This is an optimization exercise on Yosys and OpenROAD, whose aim is a short achievable clock period and few clock cycles, not a production implementation. RTL that was checked went through simulation tests only; none was proved equivalent to the original. The series may have gaps, and a smaller design here may also do less where the tests do not look. Function not checked in run 2: the RTL went through the layout flow alone.

==> design/flow/design.v <==
`timescale 1ns / 1ps
module M_datapath(input clk,
                  input reset,
                  input MIO_ready,
                  input IorD,
                  input IRWrite,
                  input [1:0] RegDst,
                  input RegWrite,
                  input [1:0] MemtoReg,
                  input ALUSrcA,
                  input[1:0]ALUSrcB,
                  input[1:0]PCSource,
                  input PCWrite,
                  input PCWriteCond,
                  input Branch,
                  input[3:0]ALU_operation,
                  output[31:0]PC_Current,
                  input[31:0]data2CPU,
                  output[31:0]Inst,
                  output[31:0]data_out,
                  output[31:0]M_addr,
                  output zero,
                  output overflow);
    wire [31:0] ALUout;
    wire [31:0] Imm32;
    wire [31:0] res;
    wire [4:0]  Wt_addr;
    wire [31:0] MD;
    wire [31:0] Wt_data;
    wire [31:0] data_B;
    wire [31:0] rdata_A;
    wire [31:0] data_A;
    wire [31:0] PC_out;
    wire [31:0] lui;
    wire [4:0] ra;
    assign ra = 5'd31;
    assign Imm32 = {Inst[15] ? 16'hFFFF : 16'h0, Inst[15:0]};
    assign data_A = ALUSrcA ? rdata_A[31:0] : PC_Current[31:0];
    assign M_addr = IorD ? ALUout[31:0] : PC_Current[31:0];
    assign lui = {Inst[15:0], data_out[15:0]};
    ALU  U1 (.A(data_A[31:0]),
             .ALU_operation(ALU_operation),
             .B(data_B[31:0]),
             .shamt(Inst[10:6]),
             .overflow(overflow),
             .res(res[31:0]),
             .zero(zero));
    Regs U2 (.clk(clk),
             .we(RegWrite),
             .rst(reset),
             .R_addr_A(Inst[25:21]),
             .R_addr_B(Inst[20:16]),
             .Wt_addr(Wt_addr[4:0]),
             .Wt_data(Wt_data[31:0]),
             .rdata_A(rdata_A[31:0]),
             .rdata_B(data_out[31:0]));
    REG32 IR (.CE(IRWrite),
              .clk(clk),
              .D(data2CPU[31:0]),
              .rst(reset),
              .Q(Inst[31:0]));
    REG32 MDR (.CE(1'b1),
               .clk(clk),
               .D(data2CPU[31:0]),
               .rst(1'b0),
               .Q(MD[31:0]));
    REG32 PC_Reg (.CE(((~(zero ^ Branch) & PCWriteCond) | PCWrite) & MIO_ready),
                  .clk(clk),
                  .D(PC_out[31:0]),
                  .rst(reset),
                  .Q(PC_Current[31:0]));
    REG32 ALU_Out_Reg (.CE(1'b1),
                       .clk(clk),
                       .D(res[31:0]),
                       .rst(1'b0),
                       .Q(ALUout[31:0]));
    MUX4T1_32 WtData_4t1 (.I0(ALUout[31:0]),
                          .I1(MD[31:0]),
                          .I2(lui[31:0]),
                          .I3(PC_Current[31:0]),
                          .s(MemtoReg[1:0]),
                          .o(Wt_data[31:0]));
    MUX4T1_32 ALUB_2t1 (.I0(data_out[31:0]),
                        .I1(32'h4),
                        .I2(Imm32[31:0]),
                        .I3({Imm32[29:0], 1'b0, 1'b0}),
                        .s(ALUSrcB[1:0]),
                        .o(data_B[31:0]));
    MUX4T1_32 PC_4t1 (.I0(res[31:0]),
                      .I1(ALUout[31:0]),
                      .I2({PC_Current[31:28], Inst[25:0], 2'b00}),
                      .I3(ALUout[31:0]),
                      .s(PCSource[1:0]),
                      .o(PC_out[31:0]));
    MUX4T1_5 WtAddr_4t1 (.I0(Inst[20:16]),
                         .I1(Inst[15:11]),
                         .I2(ra[4:0]),
                         .I3(5'b0),
                         .s(RegDst[1:0]),
                         .o(Wt_addr[4:0]));
endmodule
module REG32(
           input clk,
           input rst,
           input CE,
           input [31:0] D,
           output reg [31:0] Q);
    always @(posedge clk or posedge rst) begin
        if (rst) begin
                Q <= 0;
            end else if (CE) begin
                Q <= D;
            end
    end
endmodule
module ALU(input [31:0] A, B,
           input [3:0] ALU_operation,
           input [4:0] shamt,
           output reg [31:0] res,
           output zero,
           output reg overflow);
    wire [31:0] res_and, res_or, res_add, res_sub, res_nor, res_slt, res_srl, res_sll, res_xor;
    assign res_and = A & B;
    assign res_or  = A | B;
    assign res_add = A + B;
    assign res_sub = A - B;
    assign res_slt =($signed(A) < $signed(B)) ? 32'h1 : 32'h0;
    wire [31:0] res_sltu;
    assign res_sltu =(A < B) ? 32'h1 : 32'h0;
    assign res_srl = B >> shamt;
    assign res_sll = B << shamt;
    assign res_xor = A ^ B;
    assign zero = (res == 0)? 1: 0;
    always @*
        if(ALU_operation[3] == 1'b0) begin
            case (ALU_operation[2:0])
                3'b000: begin
                    res = res_and;
                    overflow = 1'b0;
                end
                3'b001: begin
                    res = res_or;
                    overflow = 1'b0;
                end
                3'b010: begin
                    res = res_add;
                    overflow = A[31] & ~res[31] | A[31] & B [31] | B[31] & ~res[31];
                end
                3'b110: begin
                    res = res_sub;
                    overflow = ~A[31] & res[31] | ~A[31] & B [31] | B[31] & res[31];
                end
                3'b111: begin
                    res = res_slt;
                    overflow = 1'b0;
                end
                3'b100: begin
                    res = ~res_or;
                    overflow = 1'b0;
                end
                3'b101: begin
                    res = res_srl;
                    overflow = 1'b0;
                end
                3'b011: begin
                    res = res_xor;
                    overflow = 1'b0;
                end
                default: begin
                    res = 32'h0;
                    overflow = 1'b0;
                end
            endcase
        end
        else begin
            case(ALU_operation)
                4'b1000: begin 
                    res = res_sll;
                    overflow = 1'b0;
                end
                4'b1001: begin
                    res = res_sltu;
                    overflow = 1'b0;
                end
                default: begin
                    res = 32'h0;
                    overflow = 1'b0;
                end
            endcase
        end
endmodule
module Regs(input clk, rst, we,
            input [4:0] R_addr_A, R_addr_B, Wt_addr,
            input [31:0] Wt_data,
            output [31:0] rdata_A, rdata_B);
    reg [31:0] register [1:31];
    integer i;
	assign rdata_A = (R_addr_A == 0) ? 32'h0 : register[R_addr_A];
	assign rdata_B = (R_addr_B == 0) ? 32'h0 : register[R_addr_B];
	always @(posedge clk or posedge rst) begin
        if (rst == 1)
            for(i = 1; i < 32; i = i + 1)
                register[i] <= 32'h0;
        else if (Wt_addr != 0 && we == 1)
            register[Wt_addr] <= Wt_data;
    end
endmodule
module MUX4T1_5(input [4:0] I0, I1, I2, I3,
                input [1:0] s,
                output [4:0] o);
    assign o = s[1] ? (s[0] ? I3 :I2) : (s[0] ? I1 : I0);
endmodule
module MUX4T1_32(input [31:0] I0, I1, I2, I3,
                 input [1:0] s,
                 output [31:0] o);
    assign o = s[1] ? (s[0] ? I3 :I2) : (s[0] ? I1 : I0);
endmodule
`timescale 1ns / 1ps
module ctrl(input clk,
            input reset,
            input [31:0] Inst_in,
            input zero,
            input overflow,
            input MIO_ready,
            output reg MemRead,
            output reg MemWrite,
            output reg [3:0] ALU_operation,
            output [4:0] state_out,
            output reg CPU_MIO,
            output reg IorD,
            output reg IRWrite,
            output reg [1:0] RegDst,
            output reg RegWrite,
            output reg [1:0] MemtoReg,
            output reg ALUSrcA,
            output reg [1:0] ALUSrcB,
            output reg [1:0] PCSource,
            output reg PCWrite,
            output reg PCWriteCond,
            output reg Branch);
    localparam
    IF = 4'b0000,
    ID = 4'b0001,
    Mem_Ex = 4'b0010,
    Mem_RD = 4'b0011,
    LW_WB = 4'b0100,
    Mem_WD = 4'b0101,
    R_Exe = 4'b0110,
    R_WB = 4'b0111,
    Beq_Exe = 4'b1000,
    J = 4'b1001,
    I_Exe = 4'b1010,
    I_WB = 4'b1011,
    Lui_WB = 4'b1100,
    Bne_Exe = 4'b1101,
    Jr = 4'b1110,
    Jal = 4'b1111;
    localparam
    ALU_AND = 3'b000,
    ALU_OR = 3'b001,
    ALU_ADD = 3'b010,
    ALU_XOR = 3'b011,
    ALU_NOR = 3'b100,
    ALU_SRL = 3'b101,
    ALU_SUB = 3'b110,
    ALU_SLT = 3'b111,
    ALU_SLL = 4'b1000,
    ALU_SLLV = 4'b1000,
    ALU_SLTU = 4'b1001;
    reg [3:0] state;
    assign state_out = {1'b0, state};
    task GoToIF;
        begin
            {PCWrite, PCWriteCond, IorD, MemRead, MemWrite, IRWrite, MemtoReg[1:0], PCSource[1:0], ALUSrcB[1:0], ALUSrcA, RegWrite, RegDst[1:0], CPU_MIO} <= 17'h12821;
            ALU_operation     <= ALU_ADD;
            state             <= IF;
        end
    endtask
    always @(posedge clk or posedge reset) begin
        if (reset) begin
            GoToIF;
            Branch <= 0;
        end
        else begin
            ALU_operation <= ALU_ADD;
            case (state)
                IF: begin
                    if (MIO_ready) begin
                        {PCWrite, PCWriteCond, IorD, MemRead, MemWrite, IRWrite, MemtoReg[1:0], PCSource[1:0], ALUSrcB[1:0], ALUSrcA, RegWrite, RegDst[1:0], CPU_MIO} <= 17'h00060;
                        ALU_operation     <= ALU_ADD;
                        state             <= ID;
                    end
                    else begin
                        GoToIF;
                    end
                end
                ID: begin
                    case (Inst_in[31:26])
                        6'b000000: begin   
                            {PCWrite, PCWriteCond, IorD, MemRead, MemWrite, IRWrite, MemtoReg[1:0], PCSource[1:0], ALUSrcB[1:0], ALUSrcA, RegWrite, RegDst[1:0], CPU_MIO} <= 17'h00010;
                            state             <= R_Exe;
                            case (Inst_in[5:0])
                                6'b100000: ALU_operation <= ALU_ADD;
                                6'b100010: ALU_operation <= ALU_SUB;
                                6'b100100: ALU_operation <= ALU_AND;
                                6'b100101: ALU_operation <= ALU_OR;
                                6'b100110: ALU_operation <= ALU_XOR;
                                6'b100111: ALU_operation <= ALU_NOR;
                                6'b101010: ALU_operation <= ALU_SLT;
                                6'b101011: ALU_operation <= ALU_SLTU;
                                6'b000010: ALU_operation <= ALU_SRL;
                                6'b000100: ALU_operation <= ALU_SLL;
                                6'b000000: ALU_operation <= ALU_SLLV;
                                6'b001000: begin   
                                    {PCWrite, PCWriteCond, IorD, MemRead, MemWrite, IRWrite, MemtoReg[1:0], PCSource[1:0], ALUSrcB[1:0], ALUSrcA, RegWrite, RegDst[1:0], CPU_MIO} <= 17'h10010;
                                    state             <= Jr;
                                end
                                default: begin
                                    GoToIF;   
                                end
                            endcase
                        end
                        6'b001000: begin   
                            {PCWrite, PCWriteCond, IorD, MemRead, MemWrite, IRWrite, MemtoReg[1:0], PCSource[1:0], ALUSrcB[1:0], ALUSrcA, RegWrite, RegDst[1:0], CPU_MIO} <= 17'h00050;
                            ALU_operation     <= ALU_ADD;
                            state             <= I_Exe;
                        end
                        6'b001100: begin   
                            {PCWrite, PCWriteCond, IorD, MemRead, MemWrite, IRWrite, MemtoReg[1:0], PCSource[1:0], ALUSrcB[1:0], ALUSrcA, RegWrite, RegDst[1:0], CPU_MIO} <= 17'h00050;
                            ALU_operation     <= ALU_AND;
                            state             <= I_Exe;
                        end
                        6'b001101: begin   
                            {PCWrite, PCWriteCond, IorD, MemRead, MemWrite, IRWrite, MemtoReg[1:0], PCSource[1:0], ALUSrcB[1:0], ALUSrcA, RegWrite, RegDst[1:0], CPU_MIO} <= 17'h00050;
                            ALU_operation     <= ALU_OR;
                            state             <= I_Exe;
                        end
                        6'b001110: begin   
                            {PCWrite, PCWriteCond, IorD, MemRead, MemWrite, IRWrite, MemtoReg[1:0], PCSource[1:0], ALUSrcB[1:0], ALUSrcA, RegWrite, RegDst[1:0], CPU_MIO} <= 17'h00050;
                            ALU_operation     <= ALU_XOR;
                            state             <= I_Exe;
                        end
                        6'b001010: begin   
                            {PCWrite, PCWriteCond, IorD, MemRead, MemWrite, IRWrite, MemtoReg[1:0], PCSource[1:0], ALUSrcB[1:0], ALUSrcA, RegWrite, RegDst[1:0], CPU_MIO} <= 17'h00050;
                            ALU_operation     <= ALU_SLT;
                            state             <= I_Exe;
                        end
                        6'b001011: begin   
                            {PCWrite, PCWriteCond, IorD, MemRead, MemWrite, IRWrite, MemtoReg[1:0], PCSource[1:0], ALUSrcB[1:0], ALUSrcA, RegWrite, RegDst[1:0], CPU_MIO} <= 17'h00050;
                            ALU_operation     <= ALU_SLTU;
                            state             <= I_Exe;
                        end
                        6'b001111: begin   
                            {PCWrite, PCWriteCond, IorD, MemRead, MemWrite, IRWrite, MemtoReg[1:0], PCSource[1:0], ALUSrcB[1:0], ALUSrcA, RegWrite, RegDst[1:0], CPU_MIO} <= 17'h00468;
                            state             <= Lui_WB;
                        end
                        6'b100011, 6'b101011: begin   
                            {PCWrite, PCWriteCond, IorD, MemRead, MemWrite, IRWrite, MemtoReg[1:0], PCSource[1:0], ALUSrcB[1:0], ALUSrcA, RegWrite, RegDst[1:0], CPU_MIO} <= 17'h00050;
                            ALU_operation     <= ALU_ADD;
                            state             <= Mem_Ex;
                        end
                        6'b000100: begin   
                            Branch            <= 1;
                            {PCWrite, PCWriteCond, IorD, MemRead, MemWrite, IRWrite, MemtoReg[1:0], PCSource[1:0], ALUSrcB[1:0], ALUSrcA, RegWrite, RegDst[1:0], CPU_MIO} <= 17'h08090;
                            ALU_operation     <= ALU_SUB;
                            state             <= Beq_Exe;
                        end
                        6'b000101: begin   
                            Branch            <= 0;
                            {PCWrite, PCWriteCond, IorD, MemRead, MemWrite, IRWrite, MemtoReg[1:0], PCSource[1:0], ALUSrcB[1:0], ALUSrcA, RegWrite, RegDst[1:0], CPU_MIO} <= 17'h08090;
                            ALU_operation     <= ALU_SUB;
                            state             <= Bne_Exe;
                        end
                        6'b000010: begin   
                            {PCWrite, PCWriteCond, IorD, MemRead, MemWrite, IRWrite, MemtoReg[1:0], PCSource[1:0], ALUSrcB[1:0], ALUSrcA, RegWrite, RegDst[1:0], CPU_MIO} <= 17'h10160;
                            state             <= J;
                        end
                        6'b000011: begin   
                            {PCWrite, PCWriteCond, IorD, MemRead, MemWrite, IRWrite, MemtoReg[1:0], PCSource[1:0], ALUSrcB[1:0], ALUSrcA, RegWrite, RegDst[1:0], CPU_MIO} <= 17'h1076C;
                            state             <= Jal;
                        end
                        default: begin   
                            GoToIF;
                        end
                    endcase
                end
                Mem_Ex: begin
                    case (Inst_in[31:26])
                        6'b100011: begin   
                            {PCWrite, PCWriteCond, IorD, MemRead, MemWrite, IRWrite, MemtoReg[1:0], PCSource[1:0], ALUSrcB[1:0], ALUSrcA, RegWrite, RegDst[1:0], CPU_MIO} <= 17'h06051;
                            state             <= Mem_RD;
                        end
                        6'b101011: begin   
                            {PCWrite, PCWriteCond, IorD, MemRead, MemWrite, IRWrite, MemtoReg[1:0], PCSource[1:0], ALUSrcB[1:0], ALUSrcA, RegWrite, RegDst[1:0], CPU_MIO} <= 17'h05051;
                            state             <= Mem_WD;
                        end
                        default: begin   
                            GoToIF;
                        end
                    endcase
                end
                Mem_RD: begin
                    if (MIO_ready) begin
                        {PCWrite, PCWriteCond, IorD, MemRead, MemWrite, IRWrite, MemtoReg[1:0], PCSource[1:0], ALUSrcB[1:0], ALUSrcA, RegWrite, RegDst[1:0], CPU_MIO} <= 17'h00208;
                        state             <= LW_WB;
                        end else begin
                            {PCWrite, PCWriteCond, IorD, MemRead, MemWrite, IRWrite, MemtoReg[1:0], PCSource[1:0], ALUSrcB[1:0], ALUSrcA, RegWrite, RegDst[1:0], CPU_MIO} <= 17'h06051;
                            state             <= Mem_RD;
                        end
                    end
                    LW_WB: begin
                        GoToIF;
                    end
                    Mem_WD: begin
                        if (MIO_ready) begin
                            GoToIF;
                        end
                        else begin
                            {PCWrite, PCWriteCond, IorD, MemRead, MemWrite, IRWrite, MemtoReg[1:0], PCSource[1:0], ALUSrcB[1:0], ALUSrcA, RegWrite, RegDst[1:0], CPU_MIO} <= 17'h05051;
                            state             <= Mem_WD;
                        end
                    end
                    R_Exe: begin
                        {PCWrite, PCWriteCond, IorD, MemRead, MemWrite, IRWrite, MemtoReg[1:0], PCSource[1:0], ALUSrcB[1:0], ALUSrcA, RegWrite, RegDst[1:0], CPU_MIO} <= 17'h0001A;
                        state             <= R_WB;
                    end
                    R_WB: begin
                        GoToIF;
                    end
                    Beq_Exe: begin
                        GoToIF;
                    end
                    J: begin
                        GoToIF;
                    end
                    I_Exe: begin
                        {PCWrite, PCWriteCond, IorD, MemRead, MemWrite, IRWrite, MemtoReg[1:0], PCSource[1:0], ALUSrcB[1:0], ALUSrcA, RegWrite, RegDst[1:0], CPU_MIO} <= 17'h00058;
                        state             <= I_WB;
                    end
                    I_WB: begin
                        GoToIF;
                    end
                    Lui_WB: begin
                        GoToIF;
                    end
                    Bne_Exe: begin
                        GoToIF;
                    end
                    Jr: begin
                        GoToIF;
                    end
                    Jal: begin
                        GoToIF;
                    end
                    default begin   
                        GoToIF;
                    end
            endcase
        end
    end
endmodule
`timescale 1ns / 1ps
module MCPU(input INT,
            input clk,
            input reset,
            input MIO_ready,
            input [31:0] Data_in,
            output mem_w,
            output [31:0] PC_out,
            output [31:0] inst_out,
            output [31:0] Data_out,
            output [31:0] Addr_out,
            output CPU_MIO,
            output [4:0] state);
    wire MemRead, MemWrite, IorD, IRWrite, RegWrite, ALUSrcA, PCWrite, PCWriteCond, Branch;
    wire zero, overflow;
    wire [1:0] RegDst, MemtoReg, ALUSrcB, PCSource;
    wire [3:0] ALU_operation;
    assign mem_w = (~MemRead) & MemWrite;
    ctrl Controller(.clk(clk), .reset(reset), .zero(zero), .overflow(overflow),
    .MIO_ready(MIO_ready), .Inst_in(inst_out), .MemRead(MemRead), .MemWrite(MemWrite),
    .CPU_MIO(CPU_MIO), .IorD(IorD), .IRWrite(IRWrite), .RegWrite(RegWrite),
    .ALUSrcA(ALUSrcA), .PCWrite(PCWrite), .PCWriteCond(PCWriteCond), .Branch(Branch),
    .RegDst(RegDst), .MemtoReg(MemtoReg), .ALUSrcB(ALUSrcB), .PCSource(PCSource),
    .ALU_operation(ALU_operation), .state_out(state));
    M_datapath Datapath(.clk(clk), .reset(reset), .MIO_ready(MIO_ready), .IorD(IorD),
    .IRWrite(IRWrite), .RegWrite(RegWrite), .ALUSrcA(ALUSrcA), .PCWrite(PCWrite),
    .PCWriteCond(PCWriteCond), .Branch(Branch), .RegDst(RegDst), .MemtoReg(MemtoReg),
    .ALUSrcB(ALUSrcB), .PCSource(PCSource), .ALU_operation(ALU_operation), .data2CPU(Data_in),
    .zero(zero), .overflow(overflow), .PC_Current(PC_out), .Inst(inst_out), .data_out(Data_out),
    .M_addr(Addr_out));
endmodule
`timescale 1ns / 1ps
module mcpu_top(input clk,
                input reset,
                input [31:0] Data_in,
                output mem_w,
                output [31:0] Addr_out,
                output [31:0] Data_out);
    MCPU cpu(.INT(1'b0), .clk(clk), .reset(reset), .MIO_ready(1'b1),
             .Data_in(Data_in), .mem_w(mem_w), .PC_out(), .inst_out(),
             .Data_out(Data_out), .Addr_out(Addr_out), .CPU_MIO(), .state());
endmodule
==> design/flow/run.sh <==
#!/bin/bash
# synth_recipe.tcl (not shown) runs the flow's synth.tcl, then flattens the netlist and writes it again
# the make line also repeats each setting of config.mk as NAME=value (left out here)
make -C /OpenROAD-flow-scripts/flow DESIGN_CONFIG=/design/flow/config.mk WORK_HOME=/design/flow/orfs CLKGATE_MAP_FILE= SYNTH_SCRIPT=/design/flow/synth_recipe.tcl finish
==> design/flow/config.mk <==
export PLATFORM = sky130hd
export DESIGN_NAME = mcpu_top
export DESIGN_NICKNAME = mcpu_top
export VERILOG_FILES = /design/flow/design.v
export SDC_FILE = /design/flow/constraint.sdc
export NUM_CORES = 4
export LEC_CHECK = 0
export CAP_MARGIN = 20
export CORE_MARGIN = 2
export CORE_UTILIZATION = 30
export PLACE_DENSITY = 0.45
export SLEW_MARGIN = 20
==> design/flow/constraint.sdc <==
create_clock -name core_clock -period 12.0 [get_ports {clk}]
set_input_delay 2.4000 -clock core_clock [delete_from_list [all_inputs] [get_ports {clk}]]
set_output_delay 2.4000 -clock core_clock [all_outputs]
set_load 0.01 [all_outputs]
==> impl_metrics.yaml, run 1 <==
outcome:
  status: "timing/DRC/antenna clean"
timing:
  fin_worst_skew_ns: 0.07848
  min_period_over_period_pct: 86.09
  setup_viol_count_final: 0
floorplan:
  rows: 176
  io_pins: 99
  start_util_pct: 30.09
synthesis:
  synth_top_family_by_area: "compound AO/OA/AOI/OAI gates"
  synth_cells: 8249
  ys_ff_latch: 1144
  yosys.area.top_type_share_pct: 38.97
  synth_xor_area_share_pct: 0.2791
  synthAdderAreaFrac_pct: 2.070
  synth_fp_nets: 8396
  synth_commonest_cells: "nand2_1, o21ai_0, dfrtp_1, clkbuf_1, a22oi_1"
  yosysWarnings: 5
  synth-compound-area-share_pct: 26.19
  avgSynthCellArea_um2: 8.369
  synth_area_leader_cell: "dfrtp_1"
placement:
  numPortBuffers: 98
  hpwlAfterDp_um: 334500
  placed_area_mm2: 0.07444
cells_and_area:
  fin_util_pct: 34.70
  nets: 8216
  final_cell_area_mm2: 0.07963
  seq_area_mm2: 0.02835
route:
  vias_per_cell: 6.743
  route.detailed.drc: 0
  drtAntennaViolNets: 0
clock_tree:
  cts_num_sinks: 1144
  insertion_delay_ns: 0.86
  clk_pin_slew_worst_paths_ns: 0.06
  ctsHoldBuffers: 0
  cts_resized: 0
  cts-root-buf: "clkbuf_16"
global_routing:
  grt_pass1_vias: 70020
  grt_max_degree: 157
setup_path:
  reg2reg_depth: 27
  cpPeakStageDelay_ns: 1.00
  start_kind: "register"
  critical_path.top_delay_family: "compound AO/OA/AOI/OAI gates"
  path_common_cell: "buf_4"
flow_run:
  maxCapViolCount: 0
hold_path:
  holdPathEnd: "cpu.Datapath.U2.register[12][27]"
  hold_start: "cpu.Datapath.U2.register[12][27]"
Testbench counts for the RTL of run 1, summed over its fixed seeds: cycles 39,835.
[run 1: cell type report]
| type | instances | share of cell area, % |
|---|---|---|
| repair buffers | 452 | 4.862 |
| inverters | 145 | 0.6882 |
| clock buffers | 199 | 5.148 |
| flip-flops and latches | 1144 | 35.60 |
| well taps | 3026 | 4.755 |
| clock inverters | 51 | 1.136 |
| multi-input cells | 6185 | 47.67 |
| diodes | 45 | 0.1414 |
[run 1: layer usage]
metal | wire length, um | GRT usage [%] | up-vias
met1 | 180800 | 48.66 | 37470
met3 | 59560 | 14.58 | 1907
met2 | 196900 | 56.90 | 6316
met5 | 715 | 1.470 | -
li1 | - | - | 30100
met4 | 40500 | 27.32 | 54
[run 1: stage by stage]
stage,hold WS (ns),std cells
2_1_floorplan,0.4622,8249
3_3_place_gp,0.4803,10950
3_5_place_dp,0.4898,10950
4_1_cts,0.5025,11200
5_1_grt,0.5289,11210
6_report,0.4955,11250
[run 1: state kept, by name (all words and copies together) (netlist names), 2 cells and up]
register and count:
cpu.Controller.ALUSrcB 2, cpu.Datapath.IR.Q 32, cpu.Controller.MemtoReg 2, cpu.Datapath.U2.register 992
cpu.Datapath.MDR.Q 32, cpu.Controller.RegDst 2, cpu.Controller.state 4, cpu.Controller.PCSource 2
cpu.Datapath.PC_Reg.Q 32, cpu.Datapath.ALU_Out_Reg.Q 32, cpu.Controller.ALU_operation 4
[run 1: worst max path at each step]
stage                     startpoint                         to  slack, ns  cells past startpoint
2_1_floorplan                  reset     cpu.Controller.ALUSrcA      -5.29                      1
3_3_place_gp   cpu.Datapath.IR.Q[18]  cpu.Datapath.PC_Reg.Q[25]       2.19                     25
3_5_place_dp   cpu.Datapath.IR.Q[20]  cpu.Datapath.PC_Reg.Q[28]       2.37                     28
4_1_cts        cpu.Datapath.IR.Q[20]   cpu.Datapath.PC_Reg.Q[4]       2.37                     26
5_1_grt        cpu.Datapath.IR.Q[20]   cpu.Datapath.PC_Reg.Q[0]       1.75                     27
6_report       cpu.Datapath.IR.Q[20]   cpu.Datapath.PC_Reg.Q[4]       1.67                     27
[run 1: cell families after synthesis]
kind of cell,count (synthesis)
adders and majority gates,113
buffers and inverters,920
xor gates and xnor gates,22
AOI/OAI and AO/OA,2792
muxes,300
DFF,1144
and+or+nand+nor,2958
[run 1: layout by cell type (no fill, tap or decap), types with 35 or more instances in the layout]
master / n
nand2_1: 1363
o21ai_0: 1182
dfrtp_1: 1061
a22oi_1: 419
nor2_1: 346
buf_4: 336
a21oi_1: 254
and3_1: 237
nand3_1: 235
mux2i_1: 191
nand4_1: 154
clkbuf_16: 143
inv_1: 139
ha_1: 111
clkdlybuf4s50_1: 98
mux2_2: 97
nor3_1: 95
a221oi_1: 94
a22o_1: 79
a2111oi_0: 76
a211oi_1: 70
dfxtp_1: 64
a31oi_1: 62
nor4_1: 59
nand3b_1: 52
nor2b_1: 51
diode_2: 45
a222oi_1: 38
o22ai_1: 35
[run 1: tightest hold or removal path: stages (launching register included)]
cell and delay, ns:
dfrtp_1 0.35, nand2_1 0.05, o21ai_0 0.06
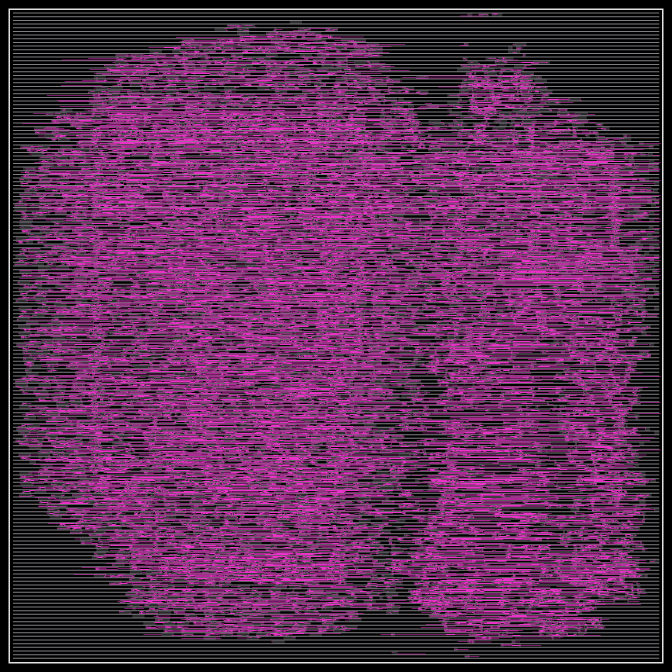
(run_1/layer_met1.png)
Supply wires on this layer in gray.
wire length on this layer: 181 mm
longest straight run: 146 um
M1 GR Usage: 48.66%
Vias: 75,840

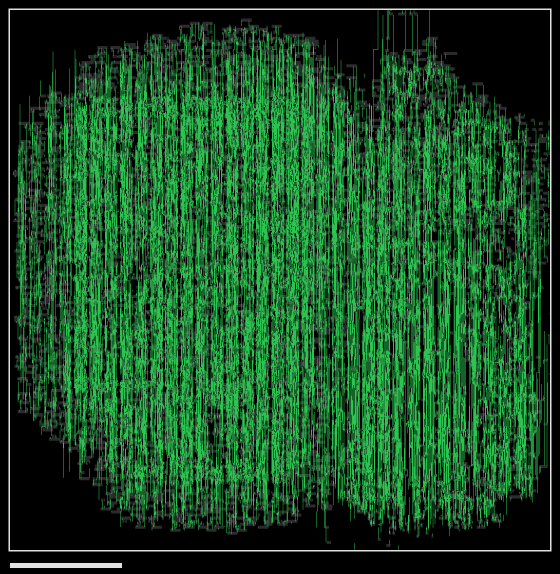
(run_1/layer_met2.png)
Bar = 100 um.
longest straight run: 217 um
main direction: vertical
routing usage on met2: 56.90%
Total Wirelength: 478,500 um

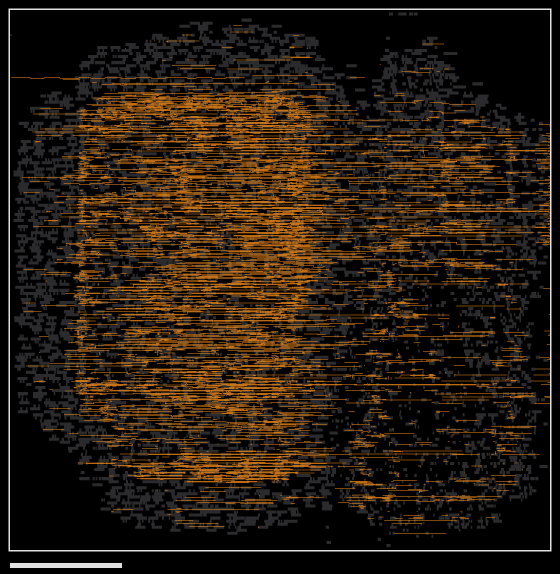
(run_1/layer_met3.png)
Bar = 100 um.
wire length on this layer: 59.6 mm
share of all routed wire: 12%
longest straight run: 234 um
nets with wire on the layer: 1,448
main direction: horizontal

--- run 2 (changed files replaced; the others as in run 1) ---
==> design/flow/design.v <==
`timescale 1ns / 1ps
module mcpu_top(input clk,
                input reset,
                input [31:0] Data_in,
                output mem_w,
                output [31:0] Addr_out,
                output [31:0] Data_out);
    localparam [3:0] A_ADD = 4'd0, A_SUB = 4'd1, A_AND = 4'd2, A_OR = 4'd3,
                     A_XOR = 4'd4, A_NOR = 4'd5, A_SLT = 4'd6, A_SLTU = 4'd7,
                     A_SLL = 4'd8, A_SRL = 4'd9, A_LUI = 4'd10;
    reg [31:0] abus;
    reg [31:0] pcF;
    reg        mw;
    reg [31:0] dout;
    assign Addr_out = abus;
    assign mem_w    = mw;
    assign Data_out = dout;
    reg        mcyc;
    reg        m_we;
    reg [4:0]  m_rd;
    reg        dv;
    reg [31:0] dir;
    reg [31:0] dpc4;
    reg        ev;
    reg [3:0]  eop;
    reg [31:0] ea, eb, esd;
    reg [4:0]  esh;
    reg [4:0]  erd;
    reg        ewe;       
    reg        eldwe;     
    reg        emem, est;
    reg        ebr, ebne, epred;
    reg [31:0] ealt;
    reg [4:0]  ea_idx, eb_idx, ert_idx;
    reg        wwe;
    reg [4:0]  wrd;
    reg [31:0] wval;
    reg [31:0] rf [1:31];
    reg [31:1] rfv;       
    reg        btv;
    reg [31:0] btpc, bttgt;
    reg        dpf;       
    reg [31:0] dpc;
    wire [31:0] e_add = ea + eb;
    wire [32:0] e_dif = {1'b0, ea} - {1'b0, eb};
    wire        e_ltu = e_dif[32];
    wire        e_lts = (ea[31] ^ eb[31]) ? ea[31] : e_dif[31];
    reg  [31:0] alu;
    always @* begin
        case (eop)
            A_ADD:   alu = e_add;
            A_SUB:   alu = e_dif[31:0];
            A_AND:   alu = ea & eb;
            A_OR:    alu = ea | eb;
            A_XOR:   alu = ea ^ eb;
            A_NOR:   alu = ~(ea | eb);
            A_SLT:   alu = {31'b0, e_lts};
            A_SLTU:  alu = {31'b0, e_ltu};
            A_SLL:   alu = eb << esh;
            A_SRL:   alu = eb >> esh;
            A_LUI:   alu = {eb[31:16], ea[15:0]};
            default: alu = 32'b0;
        endcase
    end
    wire e_exec  = ev & ~mcyc;
    wire e_taken = (ea == eb) ^ ebne;
    wire e_redir = e_exec & ebr & (e_taken ^ epred);
    wire e_memst = e_exec & emem;
    wire e_wr    = ewe | eldwe;
    wire [5:0]  d_op = dir[31:26];
    wire [5:0]  d_fn = dir[5:0];
    wire [4:0]  d_rs = dir[25:21];
    wire [4:0]  d_rt = dir[20:16];
    wire [4:0]  d_rdf = dir[15:11];
    wire [31:0] d_imm = {{16{dir[15]}}, dir[15:0]};
    wire d_R    = d_op == 6'h00;
    wire d_jr   = d_R & (d_fn == 6'h08);
    wire d_addi = d_op == 6'h08;
    wire d_andi = d_op == 6'h0c;
    wire d_ori  = d_op == 6'h0d;
    wire d_xori = d_op == 6'h0e;
    wire d_slti = d_op == 6'h0a;
    wire d_sltiu = d_op == 6'h0b;
    wire d_lui  = d_op == 6'h0f;
    wire d_lw   = d_op == 6'h23;
    wire d_sw   = d_op == 6'h2b;
    wire d_beq  = d_op == 6'h04;
    wire d_bne  = d_op == 6'h05;
    wire d_j    = d_op == 6'h02;
    wire d_jal  = d_op == 6'h03;
    wire d_br   = d_beq | d_bne;
    wire d_ialu = d_addi | d_andi | d_ori | d_xori | d_slti | d_sltiu;
    reg [3:0] d_rop;
    reg       d_rok;
    always @* begin
        d_rok = 1'b1;
        case (d_fn)
            6'h20: d_rop = A_ADD;
            6'h22: d_rop = A_SUB;
            6'h24: d_rop = A_AND;
            6'h25: d_rop = A_OR;
            6'h26: d_rop = A_XOR;
            6'h27: d_rop = A_NOR;
            6'h2a: d_rop = A_SLT;
            6'h2b: d_rop = A_SLTU;
            6'h00: d_rop = A_SLL;
            6'h04: d_rop = A_SLL;
            6'h02: d_rop = A_SRL;
            default: begin d_rop = A_ADD; d_rok = 1'b0; end
        endcase
    end
    reg [3:0] d_iop;
    always @* begin
        case (d_op)
            6'h0c:   d_iop = A_AND;
            6'h0d:   d_iop = A_OR;
            6'h0e:   d_iop = A_XOR;
            6'h0a:   d_iop = A_SLT;
            6'h0b:   d_iop = A_SLTU;
            default: d_iop = A_ADD;
        endcase
    end
    wire [3:0] d_aop = d_R ? d_rop : d_lui ? A_LUI : d_jal ? A_OR : d_iop;
    wire [4:0] d_dst = d_R ? d_rdf : d_jal ? 5'd31 : d_rt;
    wire       d_we  = ((d_R & d_rok) | d_ialu | d_lui | d_jal) & (d_dst != 5'd0);
    wire       d_ldwe = d_lw & (d_rt != 5'd0);
    wire [31:0] rf_s = ((d_rs != 5'd0) & rfv[d_rs]) ? rf[d_rs] : 32'b0;
    wire [31:0] rf_t = ((d_rt != 5'd0) & rfv[d_rt]) ? rf[d_rt] : 32'b0;
    wire [31:0] w_s  = (wwe & (wrd == d_rs)) ? wval : rf_s;
    wire [31:0] w_t  = (wwe & (wrd == d_rt)) ? wval : rf_t;
    wire        fe_s = ev & ewe & (erd == d_rs);
    wire        fe_t = ev & ewe & (erd == d_rt);
    wire        a_fe = d_jal ? 1'b0 : d_lui ? fe_t : fe_s;
    wire [31:0] a_ot = d_jal ? dpc4 : d_lui ? w_t : w_s;
    wire [31:0] ea_n = a_fe ? alu : a_ot;
    wire [4:0]  a_ix = d_jal ? 5'd0 : d_lui ? d_rt : d_rs;
    wire        b_reg = d_R | d_br;
    wire        b_fe  = b_reg & fe_t;
    wire [31:0] b_ot  = b_reg ? w_t : d_lui ? {dir[15:0], 16'b0} : d_jal ? 32'b0 : d_imm;
    wire [31:0] eb_n  = b_fe ? alu : b_ot;
    wire [4:0]  b_ix  = b_reg ? d_rt : 5'd0;
    wire [31:0] sd_n  = fe_t ? alu : w_t;
    wire [31:0] d_btgt = dpc4 + {d_imm[29:0], 2'b00};
    wire        d_pred = (d_rs == d_rt) ? d_beq : dir[15];
    wire [31:0] d_jtgt = {dpc4[31:28], dir[25:0], 2'b00};
    wire jr_haz  = d_jr & ev & e_wr & (erd == d_rs);
    wire d_adv   = dv & ~mcyc & ~jr_haz & ~e_redir;
    wire d_bp    = d_br & d_pred;
    wire d_ctl   = d_j | d_jal | d_jr | d_bp;
    wire d_redir = d_adv & (d_ctl ? ~(dpf & d_bp) : dpf);
    wire [31:0] d_tgt = (d_j | d_jal) ? d_jtgt : d_jr ? w_s : d_bp ? d_btgt : dpc4;
    wire d_btw   = d_adv & d_bp & ~dpf & dir[15];
    wire        f_acc  = ~mcyc & ~e_redir & ~d_redir & (~dv | d_adv);
    wire [31:0] pcF4   = pcF + 32'd4;
    wire        f_hit  = btv & (pcF == btpc);
    wire [31:0] pcF_n  = e_redir ? ealt : d_redir ? d_tgt : f_acc ? (f_hit ? bttgt : pcF4) : pcF;
    always @(posedge clk) begin
        if (wwe)
            rf[wrd] <= wval;
    end
    always @(posedge clk or posedge reset) begin
        if (reset) begin
            abus <= 32'b0; pcF <= 32'b0; mw <= 1'b0;
            mcyc <= 1'b0; m_we <= 1'b0;
            dv <= 1'b0; ev <= 1'b0; wwe <= 1'b0;
            rfv <= 31'b0; btv <= 1'b0;
        end else begin
            pcF  <= pcF_n;
            abus <= e_memst ? alu : pcF_n;
            mw   <= e_memst & est;
            mcyc <= e_memst;
            m_we <= e_memst & eldwe;
            if (f_acc)
                dv <= 1'b1;
            else if (d_adv | e_redir)
                dv <= 1'b0;
            if (!mcyc)
                ev <= d_adv;
            wwe <= mcyc ? m_we : (ev & ewe);
            if (wwe)
                rfv[wrd] <= 1'b1;
            if (d_btw)
                btv <= 1'b1;
        end
    end
    always @(posedge clk) begin
        if (e_memst) dout <= esd;
        m_rd <= erd;
        if (f_acc) begin
            dir  <= Data_in;
            dpc4 <= pcF4;
            dpc  <= pcF;
            dpf  <= f_hit;
        end
        if (mcyc) begin
            if (m_we & (ea_idx == m_rd)) ea <= Data_in;
            if (m_we & (eb_idx == m_rd)) eb <= Data_in;
            if (m_we & (ert_idx == m_rd)) esd <= Data_in;
        end else begin
            eop     <= d_aop;
            ea      <= ea_n;
            eb      <= eb_n;
            esd     <= sd_n;
            esh     <= dir[10:6];
            erd     <= d_dst;
            ewe     <= d_we;
            eldwe   <= d_ldwe;
            emem    <= d_lw | d_sw;
            est     <= d_sw;
            ebr     <= d_br;
            ebne    <= d_bne;
            epred   <= d_pred;
            ealt    <= d_pred ? dpc4 : d_btgt;
            ea_idx  <= a_ix;
            eb_idx  <= b_ix;
            ert_idx <= d_rt;
        end
        wrd  <= mcyc ? m_rd : erd;
        wval <= mcyc ? Data_in : alu;
        if (d_btw) begin
            btpc  <= dpc;
            bttgt <= d_btgt;
        end
    end
endmodule
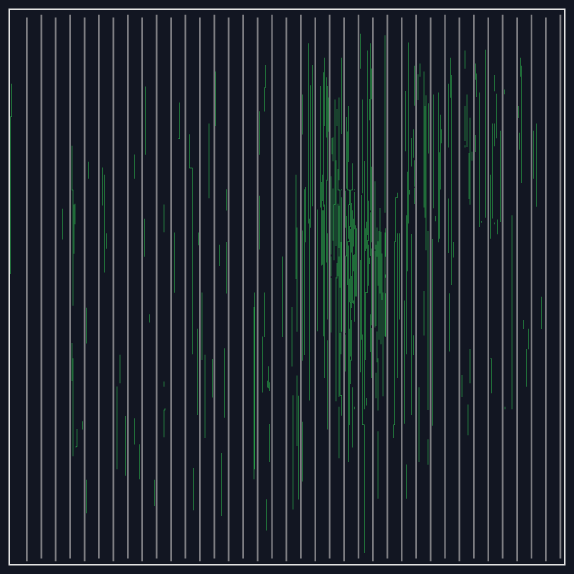
(run_2/layer_met4.png)
Supply wires on this layer in gray.
share of all routed wire: 4.9%
main direction: vertical

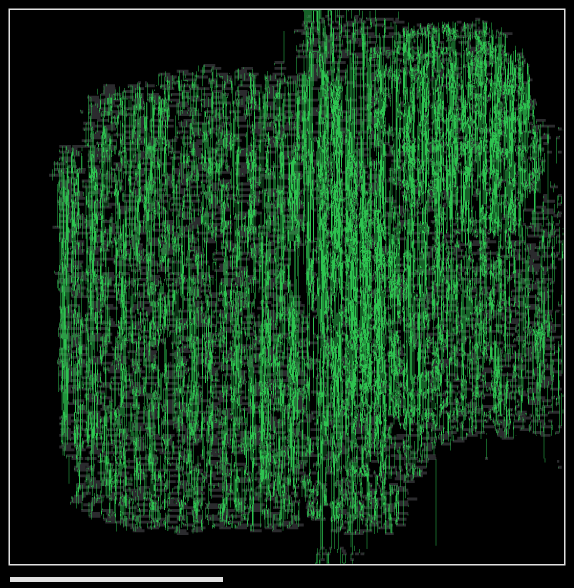
(run_2/layer_met2.png)
Bar = 200 um.
share of all routed wire: 46%
wire length on this layer: 154 mm

==> impl_metrics.yaml, run 2 <==
cells_and_area:
  nets: 5855
  regMostFlops: "rf"
  layout_commonest_cell: "edfxtp_1"
  layout_common_cells: "edfxtp_1, mux4_2, nand2_1"
  largest_reg_flops: 992
clock_tree:
  cts-root-buf: "clkbuf_16"
  cts_resized: 0
  cts-buffers-inserted: 175
  cts_num_sinks: 1499
  ctsHoldBuffers: 0
  insertion_delay_ns: 0.89
  clk_pin_slew_worst_paths_ns: 0.06
global_routing:
  grt_pass1_vias: 54090
  grt_max_degree: 113
synthesis:
  avgSynthCellArea_um2: 14.32
  synth_area_leader_cell: "edfxtp_1"
  synth_fp_nets: 5788
  yosys.area.top_type_share_pct: 50.29
  synth_cells: 5610
  ys_ff_latch: 1499
  yosysWarnings: 1
  synth_commonest_cells: "edfxtp_1, mux4_2, nand2_1, nor2_1, a21oi_1"
  synth_edf_count: 1345
  synth_flop_cell: "edfxtp_1"
placement:
  hpwlAfterDp_um: 219400
  numPortBuffers: 98
  placed_area_mm2: 0.08591
timing:
  min_period_over_period_pct: 53.39
  setup_viol_count_final: 0
  fin_worst_skew_ns: 0.08940
floorplan:
  die_area_mm2: 0.2719
  io_pins: 99
  start_util_pct: 30.21
setup_path:
  start_kind: "register"
  cpPeakStageDelay_ns: 0.77
route:
  vias_per_cell: 5.910
  route.detailed.drc: 0
  drtAntennaViolNets: 0
flow_run:
  maxCapViolCount: 0
outcome:
  status: "timing/DRC/antenna clean"
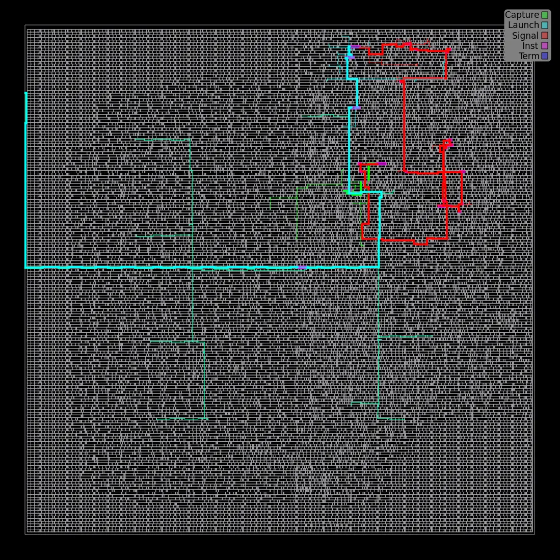
(run_2/worst_path.png)
Finished Layout Cells: 9,366
Final Worst Setup Slack: 5.593 ns
Setup TNS: 0 ns
utilization after layout: 34.50%
Tmin final: 6.407 ns

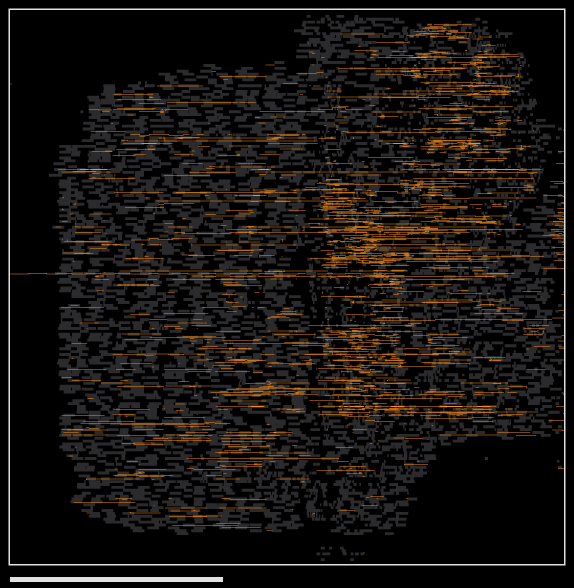
(run_2/layer_met3.png)
Bar = 200 um.
GRT met3 Usage: 4.494%
Total Wirelength: 335,500 um
Vias: 55,350

==> run 2: changes by cell type after synthesis, sizes merged, moves of 68 or more <==
cell / delta
a22o: -73
dfrtp: -973
nand4: -126
a21oi: +68
a2111oi: -68
nand2: -1013
nand3: -161
and3: -216
o21ai: -984
a22oi: -408
xor2: +68
edfxtp: +1345
mux4: +640
clkbuf: -411
==> run 2: critical path, delay by kind of cell, from the launching register on <==
kind / cells / cell delay, ns
adder cells (fa/ha/maj): 2 / 0.87
flip-flops: 1 / 0.59
AO/OA/AOI/OAI: 11 / 3.69
buffers and inverters: 1 / 0.12
AND/OR/NAND/NOR: 5 / 0.90
==> run 2: path summary, 6_finish.rpt <==
path	from	endpoint	slack [ns]	depth (start not counted)
min in group asynchronous	reset	abus[2]	1.91	2
setup / recovery	eb[6]	eb[0]	5.59	19
max in group asynchronous	reset	mcyc	8.52	4
hold reg to reg	esd[5]	dout[5]	0.42	0
hold / removal	esd[5]	dout[5]	0.42	0
setup reg to reg	eb[6]	eb[0]	5.59	19
==> run 2: area by class of cell <==
type | count | area, um2
fillers | 25600 | 174100
flip-flops and latches | 1499 | 44030
multi-input cells | 3550 | 34330
clock buffers | 218 | 4696
well taps | 3533 | 4420
repair buffers | 303 | 2570
clock inverters | 107 | 1066
inverters | 148 | 565.5
diodes | 8 | 20.02
==> run 2: metal layers <==
layer	track usage [%]	wire, um	vias to the layer above
met4	10.48	16330	12
li1	-	-	22700
met3	4.494	26060	589
met2	37.88	153500	2780
met5	0	80	-
met1	32.85	139500	29270
==> run 2: metrics by stage <==
step	hold slack, ns	instances
after floorplan	0.4003	5610
after global placement	0.4004	9033
after detailed placement	0.4045	9033
after CTS	0.4171	9358
after global routing	0.4225	9360
final	0.4170	9366
==> run 2: cell families after synthesis <==
| family | after synthesis | synth area share [%] |
|---|---|---|
| AOI/OAI and AO/OA | 1133 | 9.423 |
| xor gates and xnor gates | 150 | 1.636 |
| adders and majority gates | 145 | 2.293 |
| buffers and inverters | 561 | 2.960 |
| DFF | 1499 | 54.77 |
| muxes | 953 | 22.17 |
| and+or+nand+nor | 1169 | 6.748 |
--- run 3 (changed files replaced; the others as in run 2) ---
==> design/flow/design.v <==
`timescale 1ns / 1ps
module mcpu_top(input clk,
                input reset,
                input [31:0] Data_in,
                output mem_w,
                output [31:0] Addr_out,
                output [31:0] Data_out);
    localparam [3:0] A_ADD = 4'd0, A_SUB = 4'd1, A_AND = 4'd2, A_OR = 4'd3,
                     A_XOR = 4'd4, A_NOR = 4'd5, A_SLT = 4'd6, A_SLTU = 4'd7,
                     A_SLL = 4'd8, A_SRL = 4'd9, A_LUI = 4'd10;
    reg [31:0] abus;
    reg [31:0] pcF;
    reg        mw;
    reg [31:0] dout;
    assign Addr_out = abus;
    assign mem_w    = mw;
    assign Data_out = dout;
    reg        mcyc;
    reg        m_we;
    reg [4:0]  m_rd;
    reg        dv;
    reg [31:0] dir;
    reg [31:0] dpc4;
    reg        ev;
    reg [3:0]  eop;
    reg [31:0] ea, eb, esd;
    reg [4:0]  esh;
    reg [4:0]  erd;
    reg        ewe;       
    reg        eldwe;     
    reg        emem, est;
    reg        ebr, ebne, epred;
    reg [31:0] ealt;
    reg [4:0]  ea_idx, eb_idx, ert_idx;
    reg        wwe;
    reg [4:0]  wrd;
    reg [31:0] wval;
    reg [31:0] rf [1:31];
    wire [31:0] e_add = ea + eb;
    wire [32:0] e_dif = {1'b0, ea} - {1'b0, eb};
    wire        e_ltu = e_dif[32];
    wire        e_lts = (ea[31] ^ eb[31]) ? ea[31] : e_dif[31];
    reg  [31:0] alu;
    always @* begin
        case (eop)
            A_ADD:   alu = e_add;
            A_SUB:   alu = e_dif[31:0];
            A_AND:   alu = ea & eb;
            A_OR:    alu = ea | eb;
            A_XOR:   alu = ea ^ eb;
            A_NOR:   alu = ~(ea | eb);
            A_SLT:   alu = {31'b0, e_lts};
            A_SLTU:  alu = {31'b0, e_ltu};
            A_SLL:   alu = eb << esh;
            A_SRL:   alu = eb >> esh;
            A_LUI:   alu = {eb[31:16], ea[15:0]};
            default: alu = 32'b0;
        endcase
    end
    wire e_exec  = ev & ~mcyc;
    wire e_taken = (ea == eb) ^ ebne;
    wire e_redir = e_exec & ebr & (e_taken ^ epred);
    wire e_memst = e_exec & emem;
    wire e_wr    = ewe | eldwe;
    wire [5:0]  d_op = dir[31:26];
    wire [5:0]  d_fn = dir[5:0];
    wire [4:0]  d_rs = dir[25:21];
    wire [4:0]  d_rt = dir[20:16];
    wire [4:0]  d_rdf = dir[15:11];
    wire [31:0] d_imm = {{16{dir[15]}}, dir[15:0]};
    wire d_R    = d_op == 6'h00;
    wire d_jr   = d_R & (d_fn == 6'h08);
    wire d_addi = d_op == 6'h08;
    wire d_andi = d_op == 6'h0c;
    wire d_ori  = d_op == 6'h0d;
    wire d_xori = d_op == 6'h0e;
    wire d_slti = d_op == 6'h0a;
    wire d_sltiu = d_op == 6'h0b;
    wire d_lui  = d_op == 6'h0f;
    wire d_lw   = d_op == 6'h23;
    wire d_sw   = d_op == 6'h2b;
    wire d_beq  = d_op == 6'h04;
    wire d_bne  = d_op == 6'h05;
    wire d_j    = d_op == 6'h02;
    wire d_jal  = d_op == 6'h03;
    wire d_br   = d_beq | d_bne;
    wire d_ialu = d_addi | d_andi | d_ori | d_xori | d_slti | d_sltiu;
    reg [3:0] d_rop;
    reg       d_rok;
    always @* begin
        d_rok = 1'b1;
        case (d_fn)
            6'h20: d_rop = A_ADD;
            6'h22: d_rop = A_SUB;
            6'h24: d_rop = A_AND;
            6'h25: d_rop = A_OR;
            6'h26: d_rop = A_XOR;
            6'h27: d_rop = A_NOR;
            6'h2a: d_rop = A_SLT;
            6'h2b: d_rop = A_SLTU;
            6'h00: d_rop = A_SLL;
            6'h04: d_rop = A_SLL;
            6'h02: d_rop = A_SRL;
            default: begin d_rop = A_ADD; d_rok = 1'b0; end
        endcase
    end
    reg [3:0] d_iop;
    always @* begin
        case (d_op)
            6'h0c:   d_iop = A_AND;
            6'h0d:   d_iop = A_OR;
            6'h0e:   d_iop = A_XOR;
            6'h0a:   d_iop = A_SLT;
            6'h0b:   d_iop = A_SLTU;
            default: d_iop = A_ADD;
        endcase
    end
    wire [3:0] d_aop = d_R ? d_rop : d_lui ? A_LUI : d_jal ? A_OR : d_iop;
    wire [4:0] d_dst = d_R ? d_rdf : d_jal ? 5'd31 : d_rt;
    wire       d_we  = ((d_R & d_rok) | d_ialu | d_lui | d_jal) & (d_dst != 5'd0);
    wire       d_ldwe = d_lw & (d_rt != 5'd0);
    wire [31:0] rf_s = (d_rs == 5'd0) ? 32'b0 : rf[d_rs];
    wire [31:0] rf_t = (d_rt == 5'd0) ? 32'b0 : rf[d_rt];
    wire [31:0] w_s  = (wwe & (wrd == d_rs)) ? wval : rf_s;
    wire [31:0] w_t  = (wwe & (wrd == d_rt)) ? wval : rf_t;
    wire        fe_s = ev & ewe & (erd == d_rs);
    wire        fe_t = ev & ewe & (erd == d_rt);
    wire        a_fe = d_jal ? 1'b0 : d_lui ? fe_t : fe_s;
    wire [31:0] a_ot = d_jal ? dpc4 : d_lui ? w_t : w_s;
    wire [31:0] ea_n = a_fe ? alu : a_ot;
    wire [4:0]  a_ix = d_jal ? 5'd0 : d_lui ? d_rt : d_rs;
    wire        b_reg = d_R | d_br;
    wire        b_fe  = b_reg & fe_t;
    wire [31:0] b_ot  = b_reg ? w_t : d_lui ? {dir[15:0], 16'b0} : d_jal ? 32'b0 : d_imm;
    wire [31:0] eb_n  = b_fe ? alu : b_ot;
    wire [4:0]  b_ix  = b_reg ? d_rt : 5'd0;
    wire [31:0] sd_n  = fe_t ? alu : w_t;
    wire [31:0] d_btgt = dpc4 + {d_imm[29:0], 2'b00};
    wire        d_pred = (d_rs == d_rt) ? d_beq : dir[15];
    wire [31:0] d_jtgt = {dpc4[31:28], dir[25:0], 2'b00};
    wire jr_haz  = d_jr & ev & e_wr & (erd == d_rs);
    wire d_adv   = dv & ~mcyc & ~jr_haz & ~e_redir;
    wire d_redir = d_adv & (d_j | d_jal | d_jr | (d_br & d_pred));
    wire [31:0] d_tgt = (d_j | d_jal) ? d_jtgt : d_jr ? w_s : d_btgt;
    wire        f_acc  = ~mcyc & ~e_redir & ~d_redir & (~dv | d_adv);
    wire [31:0] pcF4   = pcF + 32'd4;
    wire [31:0] pcF_n  = e_redir ? ealt : d_redir ? d_tgt : f_acc ? pcF4 : pcF;
    integer i;
    always @(posedge clk or posedge reset) begin
        if (reset) begin
            abus <= 32'b0; pcF <= 32'b0; mw <= 1'b0; dout <= 32'b0;
            mcyc <= 1'b0; m_we <= 1'b0; m_rd <= 5'b0;
            dv <= 1'b0; dir <= 32'b0; dpc4 <= 32'b0;
            ev <= 1'b0; eop <= 4'b0; ea <= 32'b0; eb <= 32'b0; esd <= 32'b0;
            esh <= 5'b0; erd <= 5'b0; ewe <= 1'b0; eldwe <= 1'b0;
            emem <= 1'b0; est <= 1'b0; ebr <= 1'b0; ebne <= 1'b0; epred <= 1'b0;
            ealt <= 32'b0; ea_idx <= 5'b0; eb_idx <= 5'b0; ert_idx <= 5'b0;
            wwe <= 1'b0; wrd <= 5'b0; wval <= 32'b0;
            for (i = 1; i < 32; i = i + 1)
                rf[i] <= 32'b0;
        end else begin
            pcF  <= pcF_n;
            abus <= e_memst ? alu : pcF_n;
            mw   <= e_memst & est;
            if (e_memst) dout <= esd;
            mcyc <= e_memst;
            m_we <= e_memst & eldwe;
            m_rd <= erd;
            if (f_acc) begin
                dv   <= 1'b1;
                dir  <= Data_in;
                dpc4 <= pcF4;
            end else if (d_adv | e_redir) begin
                dv   <= 1'b0;
            end
            if (mcyc) begin
                if (m_we & (ea_idx == m_rd)) ea <= Data_in;
                if (m_we & (eb_idx == m_rd)) eb <= Data_in;
                if (m_we & (ert_idx == m_rd)) esd <= Data_in;
            end else begin
                ev      <= d_adv;
                eop     <= d_aop;
                ea      <= ea_n;
                eb      <= eb_n;
                esd     <= sd_n;
                esh     <= dir[10:6];
                erd     <= d_dst;
                ewe     <= d_we;
                eldwe   <= d_ldwe;
                emem    <= d_lw | d_sw;
                est     <= d_sw;
                ebr     <= d_br;
                ebne    <= d_bne;
                epred   <= d_pred;
                ealt    <= d_pred ? dpc4 : d_btgt;
                ea_idx  <= a_ix;
                eb_idx  <= b_ix;
                ert_idx <= d_rt;
            end
            if (mcyc) begin
                wwe  <= m_we;
                wrd  <= m_rd;
                wval <= Data_in;
            end else begin
                wwe  <= ev & ewe;
                wrd  <= erd;
                wval <= alu;
            end
            if (wwe)
                rf[wrd] <= wval;
        end
    end
endmodule
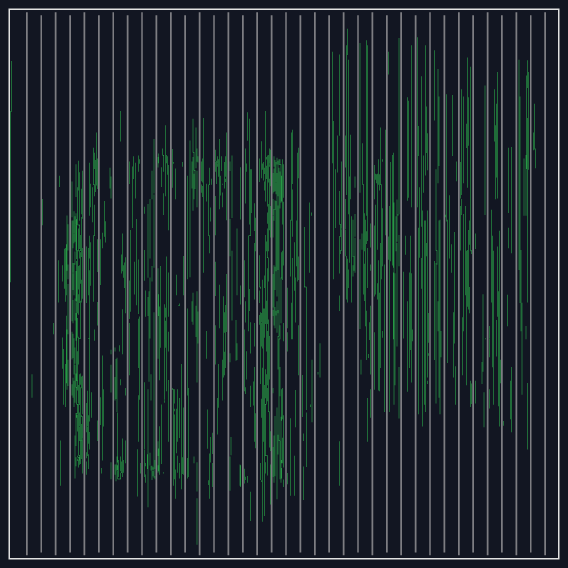
(run_3/layer_met4.png)
Supply wires on this layer in gray.
longest straight run: 203 um
main direction: vertical
Total Wirelength: 451,100 um
Vias: 74,090

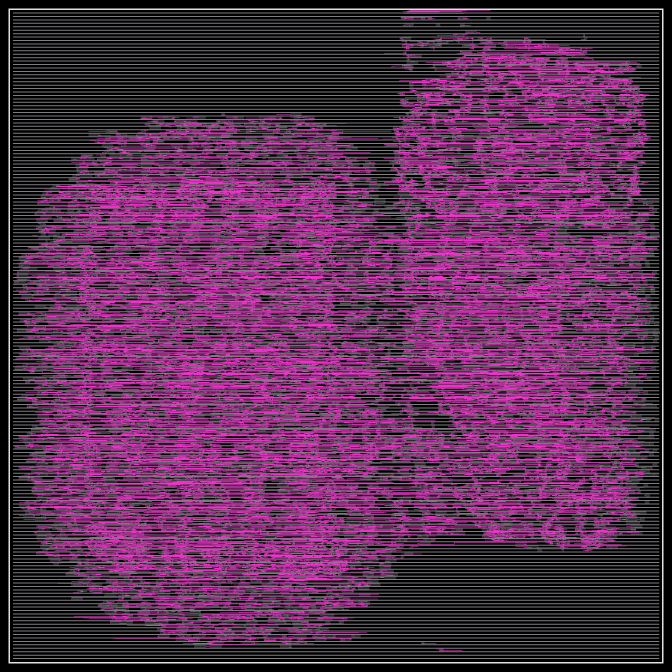
(run_3/layer_met1.png)
Supply wires on this layer in gray.
M1 GR Usage: 42.95%

==> impl_metrics.yaml, run 3 <==
outcome:
  status: "timing/DRC/antenna clean"
synthesis:
  synth_flop_cell: "dfrtp_1"
  synth_fp_nets: 7922
  synth_commonest_cells: "dfrtp_1, mux2_2, a22oi_1, nand2_1, clkbuf_1"
  yosys.area.top_type_share_pct: 43.32
  synth_cells: 7749
  synth_edf_count: 0
  synth_area_leader_cell: "dfrtp_1"
setup_path:
  r2r_setup_slack_ns: 5.84
  reg2reg_depth: 11
  start_kind: "register"
clock_tree:
  insertion_delay_ns: 0.87
  ctsHoldBuffers: 0
  cts_resized: 0
  cts_num_sinks: 1364
placement:
  hpwlAfterDp_um: 290300
  place_inst: 10920
  numPortBuffers: 98
route:
  drtAntennaViolNets: 0
  route.detailed.drc: 0
  vias_per_cell: 6.604
timing:
  min_period_over_period_pct: 51.36
  fin_worst_skew_ns: 0.06071
hold_path:
  holdPathEnd: "dout[18]"
  hold_start: "dout[18]"
  holdPathStages: 2
floorplan:
  die_area_mm2: 0.2668
  start_util_pct: 30.10
cells_and_area:
  layout_common_cells: "dfrtp_1, mux2_2, a22oi_1"
  layout_commonest_cell: "dfrtp_1"
  largest_reg_flops: 992
  nets: 7742
global_routing:
  grt_pass1_vias: 70570
Testbench counts for the RTL of run 3, summed over its fixed seeds: cycles 13,835.
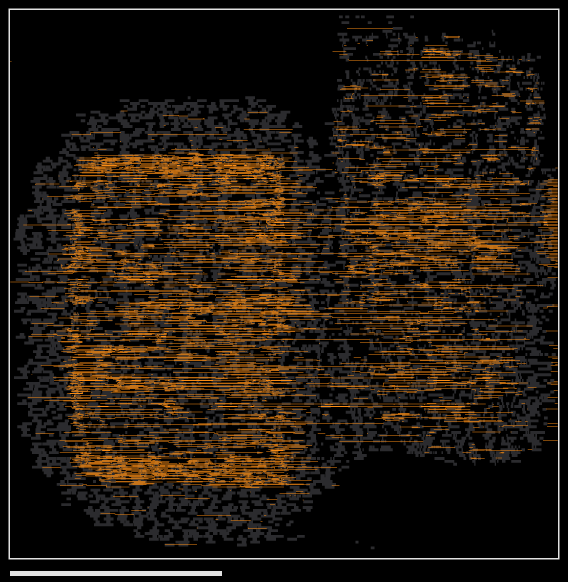
(run_3/layer_met3.png)
Bar = 200 um.
wire length on this layer: 56.4 mm
longest straight run: 331 um
main direction: horizontal
nets with wire on the layer: 1,403

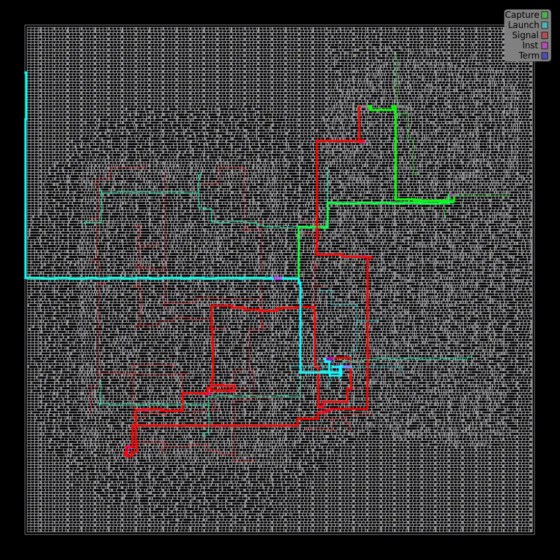
(run_3/worst_path.png)
Tmin final: 6.164 ns
Final Worst Setup Slack: 5.836 ns
Finished Layout Cells: 11,220
utilization after layout: 34.37%

-- run 3: through the flow --
stage	hold slack, ns	cell area, um2
floorplan	0.4334	78800
global placement	0.4547	84110
detailed placement	0.4592	84170
CTS	0.4720	89920
global route	0.5043	89960
finish	0.4719	89980
-- run 3: worst max-delay path: stages (launching register included) --
cell and delay [ns]:
dfrtp_2 0.64, buf_4 0.63, nand2b_1 0.65, nor2_4 0.31
buf_4 0.39, a21oi_1 0.25, nand4_1 0.13, nor4_2 0.99
nor3_1 0.11, a21oi_1 0.74, o221ai_1 0.58, mux2_2 0.46
-- run 3: worst max path at each step --
stage             from       end  slack, ns  cells after the start
3_5_place_dp   dir[16]    eb[13]       6.31                     11
6_report       dir[16]    eb[13]       5.84                     11
5_1_grt        dir[16]    eb[13]       5.86                     11
2_1_floorplan    reset   abus[0]      -9.27                      1
3_3_place_gp    eb[26]  abus[16]       6.41                     13
4_1_cts        dir[16]    eb[13]       6.27                     11
-- run 3: cell type report --
| class | count | area, um2 |
|---|---|---|
| diodes | 8 | 20.02 |
| clock buffers | 231 | 4703 |
| clock inverters | 58 | 1040 |
| fillers | 26380 | 171800 |
| inverters | 135 | 511.7 |
| multi-input cells | 5534 | 42010 |
| flip-flops and latches | 1364 | 34150 |
| well taps | 3515 | 4398 |
| repair buffers | 374 | 3139 |
-- run 3: logic make-up after synthesis --
kind of cell / count (synthesis) / share of synthesized area [%]
compound gates: 2271 / 19.95
xor+xnor: 139 / 1.563
fa+ha+maj: 139 / 2.245
buf+inv: 851 / 4.281
flops: 1364 / 43.32
mux: 1232 / 18.14
simple gates: 1753 / 10.50
-- run 3: metal layers --
metal | part of all wire, % | GRT usage [%] | up-vias | wire, um
met1 | 39 | 42.95 | 37870 | 176900
li1 | - | - | 28790 | -
met4 | 6.6 | 17.45 | 20 | 29790
met2 | 42 | 47.78 | 5901 | 187800
met3 | 12 | 10.73 | 1511 | 56350
met5 | 0.043 | 0.05407 | - | 192
==> run 4: a larger rewrite; changed files in full <==
removed: design/flow/run.sh
==> design/flow/design.v <==
`timescale 1ns / 1ps
module mcpu_top(input clk,
                input reset,
                input [31:0] Data_in,
                output mem_w,
                output [31:0] Addr_out,
                output [31:0] Data_out);
    localparam S_ADD = 0, S_SUB = 1, S_AND = 2, S_OR = 3, S_XOR = 4, S_NOR = 5,
               S_SLT = 6, S_SLTU = 7, S_SLL = 8, S_SRL = 9, S_LUI = 10, NSEL = 11;
    function [32:0] ksadd;
        input [31:0] a, b;
        input        ci;
        reg   [31:0] g, p, g2, p2, c;
        integer k, l, d;
        begin
            p = a ^ b;
            g = a & b;
            g[0] = g[0] | (p[0] & ci);
            for (l = 0; l < 5; l = l + 1) begin
                d = 1 << l;
                g2 = g;
                p2 = p;
                for (k = 0; k < 32; k = k + 1)
                    if (k >= d) begin
                        g2[k] = g[k] | (p[k] & g[k - d]);
                        p2[k] = p[k] & p[k - d];
                    end
                g = g2;
                p = p2;
            end
            c = {g[30:0], ci};
            ksadd = {g[31], (a ^ b) ^ c};
        end
    endfunction
    reg [31:0] abus;
    reg [31:0] pcF;
    reg        mw;
    reg [31:0] dout;
    assign Addr_out = abus;
    assign mem_w    = mw;
    assign Data_out = dout;
    reg        mcyc;
    reg        m_we;
    reg [4:0]  m_rd;
    reg        dv;
    reg [31:0] dir;
    reg [31:0] dpc4;
    reg [31:0] dpc;
    reg        dpf;       
    reg        run;       
    reg [31:0] ras;       
    reg [31:0] djr;       
    reg        ev;
    reg [NSEL-1:0] esel;
    reg [31:0] ea, eb, esd;
    reg [4:0]  esh;
    reg [4:0]  erd;
    reg        ewe;       
    reg        eldwe;     
    reg        emem, est;
    reg        ebr, ebne, epred, ejr;
    reg [31:0] ealt;
    reg [4:0]  ea_idx, eb_idx, ert_idx;
    reg        wwe;
    reg [4:0]  wrd;
    reg [31:0] wval;
    reg [32*32-1:32] rfq;   
    reg [31:1] rfv;       
    reg        btv;
    reg [31:0] btpc, bttgt;
    wire [32:0] e_addc = ksadd(ea, eb, 1'b0);
    wire [32:0] e_subc = ksadd(ea, ~eb, 1'b1);
    wire [31:0] e_sum  = e_addc[31:0];
    wire [31:0] e_dif  = e_subc[31:0];
    wire        e_ltu  = ~e_subc[32];
    wire        e_lts  = (ea[31] ^ eb[31]) ? ea[31] : e_dif[31];
    wire [31:0] alu =
          ({32{esel[S_ADD]}}  & e_sum)
        | ({32{esel[S_SUB]}}  & e_dif)
        | ({32{esel[S_AND]}}  & (ea & eb))
        | ({32{esel[S_OR]}}   & (ea | eb))
        | ({32{esel[S_XOR]}}  & (ea ^ eb))
        | ({32{esel[S_NOR]}}  & ~(ea | eb))
        | {31'b0, (esel[S_SLT] & e_lts) | (esel[S_SLTU] & e_ltu)}
        | ({32{esel[S_SLL]}}  & (eb << esh))
        | ({32{esel[S_SRL]}}  & (eb >> esh))
        | ({32{esel[S_LUI]}}  & {eb[31:16], ea[15:0]});
    wire e_exec  = ev & ~mcyc;
    wire e_eq    = ea == eb;
    wire e_redir = e_exec & ((ebr & (e_eq ^ ebne ^ epred)) | (ejr & ~e_eq));
    wire [31:0] e_tgt = ejr ? ea : ealt;
    wire e_memst = e_exec & emem;
    wire e_wr    = ewe | eldwe;
    wire [5:0]  d_op = dir[31:26];
    wire [5:0]  d_fn = dir[5:0];
    wire [4:0]  d_rs = dir[25:21];
    wire [4:0]  d_rt = dir[20:16];
    wire [4:0]  d_rdf = dir[15:11];
    wire [31:0] d_imm = {{16{dir[15]}}, dir[15:0]};
    wire d_R    = d_op == 6'h00;
    wire d_jr   = d_R & (d_fn == 6'h08);
    wire d_addi = d_op == 6'h08;
    wire d_andi = d_op == 6'h0c;
    wire d_ori  = d_op == 6'h0d;
    wire d_xori = d_op == 6'h0e;
    wire d_slti = d_op == 6'h0a;
    wire d_sltiu = d_op == 6'h0b;
    wire d_lui  = d_op == 6'h0f;
    wire d_lw   = d_op == 6'h23;
    wire d_sw   = d_op == 6'h2b;
    wire d_beq  = d_op == 6'h04;
    wire d_bne  = d_op == 6'h05;
    wire d_j    = d_op == 6'h02;
    wire d_jal  = d_op == 6'h03;
    wire d_br   = d_beq | d_bne;
    wire d_ialu = d_addi | d_andi | d_ori | d_xori | d_slti | d_sltiu;
    reg [NSEL-1:0] d_sel;
    reg            d_rok;
    always @* begin
        d_sel = {NSEL{1'b0}};
        d_rok = 1'b0;
        if (d_R) begin
            d_rok = 1'b1;
            case (d_fn)
                6'h20: d_sel[S_ADD] = 1'b1;
                6'h22: d_sel[S_SUB] = 1'b1;
                6'h24: d_sel[S_AND] = 1'b1;
                6'h25: d_sel[S_OR] = 1'b1;
                6'h26: d_sel[S_XOR] = 1'b1;
                6'h27: d_sel[S_NOR] = 1'b1;
                6'h2a: d_sel[S_SLT] = 1'b1;
                6'h2b: d_sel[S_SLTU] = 1'b1;
                6'h00: d_sel[S_SLL] = 1'b1;
                6'h04: d_sel[S_SLL] = 1'b1;
                6'h02: d_sel[S_SRL] = 1'b1;
                default: d_rok = 1'b0;
            endcase
        end else begin
            case (d_op)
                6'h0c: d_sel[S_AND] = 1'b1;
                6'h0d: d_sel[S_OR] = 1'b1;
                6'h0e: d_sel[S_XOR] = 1'b1;
                6'h0a: d_sel[S_SLT] = 1'b1;
                6'h0b: d_sel[S_SLTU] = 1'b1;
                6'h0f: d_sel[S_LUI] = 1'b1;
                6'h03: d_sel[S_OR] = 1'b1;     
                default: d_sel[S_ADD] = 1'b1;
            endcase
        end
    end
    wire [4:0] d_dst = d_R ? d_rdf : d_jal ? 5'd31 : d_rt;
    wire       d_we  = (d_rok | d_ialu | d_lui | d_jal) & (d_dst != 5'd0);
    wire       d_ldwe = d_lw & (d_rt != 5'd0);
    wire [32*32-1:0] rf_all = {rfq, 32'b0};
    wire [31:0] rf_s = ((d_rs != 5'd0) & rfv[d_rs]) ? rf_all[32*d_rs +: 32] : 32'b0;
    wire [31:0] rf_t = ((d_rt != 5'd0) & rfv[d_rt]) ? rf_all[32*d_rt +: 32] : 32'b0;
    wire [31:0] w_s  = (wwe & (wrd == d_rs)) ? wval : rf_s;
    wire [31:0] w_t  = (wwe & (wrd == d_rt)) ? wval : rf_t;
    wire        fe_s = ev & ewe & (erd == d_rs);
    wire        fe_t = ev & ewe & (erd == d_rt);
    wire        a_fe = d_jal ? 1'b0 : d_lui ? fe_t : fe_s;
    wire [31:0] a_ot = d_jal ? dpc4 : d_lui ? w_t : w_s;
    wire [31:0] ea_n = a_fe ? alu : a_ot;
    wire [4:0]  a_ix = d_jal ? 5'd0 : d_lui ? d_rt : d_rs;
    wire        b_reg = (d_R & ~d_jr) | d_br;
    wire        b_fe  = b_reg & fe_t;
    wire [31:0] b_ot  = b_reg ? w_t : d_lui ? {dir[15:0], 16'b0} : d_jal ? 32'b0 :
                        d_jr ? djr : d_imm;
    wire [31:0] eb_n  = b_fe ? alu : b_ot;
    wire [4:0]  b_ix  = b_reg ? d_rt : 5'd0;
    wire [31:0] sd_n  = fe_t ? alu : w_t;
    wire [32:0] d_btc  = ksadd(dpc4, {d_imm[29:0], 2'b00}, 1'b0);
    wire [31:0] d_btgt = d_btc[31:0];
    wire        d_pred = (d_rs == d_rt) ? d_beq : dir[15];
    wire d_hold  = mcyc | ~run;
    wire d_adv   = dv & ~d_hold & ~e_redir;
    wire d_bp    = d_br & d_pred;
    wire d_redir = d_adv & (d_bp ? ~dpf : dpf);
    wire [31:0] d_tgt = d_bp ? d_btgt : dpc4;
    wire d_btw   = d_adv & d_bp & ~dpf & dir[15];
    wire        f_hit  = btv & (pcF == btpc);
    wire [32:0] pcF4c  = ksadd(pcF, 32'd4, 1'b0);
    wire [31:0] pcF4   = pcF4c[31:0];
    wire [5:0]  f_op   = Data_in[31:26];
    wire        f_jmp  = f_op[5:1] == 5'b00001;                  
    wire        f_jr   = (f_op == 6'h00) & (Data_in[5:0] == 6'h08);
    wire [31:0] f_jtgt = {pcF4[31:28], Data_in[25:0], 2'b00};
    wire        f_bth  = f_hit & ~f_jmp & ~f_jr;
    wire [31:0] f_next = f_jmp ? f_jtgt : f_jr ? ras : f_hit ? bttgt : pcF4;
    wire [31:0] pcF_n  = e_redir ? e_tgt : d_redir ? d_tgt : d_hold ? pcF : f_next;
    integer r;
    always @(posedge clk) begin
        for (r = 1; r < 32; r = r + 1)
            if (wwe && wrd == r)
                rfq[32*r +: 32] <= wval;
    end
    always @(posedge clk or posedge reset) begin
        if (reset) begin
            pcF <= 32'b0; mw <= 1'b0; run <= 1'b0;
            mcyc <= 1'b0; m_we <= 1'b0;
            dv <= 1'b0; ev <= 1'b0; wwe <= 1'b0;
            rfv <= 31'b0; btv <= 1'b0;
        end else begin
            run  <= 1'b1;
            pcF  <= pcF_n;
            mw   <= e_memst & est;
            mcyc <= e_memst;
            m_we <= e_memst & eldwe;
            dv   <= d_hold ? (dv & ~e_redir) : ~(e_redir | d_redir);
            if (!mcyc)
                ev <= d_adv;
            wwe <= mcyc ? m_we : (ev & ewe);
            if (wwe)
                rfv[wrd] <= 1'b1;
            if (d_btw)
                btv <= 1'b1;
        end
    end
    always @(posedge clk) begin
        abus <= e_memst ? e_sum : pcF_n;
        dout <= esd;
        m_rd <= erd;
        if (!d_hold) begin
            dir  <= Data_in;
            dpc4 <= pcF4;
            dpc  <= pcF;
            dpf  <= f_bth;
            djr  <= ras;
            if (f_op == 6'h03)
                ras <= pcF4;
        end
        if (mcyc) begin
            if (m_we & (ea_idx == m_rd)) ea <= Data_in;
            if (m_we & (eb_idx == m_rd)) eb <= Data_in;
            if (m_we & (ert_idx == m_rd)) esd <= Data_in;
        end else begin
            esel    <= d_sel;
            ea      <= ea_n;
            eb      <= eb_n;
            esd     <= sd_n;
            esh     <= dir[10:6];
            erd     <= d_dst;
            ewe     <= d_we;
            eldwe   <= d_ldwe;
            emem    <= d_lw | d_sw;
            est     <= d_sw;
            ebr     <= d_br;
            ebne    <= d_bne;
            ejr     <= d_jr;
            epred   <= d_pred;
            ealt    <= d_pred ? dpc4 : d_btgt;
            ea_idx  <= a_ix;
            eb_idx  <= b_ix;
            ert_idx <= d_rt;
        end
        wrd  <= mcyc ? m_rd : erd;
        wval <= mcyc ? Data_in : alu;
        if (d_btw) begin
            btpc  <= dpc;
            bttgt <= d_btgt;
        end
    end
endmodule
==> design/flow/flow/run.sh <==
#!/bin/bash
# Own flow: the standard layout script (standard.sh: the standard flow's synthesis
# script, SDC and ORFS steps) with two ORFS settings changed on its command line:
#  - ADDER_MAP_FILE empty: adders are left to ABC instead of being mapped to
#    full-adder cells, which gives much faster carry logic;
#  - SETUP_SLACK_MARGIN: the timing repair aims for this much extra setup slack,
#    so that the paths come out well below the clock period.
# The SDC (clock period, I/O delays, loads) is the standard flow's, unchanged.
set -uo pipefail
MARGIN=$(cat flow/margin.txt 2>/dev/null || echo 8.5)
bash standard.sh ADDER_MAP_FILE= SETUP_SLACK_MARGIN=$MARGIN finish > standard_flow.log 2>&1
rc=$?
tail -20 standard_flow.log
exit $rc
==> design/flow/flow/margin.txt <==
8.5
==> design/flow/standard.sh <==
#!/bin/bash
# synth_recipe.tcl (not shown) runs the flow's synth.tcl, then flattens the netlist and writes it again
# the make line also repeats each setting of config.mk as NAME=value (left out here)
make -C /OpenROAD-flow-scripts/flow DESIGN_CONFIG=/design/flow/config.mk WORK_HOME=/design/flow/orfs CLKGATE_MAP_FILE= SYNTH_SCRIPT=/design/flow/synth_recipe.tcl "${@:-finish}"
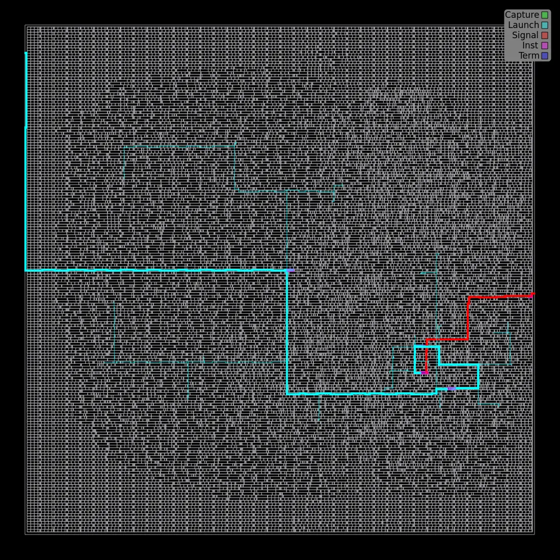
(run_4/worst_path.png)
Final Worst Setup Slack: 8.196 ns
utilization after layout: 38.51%
Finished Layout Cells: 10,060
Tmin final: 3.804 ns

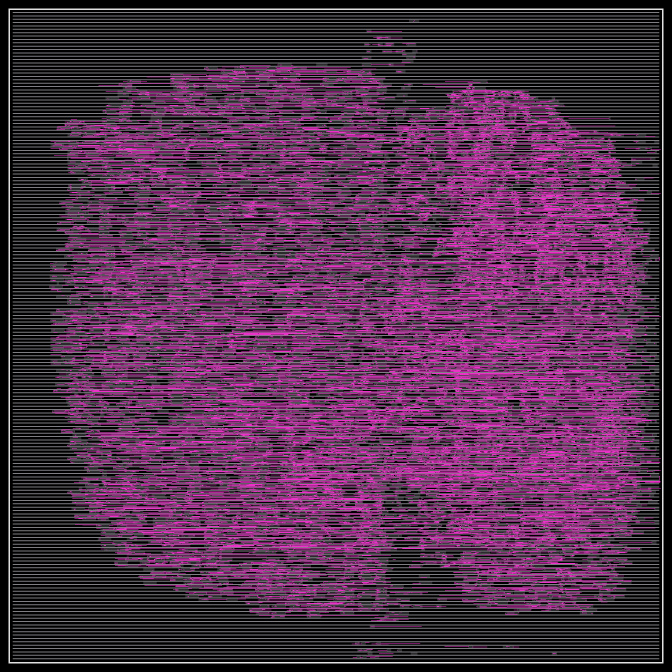
(run_4/layer_met1.png)
Supply wires on this layer in gray.
longest straight run: 175 um
share of all routed wire: 39%
main direction: horizontal
wire length on this layer: 147 mm
Total Wirelength: 377,300 um
M1 GR Usage: 34.32%

==> impl_metrics.yaml, run 4 <==
setup_path:
  start_kind: "register"
  cpPeakStageDelay_ns: 0.41
  crit_chain: "buf_6"
  critical_path.top_delay_family: "flip-flops"
synthesis:
  yosys.area_share.simple_pct: 6.706
  synth_top_family_by_area: "multiplexers"
  synthAdderAreaFrac_pct: 0.6435
  avgSynthCellArea_um2: 14.11
  synth_edf_count: 1385
  synth_flop_cell: "edfxtp_1"
  synth_commonest_cells: "edfxtp_1, mux4_2, nand2_1, clkbuf_1, nor2_1"
  yosysWarnings: 1
  yosys-mux-area-fraction_pct: 21.71
  synth_area_leader_cell: "edfxtp_1"
  yosys.area.top_type_share_pct: 50.68
  synth_cells: 5814
  synth_fp_nets: 5848
  synth-compound-area-share_pct: 9.562
  synth_xor_area_share_pct: 3.008
  ys_ff_latch: 1562
floorplan:
  rows: 192
  io_pins: 99
  die_area_mm2: 0.2777
cells_and_area:
  multi_input_area_mm2: 0.03867
  layout_commonest_cell: "edfxtp_1"
  fill_cells: 25350
  largest_reg_flops: 992
  seq_area_mm2: 0.04563
placement:
  numPortBuffers: 98
  hpwlAfterDp_um: 223900
route:
  drtAntennaViolNets: 0
  top_layer: "met5"
  dr_wl_met3_um: 33140
  route.detailed.drc: 0
  wl_met2_um: 170400
  vias_per_cell: 6.086
  drt-met1-wl_um: 147100
clock_tree:
  insertion_delay_ns: 0.88
  cts-root-buf: "clkbuf_16"
  cts_num_sinks: 1562
  clk_pin_slew_worst_paths_ns: 0.06
  cts-buffers-inserted: 178
outcome:
  status: "timing/DRC/antenna clean"
flow_run:
  maxCapViolCount: 0
timing:
  fin_worst_skew_ns: 0.07234
  setup_viol_count_final: 0
  fin_setup_tns_ns: 0
  min_period_over_period_pct: 31.70
global_routing:
  grt_max_degree: 59
  grt_pass1_vias: 58680
Testbench counts for the RTL of run 4, summed over its fixed seeds: cycles 13,055.
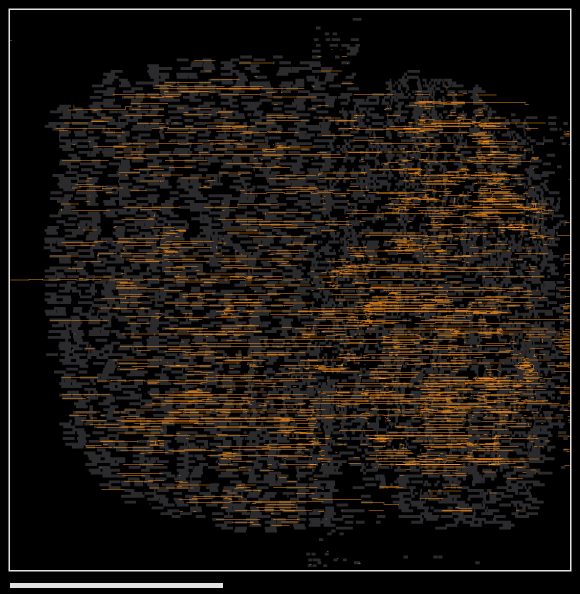
(run_4/layer_met3.png)
Bar = 200 um.
main direction: horizontal
wire length on this layer: 33.1 mm
GRT met3 Usage: 4.514%
Vias: 61,250

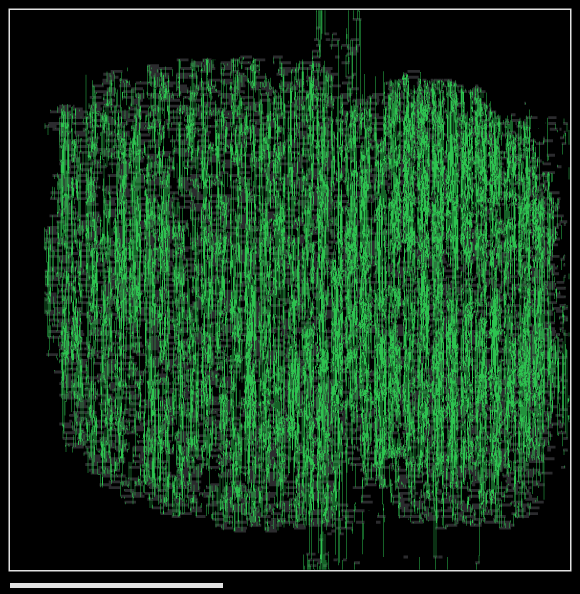
(run_4/layer_met2.png)
Bar = 200 um.
routing usage on met2: 40.92%

-- run 4: cell count changes after synthesis, sizes merged, moves of 100 or more --
| cell | change |
|---|---|
| clkbuf | -168 |
| a22oi | -814 |
| dfxtp | +106 |
| ha | -135 |
| a21oi | -165 |
| mux2 | -1008 |
| mux2i | +134 |
| dfrtp | -1293 |
| edfxtp | +1385 |
| mux4 | +601 |
| nand2 | -227 |
| nand4 | -125 |
| xnor2 | +100 |
-- run 4: kinds of logic (layout without fill, tap and decap cells) --
group / after synthesis / after routing
buffers and inverters: 611 / 1257
muxes: 959 / 959
DFF: 1562 / 1562
xor gates and xnor gates: 281 / 281
and+or+nand+nor: 1179 / 1184
AOI/OAI and AO/OA: 1169 / 1170
adders and majority gates: 52 / 52
other: 1 / 10
-- run 4: routing by layer --
metal / vias up / GRT usage [%]
li1: 24330 / -
met1: 32370 / 34.32
met2: 3672 / 40.92
met3: 873 / 4.514
met4: 6 / 15.05
met5: - / 0
-- run 4: cell type report --
| class | instances | area share (%) |
|---|---|---|
| clock inverter | 98 | 0.9811 |
| multi-input combinational | 3647 | 36.79 |
| clock buffer | 234 | 4.592 |
| inverter | 95 | 0.4179 |
| timing repair buffer | 828 | 9.485 |
| tap | 3589 | 4.273 |
| antenna | 9 | 0.02143 |
| timing repair inverter | 2 | 0.01667 |
| sequential | 1562 | 43.42 |
-- run 4: worst paths after layout --
| check | startpoint | to | slack [ns] | cells past startpoint |
|---|---|---|---|---|
| min | esd[10] | dout[10] | 0.34 | 0 |
| max in group asynchronous | reset | pcF[2] | 8.79 | 3 |
| max | abus[26] | Addr_out[26] | 8.20 | 1 |
| min in group asynchronous | reset | rfv[4] | 2.06 | 2 |
| max reg2reg | ea[11] | abus[14] | 8.30 | 16 |
| min reg2reg | esd[10] | dout[10] | 0.34 | 0 |
-- run 4: repair_timing --
action,CTS,global route
cloned,58,24
pin swaps,105,213
setup endpoints to repair,412,274
hold buffers,0,0
setup buffers,290,161
gates resized for setup,1117,419
-- run 4: stage by stage --
step,cells,instance area (um2),hold WS (ns),utilization (%)
after global placement,9186,87790,0.3275,32.17
after detailed placement,9189,87830,0.3304,32.18
after CTS,9869,101300,0.3443,37.12
final,10060,105100,0.3405,38.51
after floorplan,5814,82490,0.3233,-
after global routing,10060,105100,0.3490,38.50
## Run 5: what changed since run 4
==> design/flow/flow/margin.txt (replaced) <==
9.5
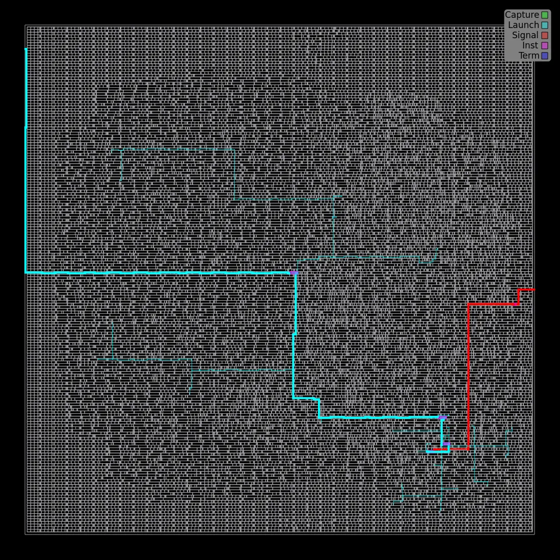
(run_5/worst_path.png)
Tmin final: 3.840 ns
Final Worst Setup Slack: 8.160 ns
Finished Layout Cells: 10,380
utilization after layout: 41.00%

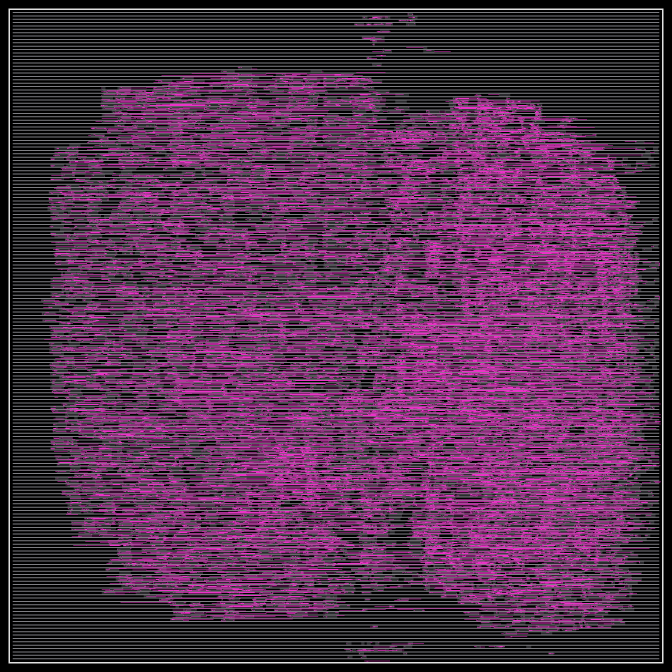
(run_5/layer_met1.png)
Supply wires on this layer in gray.
nets with wire on the layer: 6,372
longest straight run: 137 um
share of all routed wire: 39%
M1 GR Usage: 34.89%
Total Wirelength: 385,200 um

==> impl_metrics.yaml, run 5 <==
global_routing:
  grt_max_degree: 58
outcome:
  status: "timing/DRC/antenna clean"
placement:
  numPortBuffers: 98
floorplan:
  start_util_pct: 30.07
  rows: 192
cells_and_area:
  regMostFlops: "rfq"
  layout_common_cells: "edfxtp_1, mux4_2, buf_4"
  layout_commonest_cell: "edfxtp_1"
  largest_reg_flops: 992
  fill_cells: 24710
clock_tree:
  clk_pin_slew_worst_paths_ns: 0.06
  cts-root-buf: "clkbuf_16"
synthesis:
  yosys.area.top_type_share_pct: 50.68
  synth_fp_nets: 5848
  synth_flop_cell: "edfxtp_1"
  ys_ff_latch: 1562
  avgSynthCellArea_um2: 14.11
  synth_cells: 5814
  yosysWarnings: 1
timing:
  fin_setup_tns_ns: 0
setup_path:
  critical_path.top_delay_family: "flip-flops"
  cpPeakStageDelay_ns: 0.43
  start_kind: "register"
route:
  wl_met2_um: 176000
  route.detailed.drc: 0
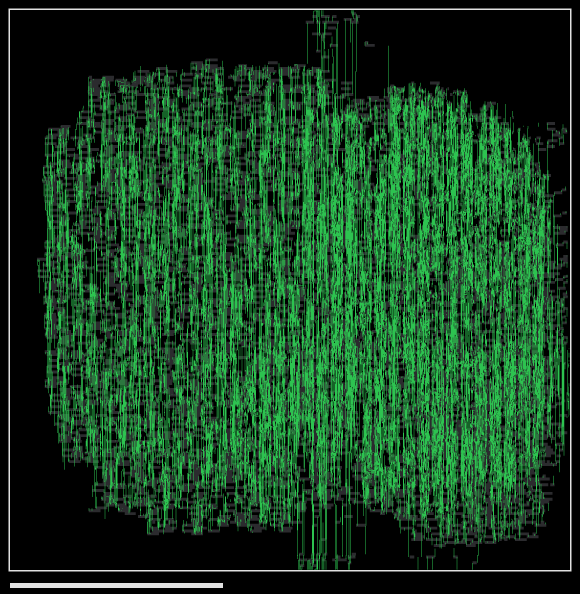
(run_5/layer_met2.png)
Bar = 200 um.
Vias: 62,510
routing usage on met2: 42.28%

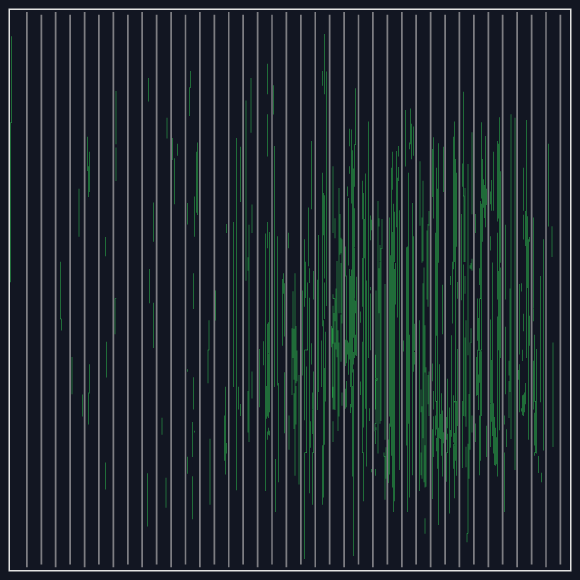
(run_5/layer_met4.png)
Supply wires on this layer in gray.
longest straight run: 331 um
share of all routed wire: 6.9%
nets with wire on the layer: 277
main direction: vertical

[run 5: logic make-up (layout without fill, tap and decap cells)]
kind of cell,after synthesis,after routing,share of synthesized area (%)
simple gates,1179,1185,6.706
buf+inv,611,1568,2.932
mux,959,959,21.71
other cells,1,19,0.004570
xor+xnor,281,281,3.008
compound gates,1169,1169,9.562
fa+ha+maj,52,52,0.6435
flops,1562,1562,55.44
[run 5: timing repair]
| item | CTS | global route |
|---|---|---|
| endpoints found under the setup margin | 1662 | 793 |
| pin swaps | 311 | 222 |
| buffers inserted | 566 | 170 |
| cloned | 90 | 14 |
| hold buffers | 0 | 0 |
| gates resized for setup | 1750 | 346 |
[run 5: cell type report]
type,instances,area [um2],area share (%)
diodes,18,45.04,0.04026
clock buffers,243,5079,4.539
clock inverters,96,1149,1.027
inverters,95,434.2,0.3881
multi-input cells,3647,40920,36.58
flip-flops and latches,1562,45650,40.80
well taps,3589,4491,4.014
repair buffers,1133,14100,12.60
repair inverters,1,8.758,0.007828
[run 5: worst paths after layout]
check,startpoint,endpoint,slack [ns],depth (start not counted)
worst max-delay path,abus[26],Addr_out[26],8.16,1
worst min-delay path,esd[16],dout[16],0.33,0
worst max register to register,ea[9],abus[21],8.17,13
worst min register to register,esd[16],dout[16],0.33,0
max in group asynchronous,reset,m_we,9.58,4
min in group asynchronous,reset,rfv[21],2.01,3
[run 5: stage by stage]
stage / area [um2] / hold WS (ns) / worst slack [ns] / cells / utilization (%)
finish: 111900 / 0.3302 / 8.160 / 10380 / 41.00
global route: 111900 / 0.3336 / 8.133 / 10380 / 40.99
CTS: 108500 / 0.3288 / 8.115 / 10180 / 39.76
detailed placement: 88550 / 0.3278 / 5.815 / 9187 / 32.45
global placement: 88520 / 0.3269 / 5.850 / 9186 / 32.44
floorplan: 83970 / 0.3232 / 7.898 / 5814 / -
[run 5: worst register-to-register path, stage by stage, from the launching register on]
cell,delay (ns)
edfxtp_1,0.51
buf_6,0.18
buf_4,0.13
a21o_1,0.21
a2111oi_2,0.38
or3_4,0.24
buf_6,0.11
a32oi_4,0.13
a211oi_4,0.30
buf_6,0.16
o21ai_4,0.07
buf_4,0.15
xnor2_1,0.95
mux2_4,0.30
[run 5: per-layer routing]
metal | global-route usage [%] | vias up
li1 | - | 25000
met1 | 34.89 | 33100
met2 | 42.28 | 3528
met3 | 5.144 | 877
met4 | 15.22 | 8
met5 | 0 | -
## Run 6: what changed since run 5
==> design/flow/flow/margin.txt (replaced) <==
8.5
--- a/design/flow/config.mk
+++ b/design/flow/config.mk
@@ -10,2 +10,4 @@
 export CORE_UTILIZATION = 30
+export CTS_CLUSTER_DIAMETER = 60
+export CTS_CLUSTER_SIZE = 30
 export PLACE_DENSITY = 0.45
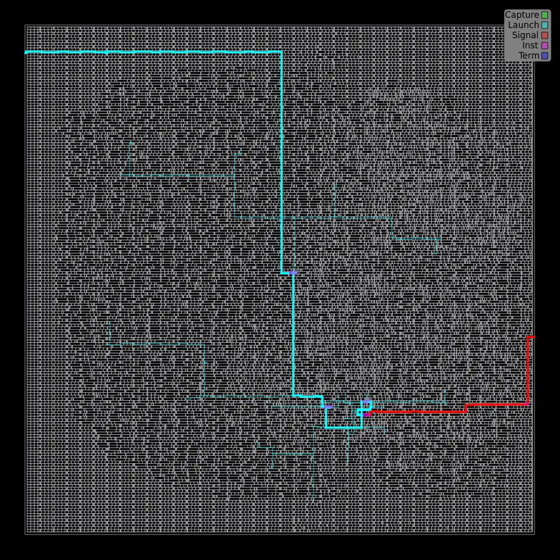
(run_6/worst_path.png)
Tmin final: 3.807 ns
Finished Layout Cells: 9,980

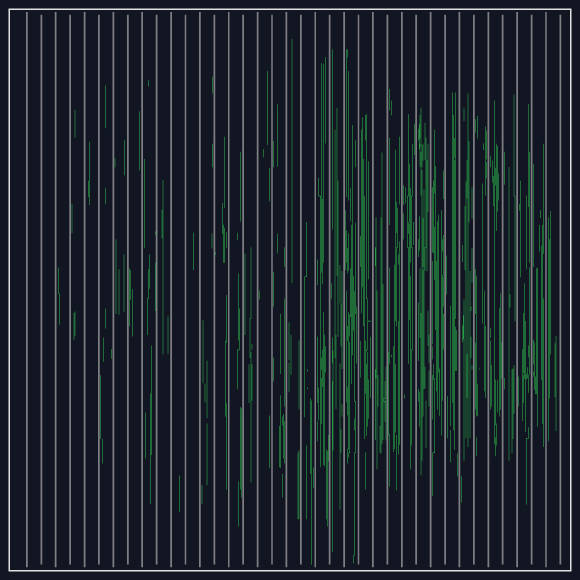
(run_6/layer_met4.png)
Supply wires on this layer in gray.
nets with wire on the layer: 282
main direction: vertical
share of all routed wire: 6.9%
longest straight run: 333 um

==> impl_metrics.yaml, run 6 <==
clock_tree:
  cts-root-buf: "clkbuf_16"
  clk_pin_slew_worst_paths_ns: 0.08
  cts_num_sinks: 1562
  insertion_delay_ns: 0.86
  ctsHoldBuffers: 0
  cts-buffers-inserted: 146
synthesis:
  synth_edf_count: 1385
  synth_fp_nets: 5848
  synth_flop_cell: "edfxtp_1"
  avgSynthCellArea_um2: 14.11
  synth-compound-area-share_pct: 9.562
  synthAdderAreaFrac_pct: 0.6435
  synth_cells: 5814
  yosys.area.top_type_share_pct: 50.68
  yosysWarnings: 1
  synth_commonest_cells: "edfxtp_1, mux4_2, nand2_1, clkbuf_1, nor2_1"
  yosys-mux-area-fraction_pct: 21.71
  synth_xor_area_share_pct: 3.008
  synth_area_leader_cell: "edfxtp_1"
  ys_ff_latch: 1562
cells_and_area:
  largest_reg_flops: 992
  regMostFlops: "rfq"
  fill_cells: 25410
  layout_common_cells: "edfxtp_1, mux4_2, buf_4"
  layout_commonest_cell: "edfxtp_1"
  fin_util_pct: 38.08
  seq_area_mm2: 0.04563
  multi_input_area_mm2: 0.03879
setup_path:
  start_kind: "register"
  crit_chain: "buf_6"
  r2r_setup_slack_ns: 8.35
  cp.buffers_inverters: 1
  cpPeakStageDelay_ns: 0.41
flow_run:
  maxCapViolCount: 0
placement:
  hpwlAfterDp_um: 223900
  place.gp.congestion: 0.9557
floorplan:
  rows: 192
  io_pins: 99
timing:
  setup_viol_count_final: 0
  fin_setup_tns_ns: 0
  fin_worst_skew_ns: 0.06769
  fmaxAchievable_mhz: 262.7
outcome:
  status: "timing/DRC/antenna clean"
route:
  vias_per_cell: 6.053
  route.detailed.drc: 0
  drtAntennaViolNets: 0
global_routing:
  grt_max_degree: 60
  grt_pass1_vias: 58350
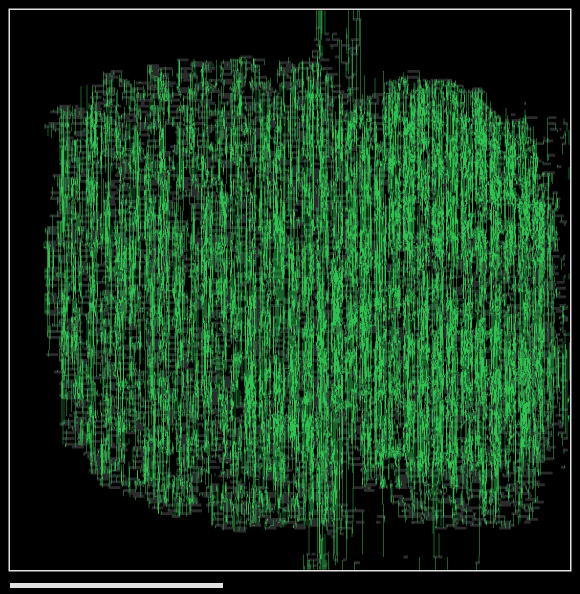
(run_6/layer_met2.png)
Bar = 200 um.
wire length on this layer: 169 mm
share of all routed wire: 45%
Total Wirelength: 373,300 um
Vias: 60,410
routing usage on met2: 40.56%

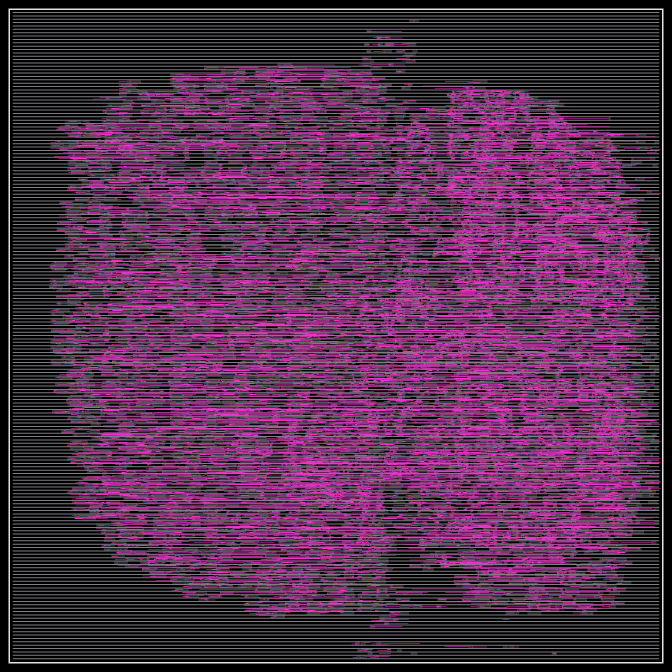
(run_6/layer_met1.png)
Supply wires on this layer in gray.
M1 GR Usage: 34.11%

run 6: final timing paths:
kind | start | endpoint | cells past startpoint
max | abus[21] | Addr_out[21] | 1
min | esd[7] | dout[7] | 0
max reg2reg | dir[16] | eb[1] | 17
min reg2reg | esd[7] | dout[7] | 0
max in group asynchronous | reset | pcF[2] | 3
min in group asynchronous | reset | rfv[27] | 2
run 6: kinds of logic after synthesis:
logic type,count (synthesis)
flops,1562
simple gates,1179
compound gates,1169
mux,959
buf+inv,611
xor+xnor,281
fa+ha+maj,52
other cells,1
run 6: final cells by class:
| class | count | area share [%] |
|---|---|---|
| Sequential cell | 1562 | 43.91 |
| Multi-Input combinational cell | 3645 | 37.33 |
| Timing Repair Buffer | 800 | 9.095 |
| Tap cell | 3589 | 4.322 |
| Clock buffer | 168 | 3.727 |
| Clock inverter | 103 | 1.146 |
| Inverter | 95 | 0.4142 |
| Antenna cell | 16 | 0.03853 |
| Timing Repair inverter | 2 | 0.01686 |
run 6: repair_timing:
action / CTS / global route
gates cloned: 56 / 15
pin swaps: 114 / 230
buffers inserted: 282 / 149
endpoints found under the setup margin: 418 / 283
gates resized for setup: 1133 / 452
run 6: routing by layer:
| metal | up-vias | share of wire, % | GRT usage (%) |
|---|---|---|---|
| met4 | 14 | 6.9 | 14.70 |
| met1 | 31940 | 39 | 34.11 |
| met5 | - | 0.020 | 0 |
| met3 | 806 | 8.6 | 4.811 |
| met2 | 3464 | 45 | 40.56 |
| li1 | 24190 | - | - |
run 6: stage by stage:
step | area (um2) | setup slack [ns] | hold slack, ns | std cells
floorplan | 82490 | 7.932 | 0.3233 | 5814
global placement | 87790 | 5.607 | 0.3275 | 9186
detailed placement | 87830 | 5.619 | 0.3304 | 9189
CTS | 100300 | 8.152 | 0.3444 | 9798
global route | 103900 | 8.163 | 0.3460 | 9970
finish | 103900 | 8.193 | 0.3412 | 9980
## Run 7: what changed since run 6
--- a/design/flow/design.v
+++ b/design/flow/design.v
@@ -198,3 +198,3 @@
         if (reset) begin
-            pcF <= 32'b0; mw <= 1'b0; run <= 1'b0;
+            pcF <= 32'b0; mw <= 1'b0; run <= 1'b0; ras <= 32'b0;
             mcyc <= 1'b0; m_we <= 1'b0;
@@ -216,2 +216,4 @@
                 btv <= 1'b1;
+            if (!d_hold && f_op == 6'h03)
+                ras <= pcF4;
         end
@@ -228,4 +230,2 @@
             djr  <= ras;
-            if (f_op == 6'h03)
-                ras <= pcF4;
         end
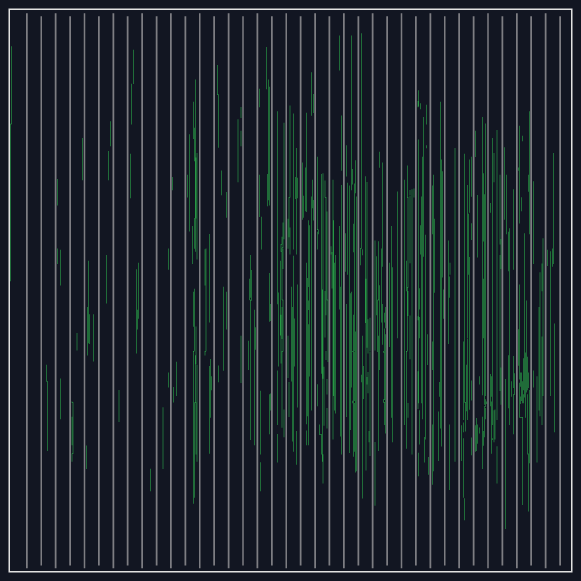
(run_7/layer_met4.png)
Supply wires on this layer in gray.
nets with wire on the layer: 243
longest straight run: 307 um
main direction: vertical
share of all routed wire: 6.3%
wire length on this layer: 24.0 mm

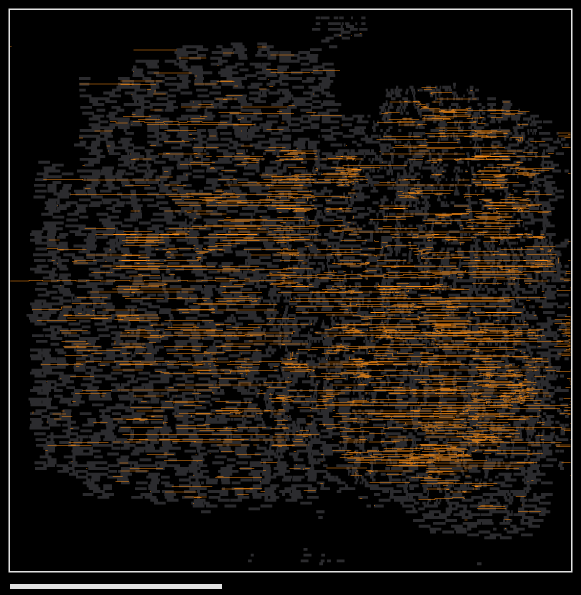
(run_7/layer_met3.png)
Bar = 200 um.
longest straight run: 227 um
share of all routed wire: 8.8%
nets with wire on the layer: 1,027
wire length on this layer: 33.7 mm
main direction: horizontal

==> impl_metrics.yaml, run 7 <==
synthesis:
  ys_ff_latch: 1562
  avgSynthCellArea_um2: 13.91
  synth_edf_count: 1353
  synth_flop_cell: "edfxtp_1"
  yosys.area.top_type_share_pct: 49.27
  synth_commonest_cells: "edfxtp_1, mux4_2, nand2_1, nor2_1, clkbuf_1"
  synth_fp_nets: 5964
route:
  route.detailed.drc: 0
  drtAntennaViolNets: 0
  drt_wl_total_um: 382900
cells_and_area:
  nets: 6433
  layout_common_cells: "edfxtp_1, mux4_2, buf_4"
  largest_reg_flops: 992
outcome:
  status: "timing/DRC/antenna clean"
floorplan:
  die_area_mm2: 0.2791
  start_util_pct: 30.14
  io_pins: 99
  rows: 192
setup_path:
  cp.buffers_inverters: 1
  slowest_stage: "dfxtp_4"
  critical_path.top_delay_family: "flip-flops"
  start_kind: "register"
  crit_chain: "buf_6"
timing:
  fmaxAchievable_mhz: 262.4
  setup_viol_count_final: 0
  fin_setup_tns_ns: 0
  holdWs_ns: 0.3241
  fin_worst_skew_ns: 0.09759
placement:
  numPortBuffers: 98
  hpwlAfterDp_um: 229400
clock_tree:
  cts-root-buf: "clkbuf_16"
  clk_pin_slew_worst_paths_ns: 0.08
global_routing:
  grt_max_degree: 59
  grt_pass1_vias: 58310
Testbench counts for the RTL of run 7, summed over its fixed seeds: cycles 13,055.
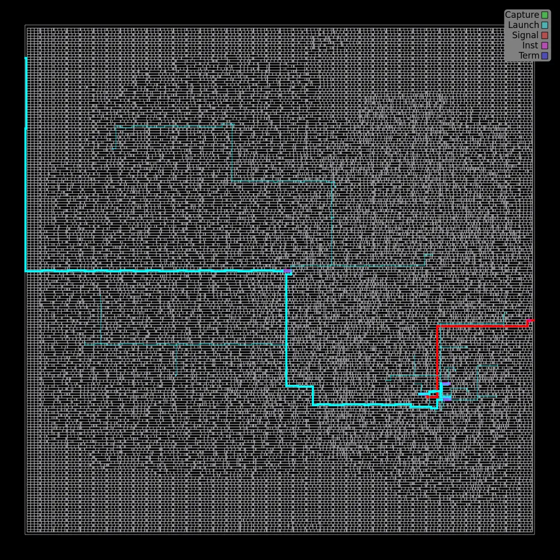
(run_7/worst_path.png)
utilization after layout: 37.99%
Tmin final: 3.811 ns
Final Worst Setup Slack: 8.189 ns
Finished Layout Cells: 10,120

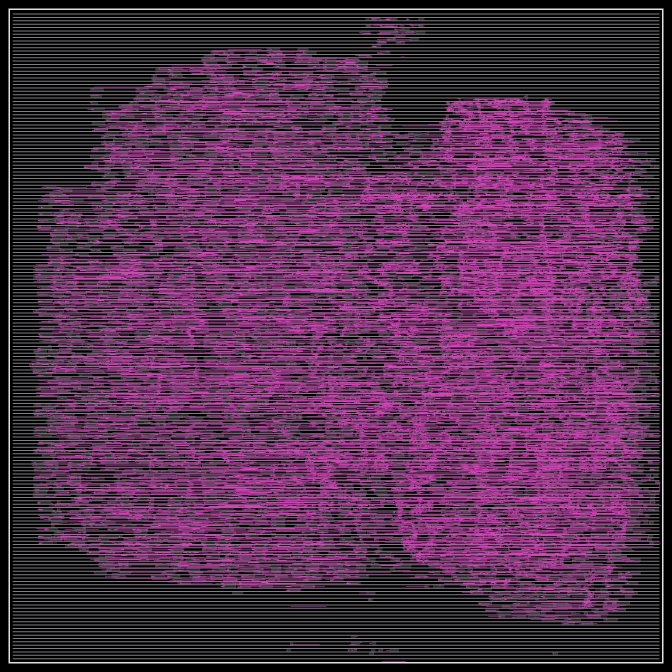
(run_7/layer_met1.png)
Supply wires on this layer in gray.
main direction: horizontal
wire length on this layer: 152 mm
share of all routed wire: 40%
nets with wire on the layer: 6,213
longest straight run: 181 um

[run 7: cell types whose count changed after synthesis, sizes merged, moves of 17 or more]
cell and delta:
nand3 +43, nand2 +39, mux2 +36, dfrtp +32, edfxtp -32, nor3 -24
nor2 +23, o22ai +21, mux2i -17, o221ai -17
[run 7: logic make-up after synthesis]
| family | after synthesis | share of synthesized area (%) |
|---|---|---|
| flops | 1562 | 54.97 |
| simple gates | 1290 | 7.318 |
| compound gates | 1161 | 9.286 |
| mux | 983 | 22.03 |
| buf+inv | 617 | 2.966 |
| xor+xnor | 273 | 2.909 |
| fa+ha+maj | 43 | 0.5235 |
| other cells | 1 | 0.004547 |
[run 7: repair_timing]
action                      CTS  global route
gates resized for setup    1031           434
setup buffers               246           185
setup endpoints to repair   451           290
pin swaps                    79           147
gates cloned                 56            25
hold buffers                  0             0
[run 7: layout make-up]
cell class	instances	area (um2)
Timing Repair inverter	2	13.76
Clock buffer	158	3709
Antenna cell	13	32.53
Sequential cell	1562	45470
Tap cell	3589	4491
Inverter	105	464.2
Multi-Input combinational cell	3759	38820
Timing Repair Buffer	826	9543
Fill cell	25500	169700
Clock inverter	109	1401
[run 7: worst reg2reg max path: stages, from the launching register on]
cell	delay (ns)
edfxtp_1	0.41
buf_4	0.22
buf_16	0.19
xnor2_1	0.22
nand3_2	0.19
o31a_1	0.36
o21a_4	0.29
buf_12	0.18
o211ai_1	0.12
o311a_1	0.20
nand3_1	0.17
mux2i_2	0.21
or4_4	0.54
mux2_4	0.26
[run 7: stage by stage]
| stage | area (um2) | util (%) | setup WS [ns] |
|---|---|---|---|
| 4_1_cts | 99850 | 36.49 | 8.134 |
| 6_report | 103900 | 37.99 | 8.189 |
| 3_3_place_gp | 88210 | 32.24 | 6.161 |
| 5_1_grt | 103900 | 37.98 | 8.150 |
| 2_1_floorplan | 82770 | - | 7.888 |
| 3_5_place_dp | 88250 | 32.25 | 6.242 |
[run 7: worst paths after layout]
kind,startpoint,depth (start not counted),slack [ns],endpoint
max,abus[23],1,8.19,Addr_out[23]
max reg2reg,dir[17],13,8.31,abus[16]
min,esd[5],0,0.32,dout[5]
min reg2reg,esd[5],0,0.32,dout[5]
min in group asynchronous,reset,2,2.20,rfv[13]
max in group asynchronous,reset,4,8.89,mcyc
[run 7: routing by layer]
| layer | GRT usage [%] | routed length (um) | vias to the layer above |
|---|---|---|---|
| met1 | 34.89 | 151700 | 32480 |
| met4 | 13.27 | 23990 | 2 |
| li1 | - | - | 24630 |
| met3 | 5.031 | 33660 | 750 |
| met5 | 0 | 13 | - |
| met2 | 40.94 | 173500 | 3528 |
## Run 8: what changed since run 7
--- a/design/flow/design.v
+++ b/design/flow/design.v
@@ -61,2 +61,3 @@
     reg        ebr, ebne, epred, ejr;
+    reg        ezv, ez;   
     reg [31:0] ealt;
@@ -173,3 +174,10 @@
     wire [31:0] d_btgt = d_btc[31:0];
-    wire        d_pred = (d_rs == d_rt) ? d_beq : dir[15];
+    wire        d_spred = (d_rs == d_rt) ? d_beq : dir[15];
+    wire        fw_s = wwe & (wrd == d_rs);
+    wire        d_zv = (d_addi | d_andi) & ~fe_s & ~fw_s;
+    wire [31:0] d_nimm = 32'b0 - d_imm;
+    wire        d_z  = d_addi ? (rf_s == d_nimm) : ((rf_s & d_imm) == 32'b0);
+    wire        d_zc    = (d_rt == 5'd0) & (d_rs != 5'd0);
+    wire        d_early = d_zc & fe_s & ezv;
+    wire        d_pred  = d_early ? (ez ^ d_bne) : d_spred;
     wire d_hold  = mcyc | ~run;
@@ -179,3 +187,3 @@
     wire [31:0] d_tgt = d_bp ? d_btgt : dpc4;
-    wire d_btw   = d_adv & d_bp & ~dpf & dir[15];
+    wire d_btw   = dv & d_br & d_spred & ~dpf & dir[15];   
     wire        f_hit  = btv & (pcF == btpc);
@@ -235,2 +243,3 @@
             if (m_we & (ert_idx == m_rd)) esd <= Data_in;
+            if (m_we & (ea_idx == m_rd)) ezv <= 1'b0;
         end else begin
@@ -250,2 +259,4 @@
             epred   <= d_pred;
+            ezv     <= d_zv;
+            ez      <= d_z;
             ealt    <= d_pred ? dpc4 : d_btgt;
--- a/design/flow/config.mk
+++ b/design/flow/config.mk
@@ -10,4 +10,2 @@
 export CORE_UTILIZATION = 30
-export CTS_CLUSTER_DIAMETER = 60
-export CTS_CLUSTER_SIZE = 30
 export PLACE_DENSITY = 0.45
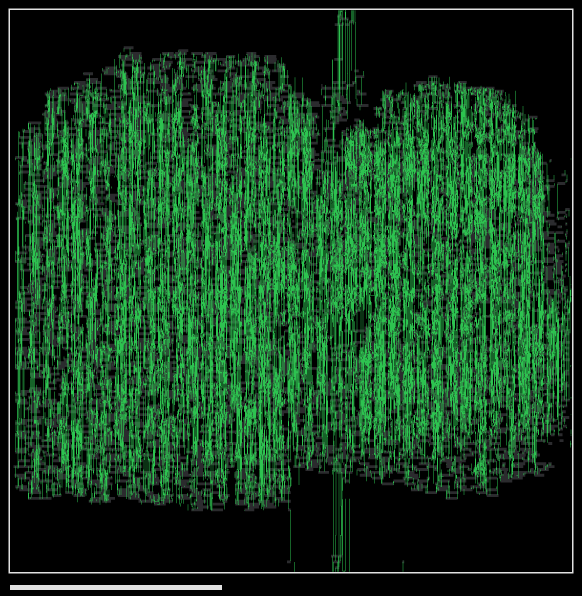
(run_8/layer_met2.png)
Bar = 200 um.
main direction: vertical
share of all routed wire: 45%
longest straight run: 182 um
nets with wire on the layer: 5,996
wire length on this layer: 179 mm
routing usage on met2: 42.44%
Vias: 63,980

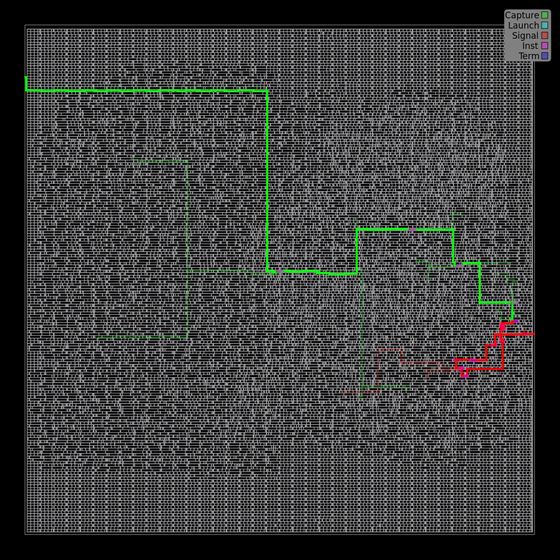
(run_8/worst_path.png)
utilization after layout: 39.22%
Tmin final: 4.084 ns
Finished Layout Cells: 10,530

==> impl_metrics.yaml, run 8 <==
setup_path:
  critPathLaunch: "Data_in[1]"
  path_depth: 12
  crit_chain: "buf_8, or4b_4, nor4_4, and3b_2, buf_12, buf_12, o211ai_1, o21ai_1, nor2_1, a211oi_2, o22ai_2, mux2_4"
  r2r_setup_slack_ns: 8.03
  critical_path.top_delay_family: "simple AND/OR/NAND/NOR gates"
  start_kind: "input pin"
  endpoint: "abus[4]"
  slowest_stage: "or4b_4"
  r2r_start: "ea[13]"
  cp.buffers_inverters: 3
  reg2reg_depth: 12
  r2r_end: "abus[24]"
synthesis:
  synth_flop_cell: "edfxtp_1"
  synth_commonest_cells: "edfxtp_1, mux4_2, nand2_1, clkbuf_1, nor2_1"
  ys_ff_latch: 1564
  synth_area_leader_cell: "edfxtp_1"
  yosysWarnings: 1
  synth_cells: 6103
  synth_edf_count: 1355
  synth_fp_nets: 6137
timing:
  fin_setup_tns_ns: 0
  fmaxAchievable_mhz: 244.8
  min_period_over_period_pct: 34.04
  setup_viol_count_final: 0
  fin_worst_skew_ns: 0.08120
cells_and_area:
  layout_common_cells: "edfxtp_1, mux4_2, buf_4"
  multi_input_area_mm2: 0.03991
  regMostFlops: "rfq"
  fill_cells: 25550
  seq_area_mm2: 0.04554
  largest_reg_flops: 992
  nets: 6736
  layout_commonest_cell: "edfxtp_1"
clock_tree:
  ctsHoldBuffers: 0
  insertion_delay_ns: 0.87
  cts_num_sinks: 1564
  clk_pin_slew_worst_paths_ns: 0.06
  cts-buffers-inserted: 180
  cts-root-buf: "clkbuf_16"
global_routing:
  grt_pass1_vias: 60510
  grt_max_degree: 125
route:
  drtAntennaViolNets: 0
  vias_per_cell: 6.076
  drt_wl_total_um: 394300
  route.detailed.drc: 0
floorplan:
  io_pins: 99
  start_util_pct: 30.20
  rows: 192
  die_area_mm2: 0.2801
placement:
  hpwlAfterDp_um: 236900
  numPortBuffers: 98
flow_run:
  maxCapViolCount: 0
outcome:
  status: "timing/DRC/antenna clean"
hold_path:
  holdPathStages: 0
Testbench counts for the RTL of run 8, summed over its fixed seeds: cycles 12,859.
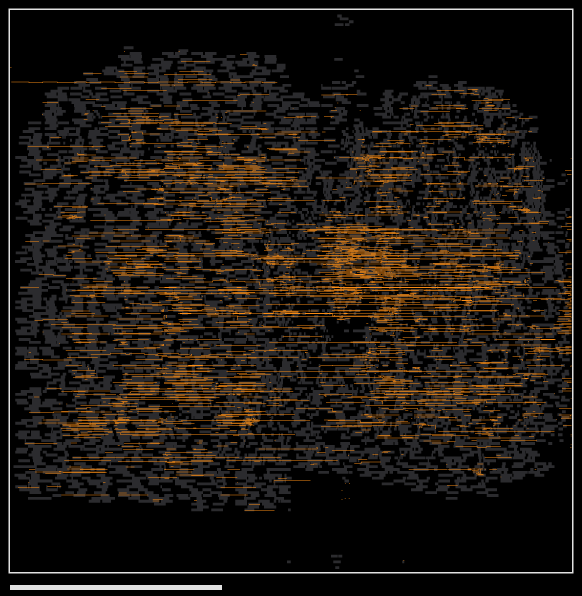
(run_8/layer_met3.png)
Bar = 200 um.
nets with wire on the layer: 1,107
main direction: horizontal

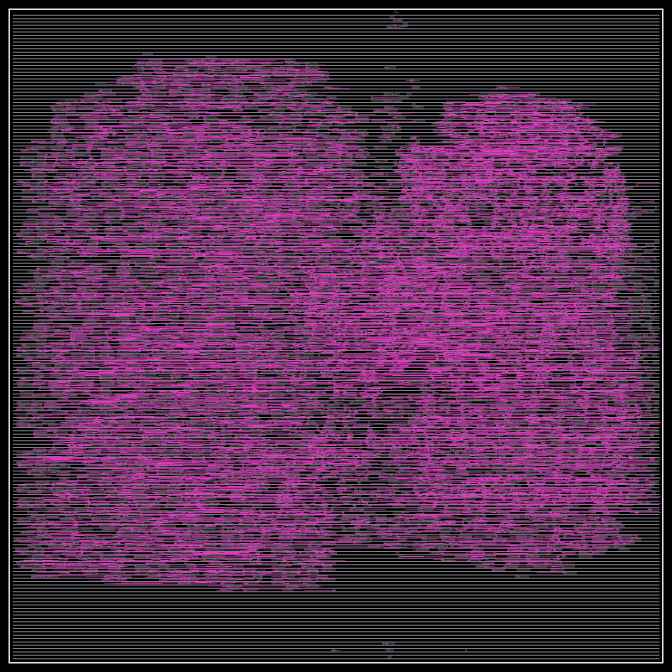
(run_8/layer_met1.png)
Supply wires on this layer in gray.
longest straight run: 144 um
nets with wire on the layer: 6,441
main direction: horizontal
share of all routed wire: 39%

## run 8: cell count changes after synthesis, moves of 23 or more
| cell | previous run | this run |
|---|---|---|
| a21oi_1 | 304 | 254 |
| a22o_1 | 9 | 51 |
| a22oi_1 | 13 | 44 |
| buf_2 | 71 | 46 |
| clkbuf_1 | 329 | 367 |
| maj3_1 | 42 | 66 |
| mux2_2 | 89 | 161 |
| mux2i_1 | 237 | 274 |
| mux4_2 | 656 | 557 |
| nand3_1 | 103 | 78 |
| nor2_1 | 365 | 342 |
| nor2b_1 | 43 | 67 |
| o21ai_0 | 231 | 289 |
## run 8: routing by layer
| metal | wire (um) | vias up | part of all wire (%) | GRT usage [%] |
|---|---|---|---|---|
| met5 | 59 | - | 0.015 | 0 |
| met4 | 24180 | 10 | 6.1 | 13.53 |
| met1 | 154700 | 33780 | 39 | 35.94 |
| met2 | 178800 | 3861 | 45 | 42.44 |
| li1 | - | 25440 | - | - |
| met3 | 36580 | 890 | 9.3 | 4.894 |
## run 8: cell families (layout without fill, tap and decap cells)
logic type	after synthesis	count (layout)	share of synthesized area, %
adders and majority gates	66	66	0.7981
muxes	992	992	20.66
AOI/OAI and AO/OA	1252	1252	10.05
DFF	1564	1564	54.84
xor gates and xnor gates	280	280	2.985
and+or+nand+nor	1323	1327	7.685
buffers and inverters	625	1355	2.981
other	1	8	0.004531
## run 8: layout make-up
| class | count | share of cell area, % |
|---|---|---|
| Sequential cell | 1564 | 42.36 |
| Multi-Input combinational cell | 3918 | 37.12 |
| Timing Repair Buffer | 935 | 10.42 |
| Clock buffer | 233 | 4.640 |
| Tap cell | 3686 | 4.290 |
| Clock inverter | 84 | 0.7530 |
| Inverter | 102 | 0.3911 |
| Antenna cell | 7 | 0.01629 |
| Timing Repair inverter | 1 | 0.004655 |
## run 8: worst reg2reg max path: stages (launching register included)
cell	delay [ns]
edfxtp_1	0.52
xor2_4	0.24
or4_4	0.58
or4_4	0.49
or4_4	0.44
and3_4	0.22
buf_12	0.13
or3_4	0.33
buf_12	0.17
nand2_8	0.14
o22ai_1	0.10
a311o_1	0.30
mux2_4	0.26
## run 8: worst min path at each step
| stage | from | endpoint | slack (ns) |
|---|---|---|---|
| after global routing | esd[3] | dout[3] | 0.35 |
| after detailed placement | esd[15] | dout[15] | 0.33 |
| after global placement | esd[13] | dout[13] | 0.32 |
| final | esd[29] | dout[29] | 0.34 |
| after CTS | esd[27] | dout[27] | 0.34 |
| after floorplan | esd[0] | dout[0] | 0.32 |
## run 8: per-stage QoR
stage / worst slack (ns) / hold WS (ns) / instance area (um2) / std cells
CTS: 7.940 / 0.3405 / 103700 / 10340
finish: 7.916 / 0.3399 / 107500 / 10530
floorplan: 7.309 / 0.3233 / 83070 / 6103
global route: 7.776 / 0.3457 / 107500 / 10530
global placement: 5.522 / 0.3241 / 88460 / 9577
detailed placement: 5.610 / 0.3269 / 88490 / 9578
## run 8: what timing repair did
action,4_1_cts,5_1_grt
endpoints found under the setup margin,414,345
setup buffers,375,173
resized for setup,1423,435
cloned,65,14
pin swaps,253,230
## Run 9: what changed since run 8
--- a/design/flow/design.v
+++ b/design/flow/design.v
@@ -177,4 +177,4 @@
     wire        d_zv = (d_addi | d_andi) & ~fe_s & ~fw_s;
-    wire [31:0] d_nimm = 32'b0 - d_imm;
-    wire        d_z  = d_addi ? (rf_s == d_nimm) : ((rf_s & d_imm) == 32'b0);
+    wire        d_z  = d_addi ? ((rf_s ^ d_imm) == {(rf_s[30:0] | d_imm[30:0]), 1'b0})
+                              : ((rf_s & d_imm) == 32'b0);
     wire        d_zc    = (d_rt == 5'd0) & (d_rs != 5'd0);
@@ -206,3 +206,3 @@
         if (reset) begin
-            pcF <= 32'b0; mw <= 1'b0; run <= 1'b0; ras <= 32'b0;
+            pcF <= 32'b0; mw <= 1'b0; run <= 1'b0;
             mcyc <= 1'b0; m_we <= 1'b0;
@@ -224,4 +224,2 @@
                 btv <= 1'b1;
-            if (!d_hold && f_op == 6'h03)
-                ras <= pcF4;
         end
@@ -238,2 +236,4 @@
             djr  <= ras;
+            if (f_op == 6'h03)
+                ras <= pcF4;
         end
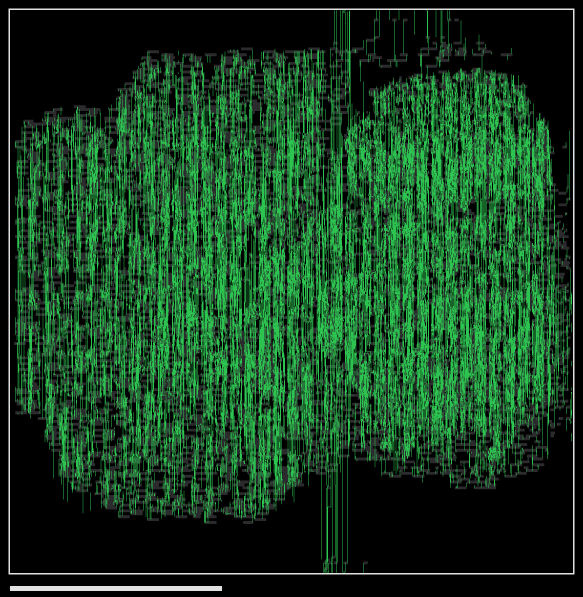
(run_9/layer_met2.png)
Bar = 200 um.
wire length on this layer: 177 mm
longest straight run: 209 um
nets with wire on the layer: 6,006
main direction: vertical
share of all routed wire: 46%
Vias: 63,820
routing usage on met2: 41.66%

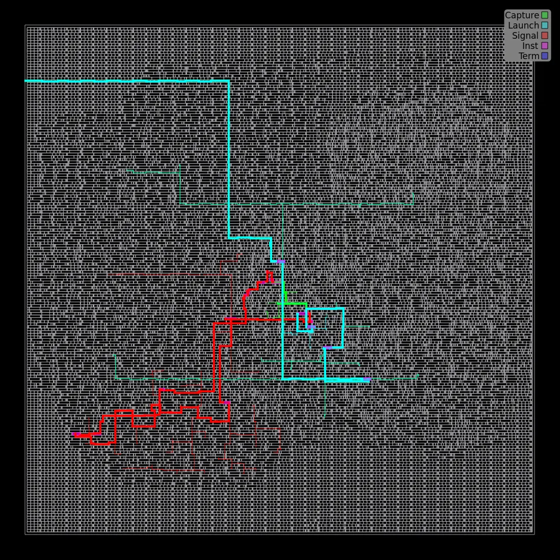
(run_9/worst_path.png)
Finished Layout Cells: 10,590
Final Worst Setup Slack: 8.068 ns
Tmin final: 3.932 ns
utilization after layout: 39.30%

==> impl_metrics.yaml, run 9 <==
route:
  vias_per_cell: 6.027
hold_path:
  holdPathEnd: "dout[0]"
  holdPathStages: 0
setup_path:
  path_depth: 13
  cpPeakStageDelay_ns: 0.56
  cp.buffers_inverters: 4
  r2r_end: "ez"
  reg2reg_depth: 13
outcome:
  status: "timing/DRC/antenna clean"
global_routing:
  grt_use_met1_pct: 34.99
  grt_max_degree: 100
synthesis:
  yosys-mux-area-fraction_pct: 20.71
  yosys.area_share.simple_pct: 7.873
  synth_edf_count: 1387
  avgSynthCellArea_um2: 13.49
  synth_cells: 6160
clock_tree:
  clk_pin_slew_worst_paths_ns: 0.07
  cts-buffers-inserted: 184
cells_and_area:
  layout_common_cells: "edfxtp_1, mux4_2, buf_4"
  final_cell_area_mm2: 0.1085
  regMostFlops: "rfq"
floorplan:
  io_pins: 99
flow_run:
  maxCapViolCount: 0
timing:
  fin_setup_tns_ns: 0
  fin_worst_skew_ns: 0.1031
placement:
  hpwlAfterDp_um: 229600
Testbench counts for the RTL of run 9, summed over its fixed seeds: cycles 12,859.
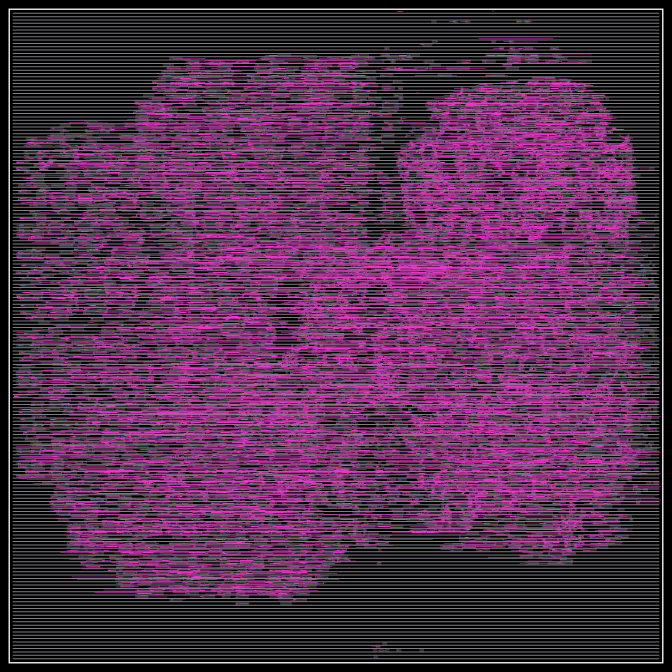
(run_9/layer_met1.png)
Supply wires on this layer in gray.
share of all routed wire: 39%
longest straight run: 141 um
wire length on this layer: 152 mm
nets with wire on the layer: 6,456

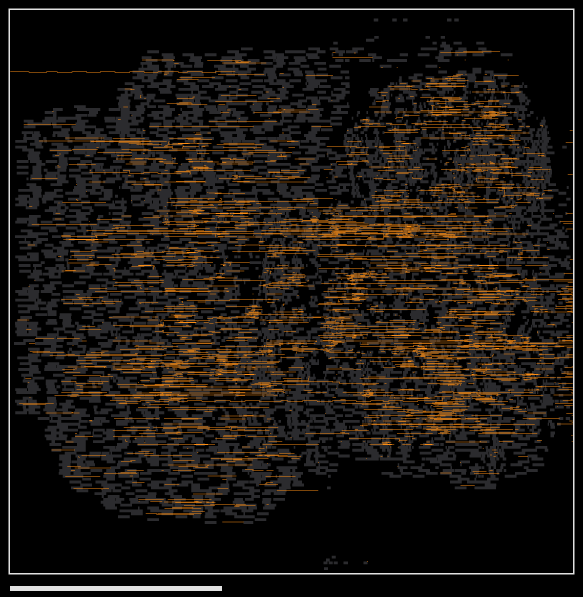
(run_9/layer_met3.png)
Bar = 200 um.
share of all routed wire: 8.7%
main direction: horizontal
GRT met3 Usage: 4.916%
Total Wirelength: 387,900 um

[run 9: stage by stage]
step                      util (%)  setup WS [ns]
after floorplan                  -          7.939
after global placement       32.06          6.103
after detailed placement     32.10          6.105
after CTS                    37.98          8.142
after global routing         39.29          7.977
final                        39.30          8.068
[run 9: final cells by class]
cell class                      count  area share [%]
Clock buffer                      241           4.632
Inverter                          100          0.4130
Antenna cell                        6         0.01384
Sequential cell                  1564           42.14
Timing Repair Buffer              908           10.18
Clock inverter                     91          0.7360
Tap cell                         3705           4.274
Multi-Input combinational cell   3973           37.62
[run 9: repair_timing]
item	CTS	global route
pin swaps	222	217
hold endpoints to repair	0	0
cloned	76	17
gates resized for setup	1553	454
setup buffers	392	126
endpoints found under the setup margin	426	273
[run 9: logic make-up (layout without fill, tap and decap cells)]
kind of cell | count (synthesis) | in the layout
and+or+nand+nor | 1403 | 1405
DFF | 1564 | 1564
buffers and inverters | 625 | 1340
AOI/OAI and AO/OA | 1262 | 1262
adders and majority gates | 57 | 57
muxes | 975 | 975
other | 1 | 7
xor gates and xnor gates | 273 | 273
[run 9: worst max-delay path by stage]
stage	slack, ns	to
after floorplan	7.94	abus[8]
after global placement	6.10	abus[31]
after detailed placement	6.10	abus[28]
after CTS	8.14	Addr_out[24]
after global routing	7.98	ez
final	8.07	ez
[run 9: per-layer routing]
layer | vias to the layer above | wire, um
met2 | 3886 | 177100
met4 | 0 | 24540
met1 | 33490 | 152400
met5 | - | 0
li1 | 25570 | -
met3 | 869 | 33910

## separate check: timing with driven ports
The results above use ideal ports. As a check the final layouts listed here were re-extracted and re-timed, cells and wires unchanged.
Step 1 assumes that a clkbuf_16 drives the clock port and a buf_2 every other input.
Step 2 times the ports against the registers' clock, not the clock port: input delays grow and output delays shrink by t, the midpoint of the rising clock arrivals with the driver on.
Three values: no drivers, after step 1, after step 2; two values: the first two.
run	t (ns)	setup WS [ns]	worst setup path at the end	slew at the worst register clock pin (ns)	cell pins on the clock port's net
run 1	0.917	1.669 / 1.669 / 1.669	register to register	0.07 / 0.07	1
run 2	0.929	5.593 / 5.593 / 5.593	register to register	0.07 / 0.07	1
run 3	0.927	5.836 / 5.836 / 5.836	register to register	0.07 / 0.07	1
run 4	0.933	8.196 / 8.102 / 7.375	input to register	0.07 / 0.07	1
run 5	0.925	8.160 / 8.071 / 7.386	input to register	0.07 / 0.07	1
run 6	0.927	8.193 / 8.094 / 7.424	input to register	0.09 / 0.09	1
run 7	0.918	8.189 / 8.096 / 7.474	input to register	0.10 / 0.10	1
run 8	0.929	7.916 / 7.970 / 7.040	input to register	0.07 / 0.07	1
run 9	0.953	8.068 / 8.068 / 7.336	input to register	0.07 / 0.07	1
After both steps every run listed still meets setup and hold. For run 8, which loses most, drivers alone change the setup slack by +0.054 ns; drivers and shift together by -0.876 ns.
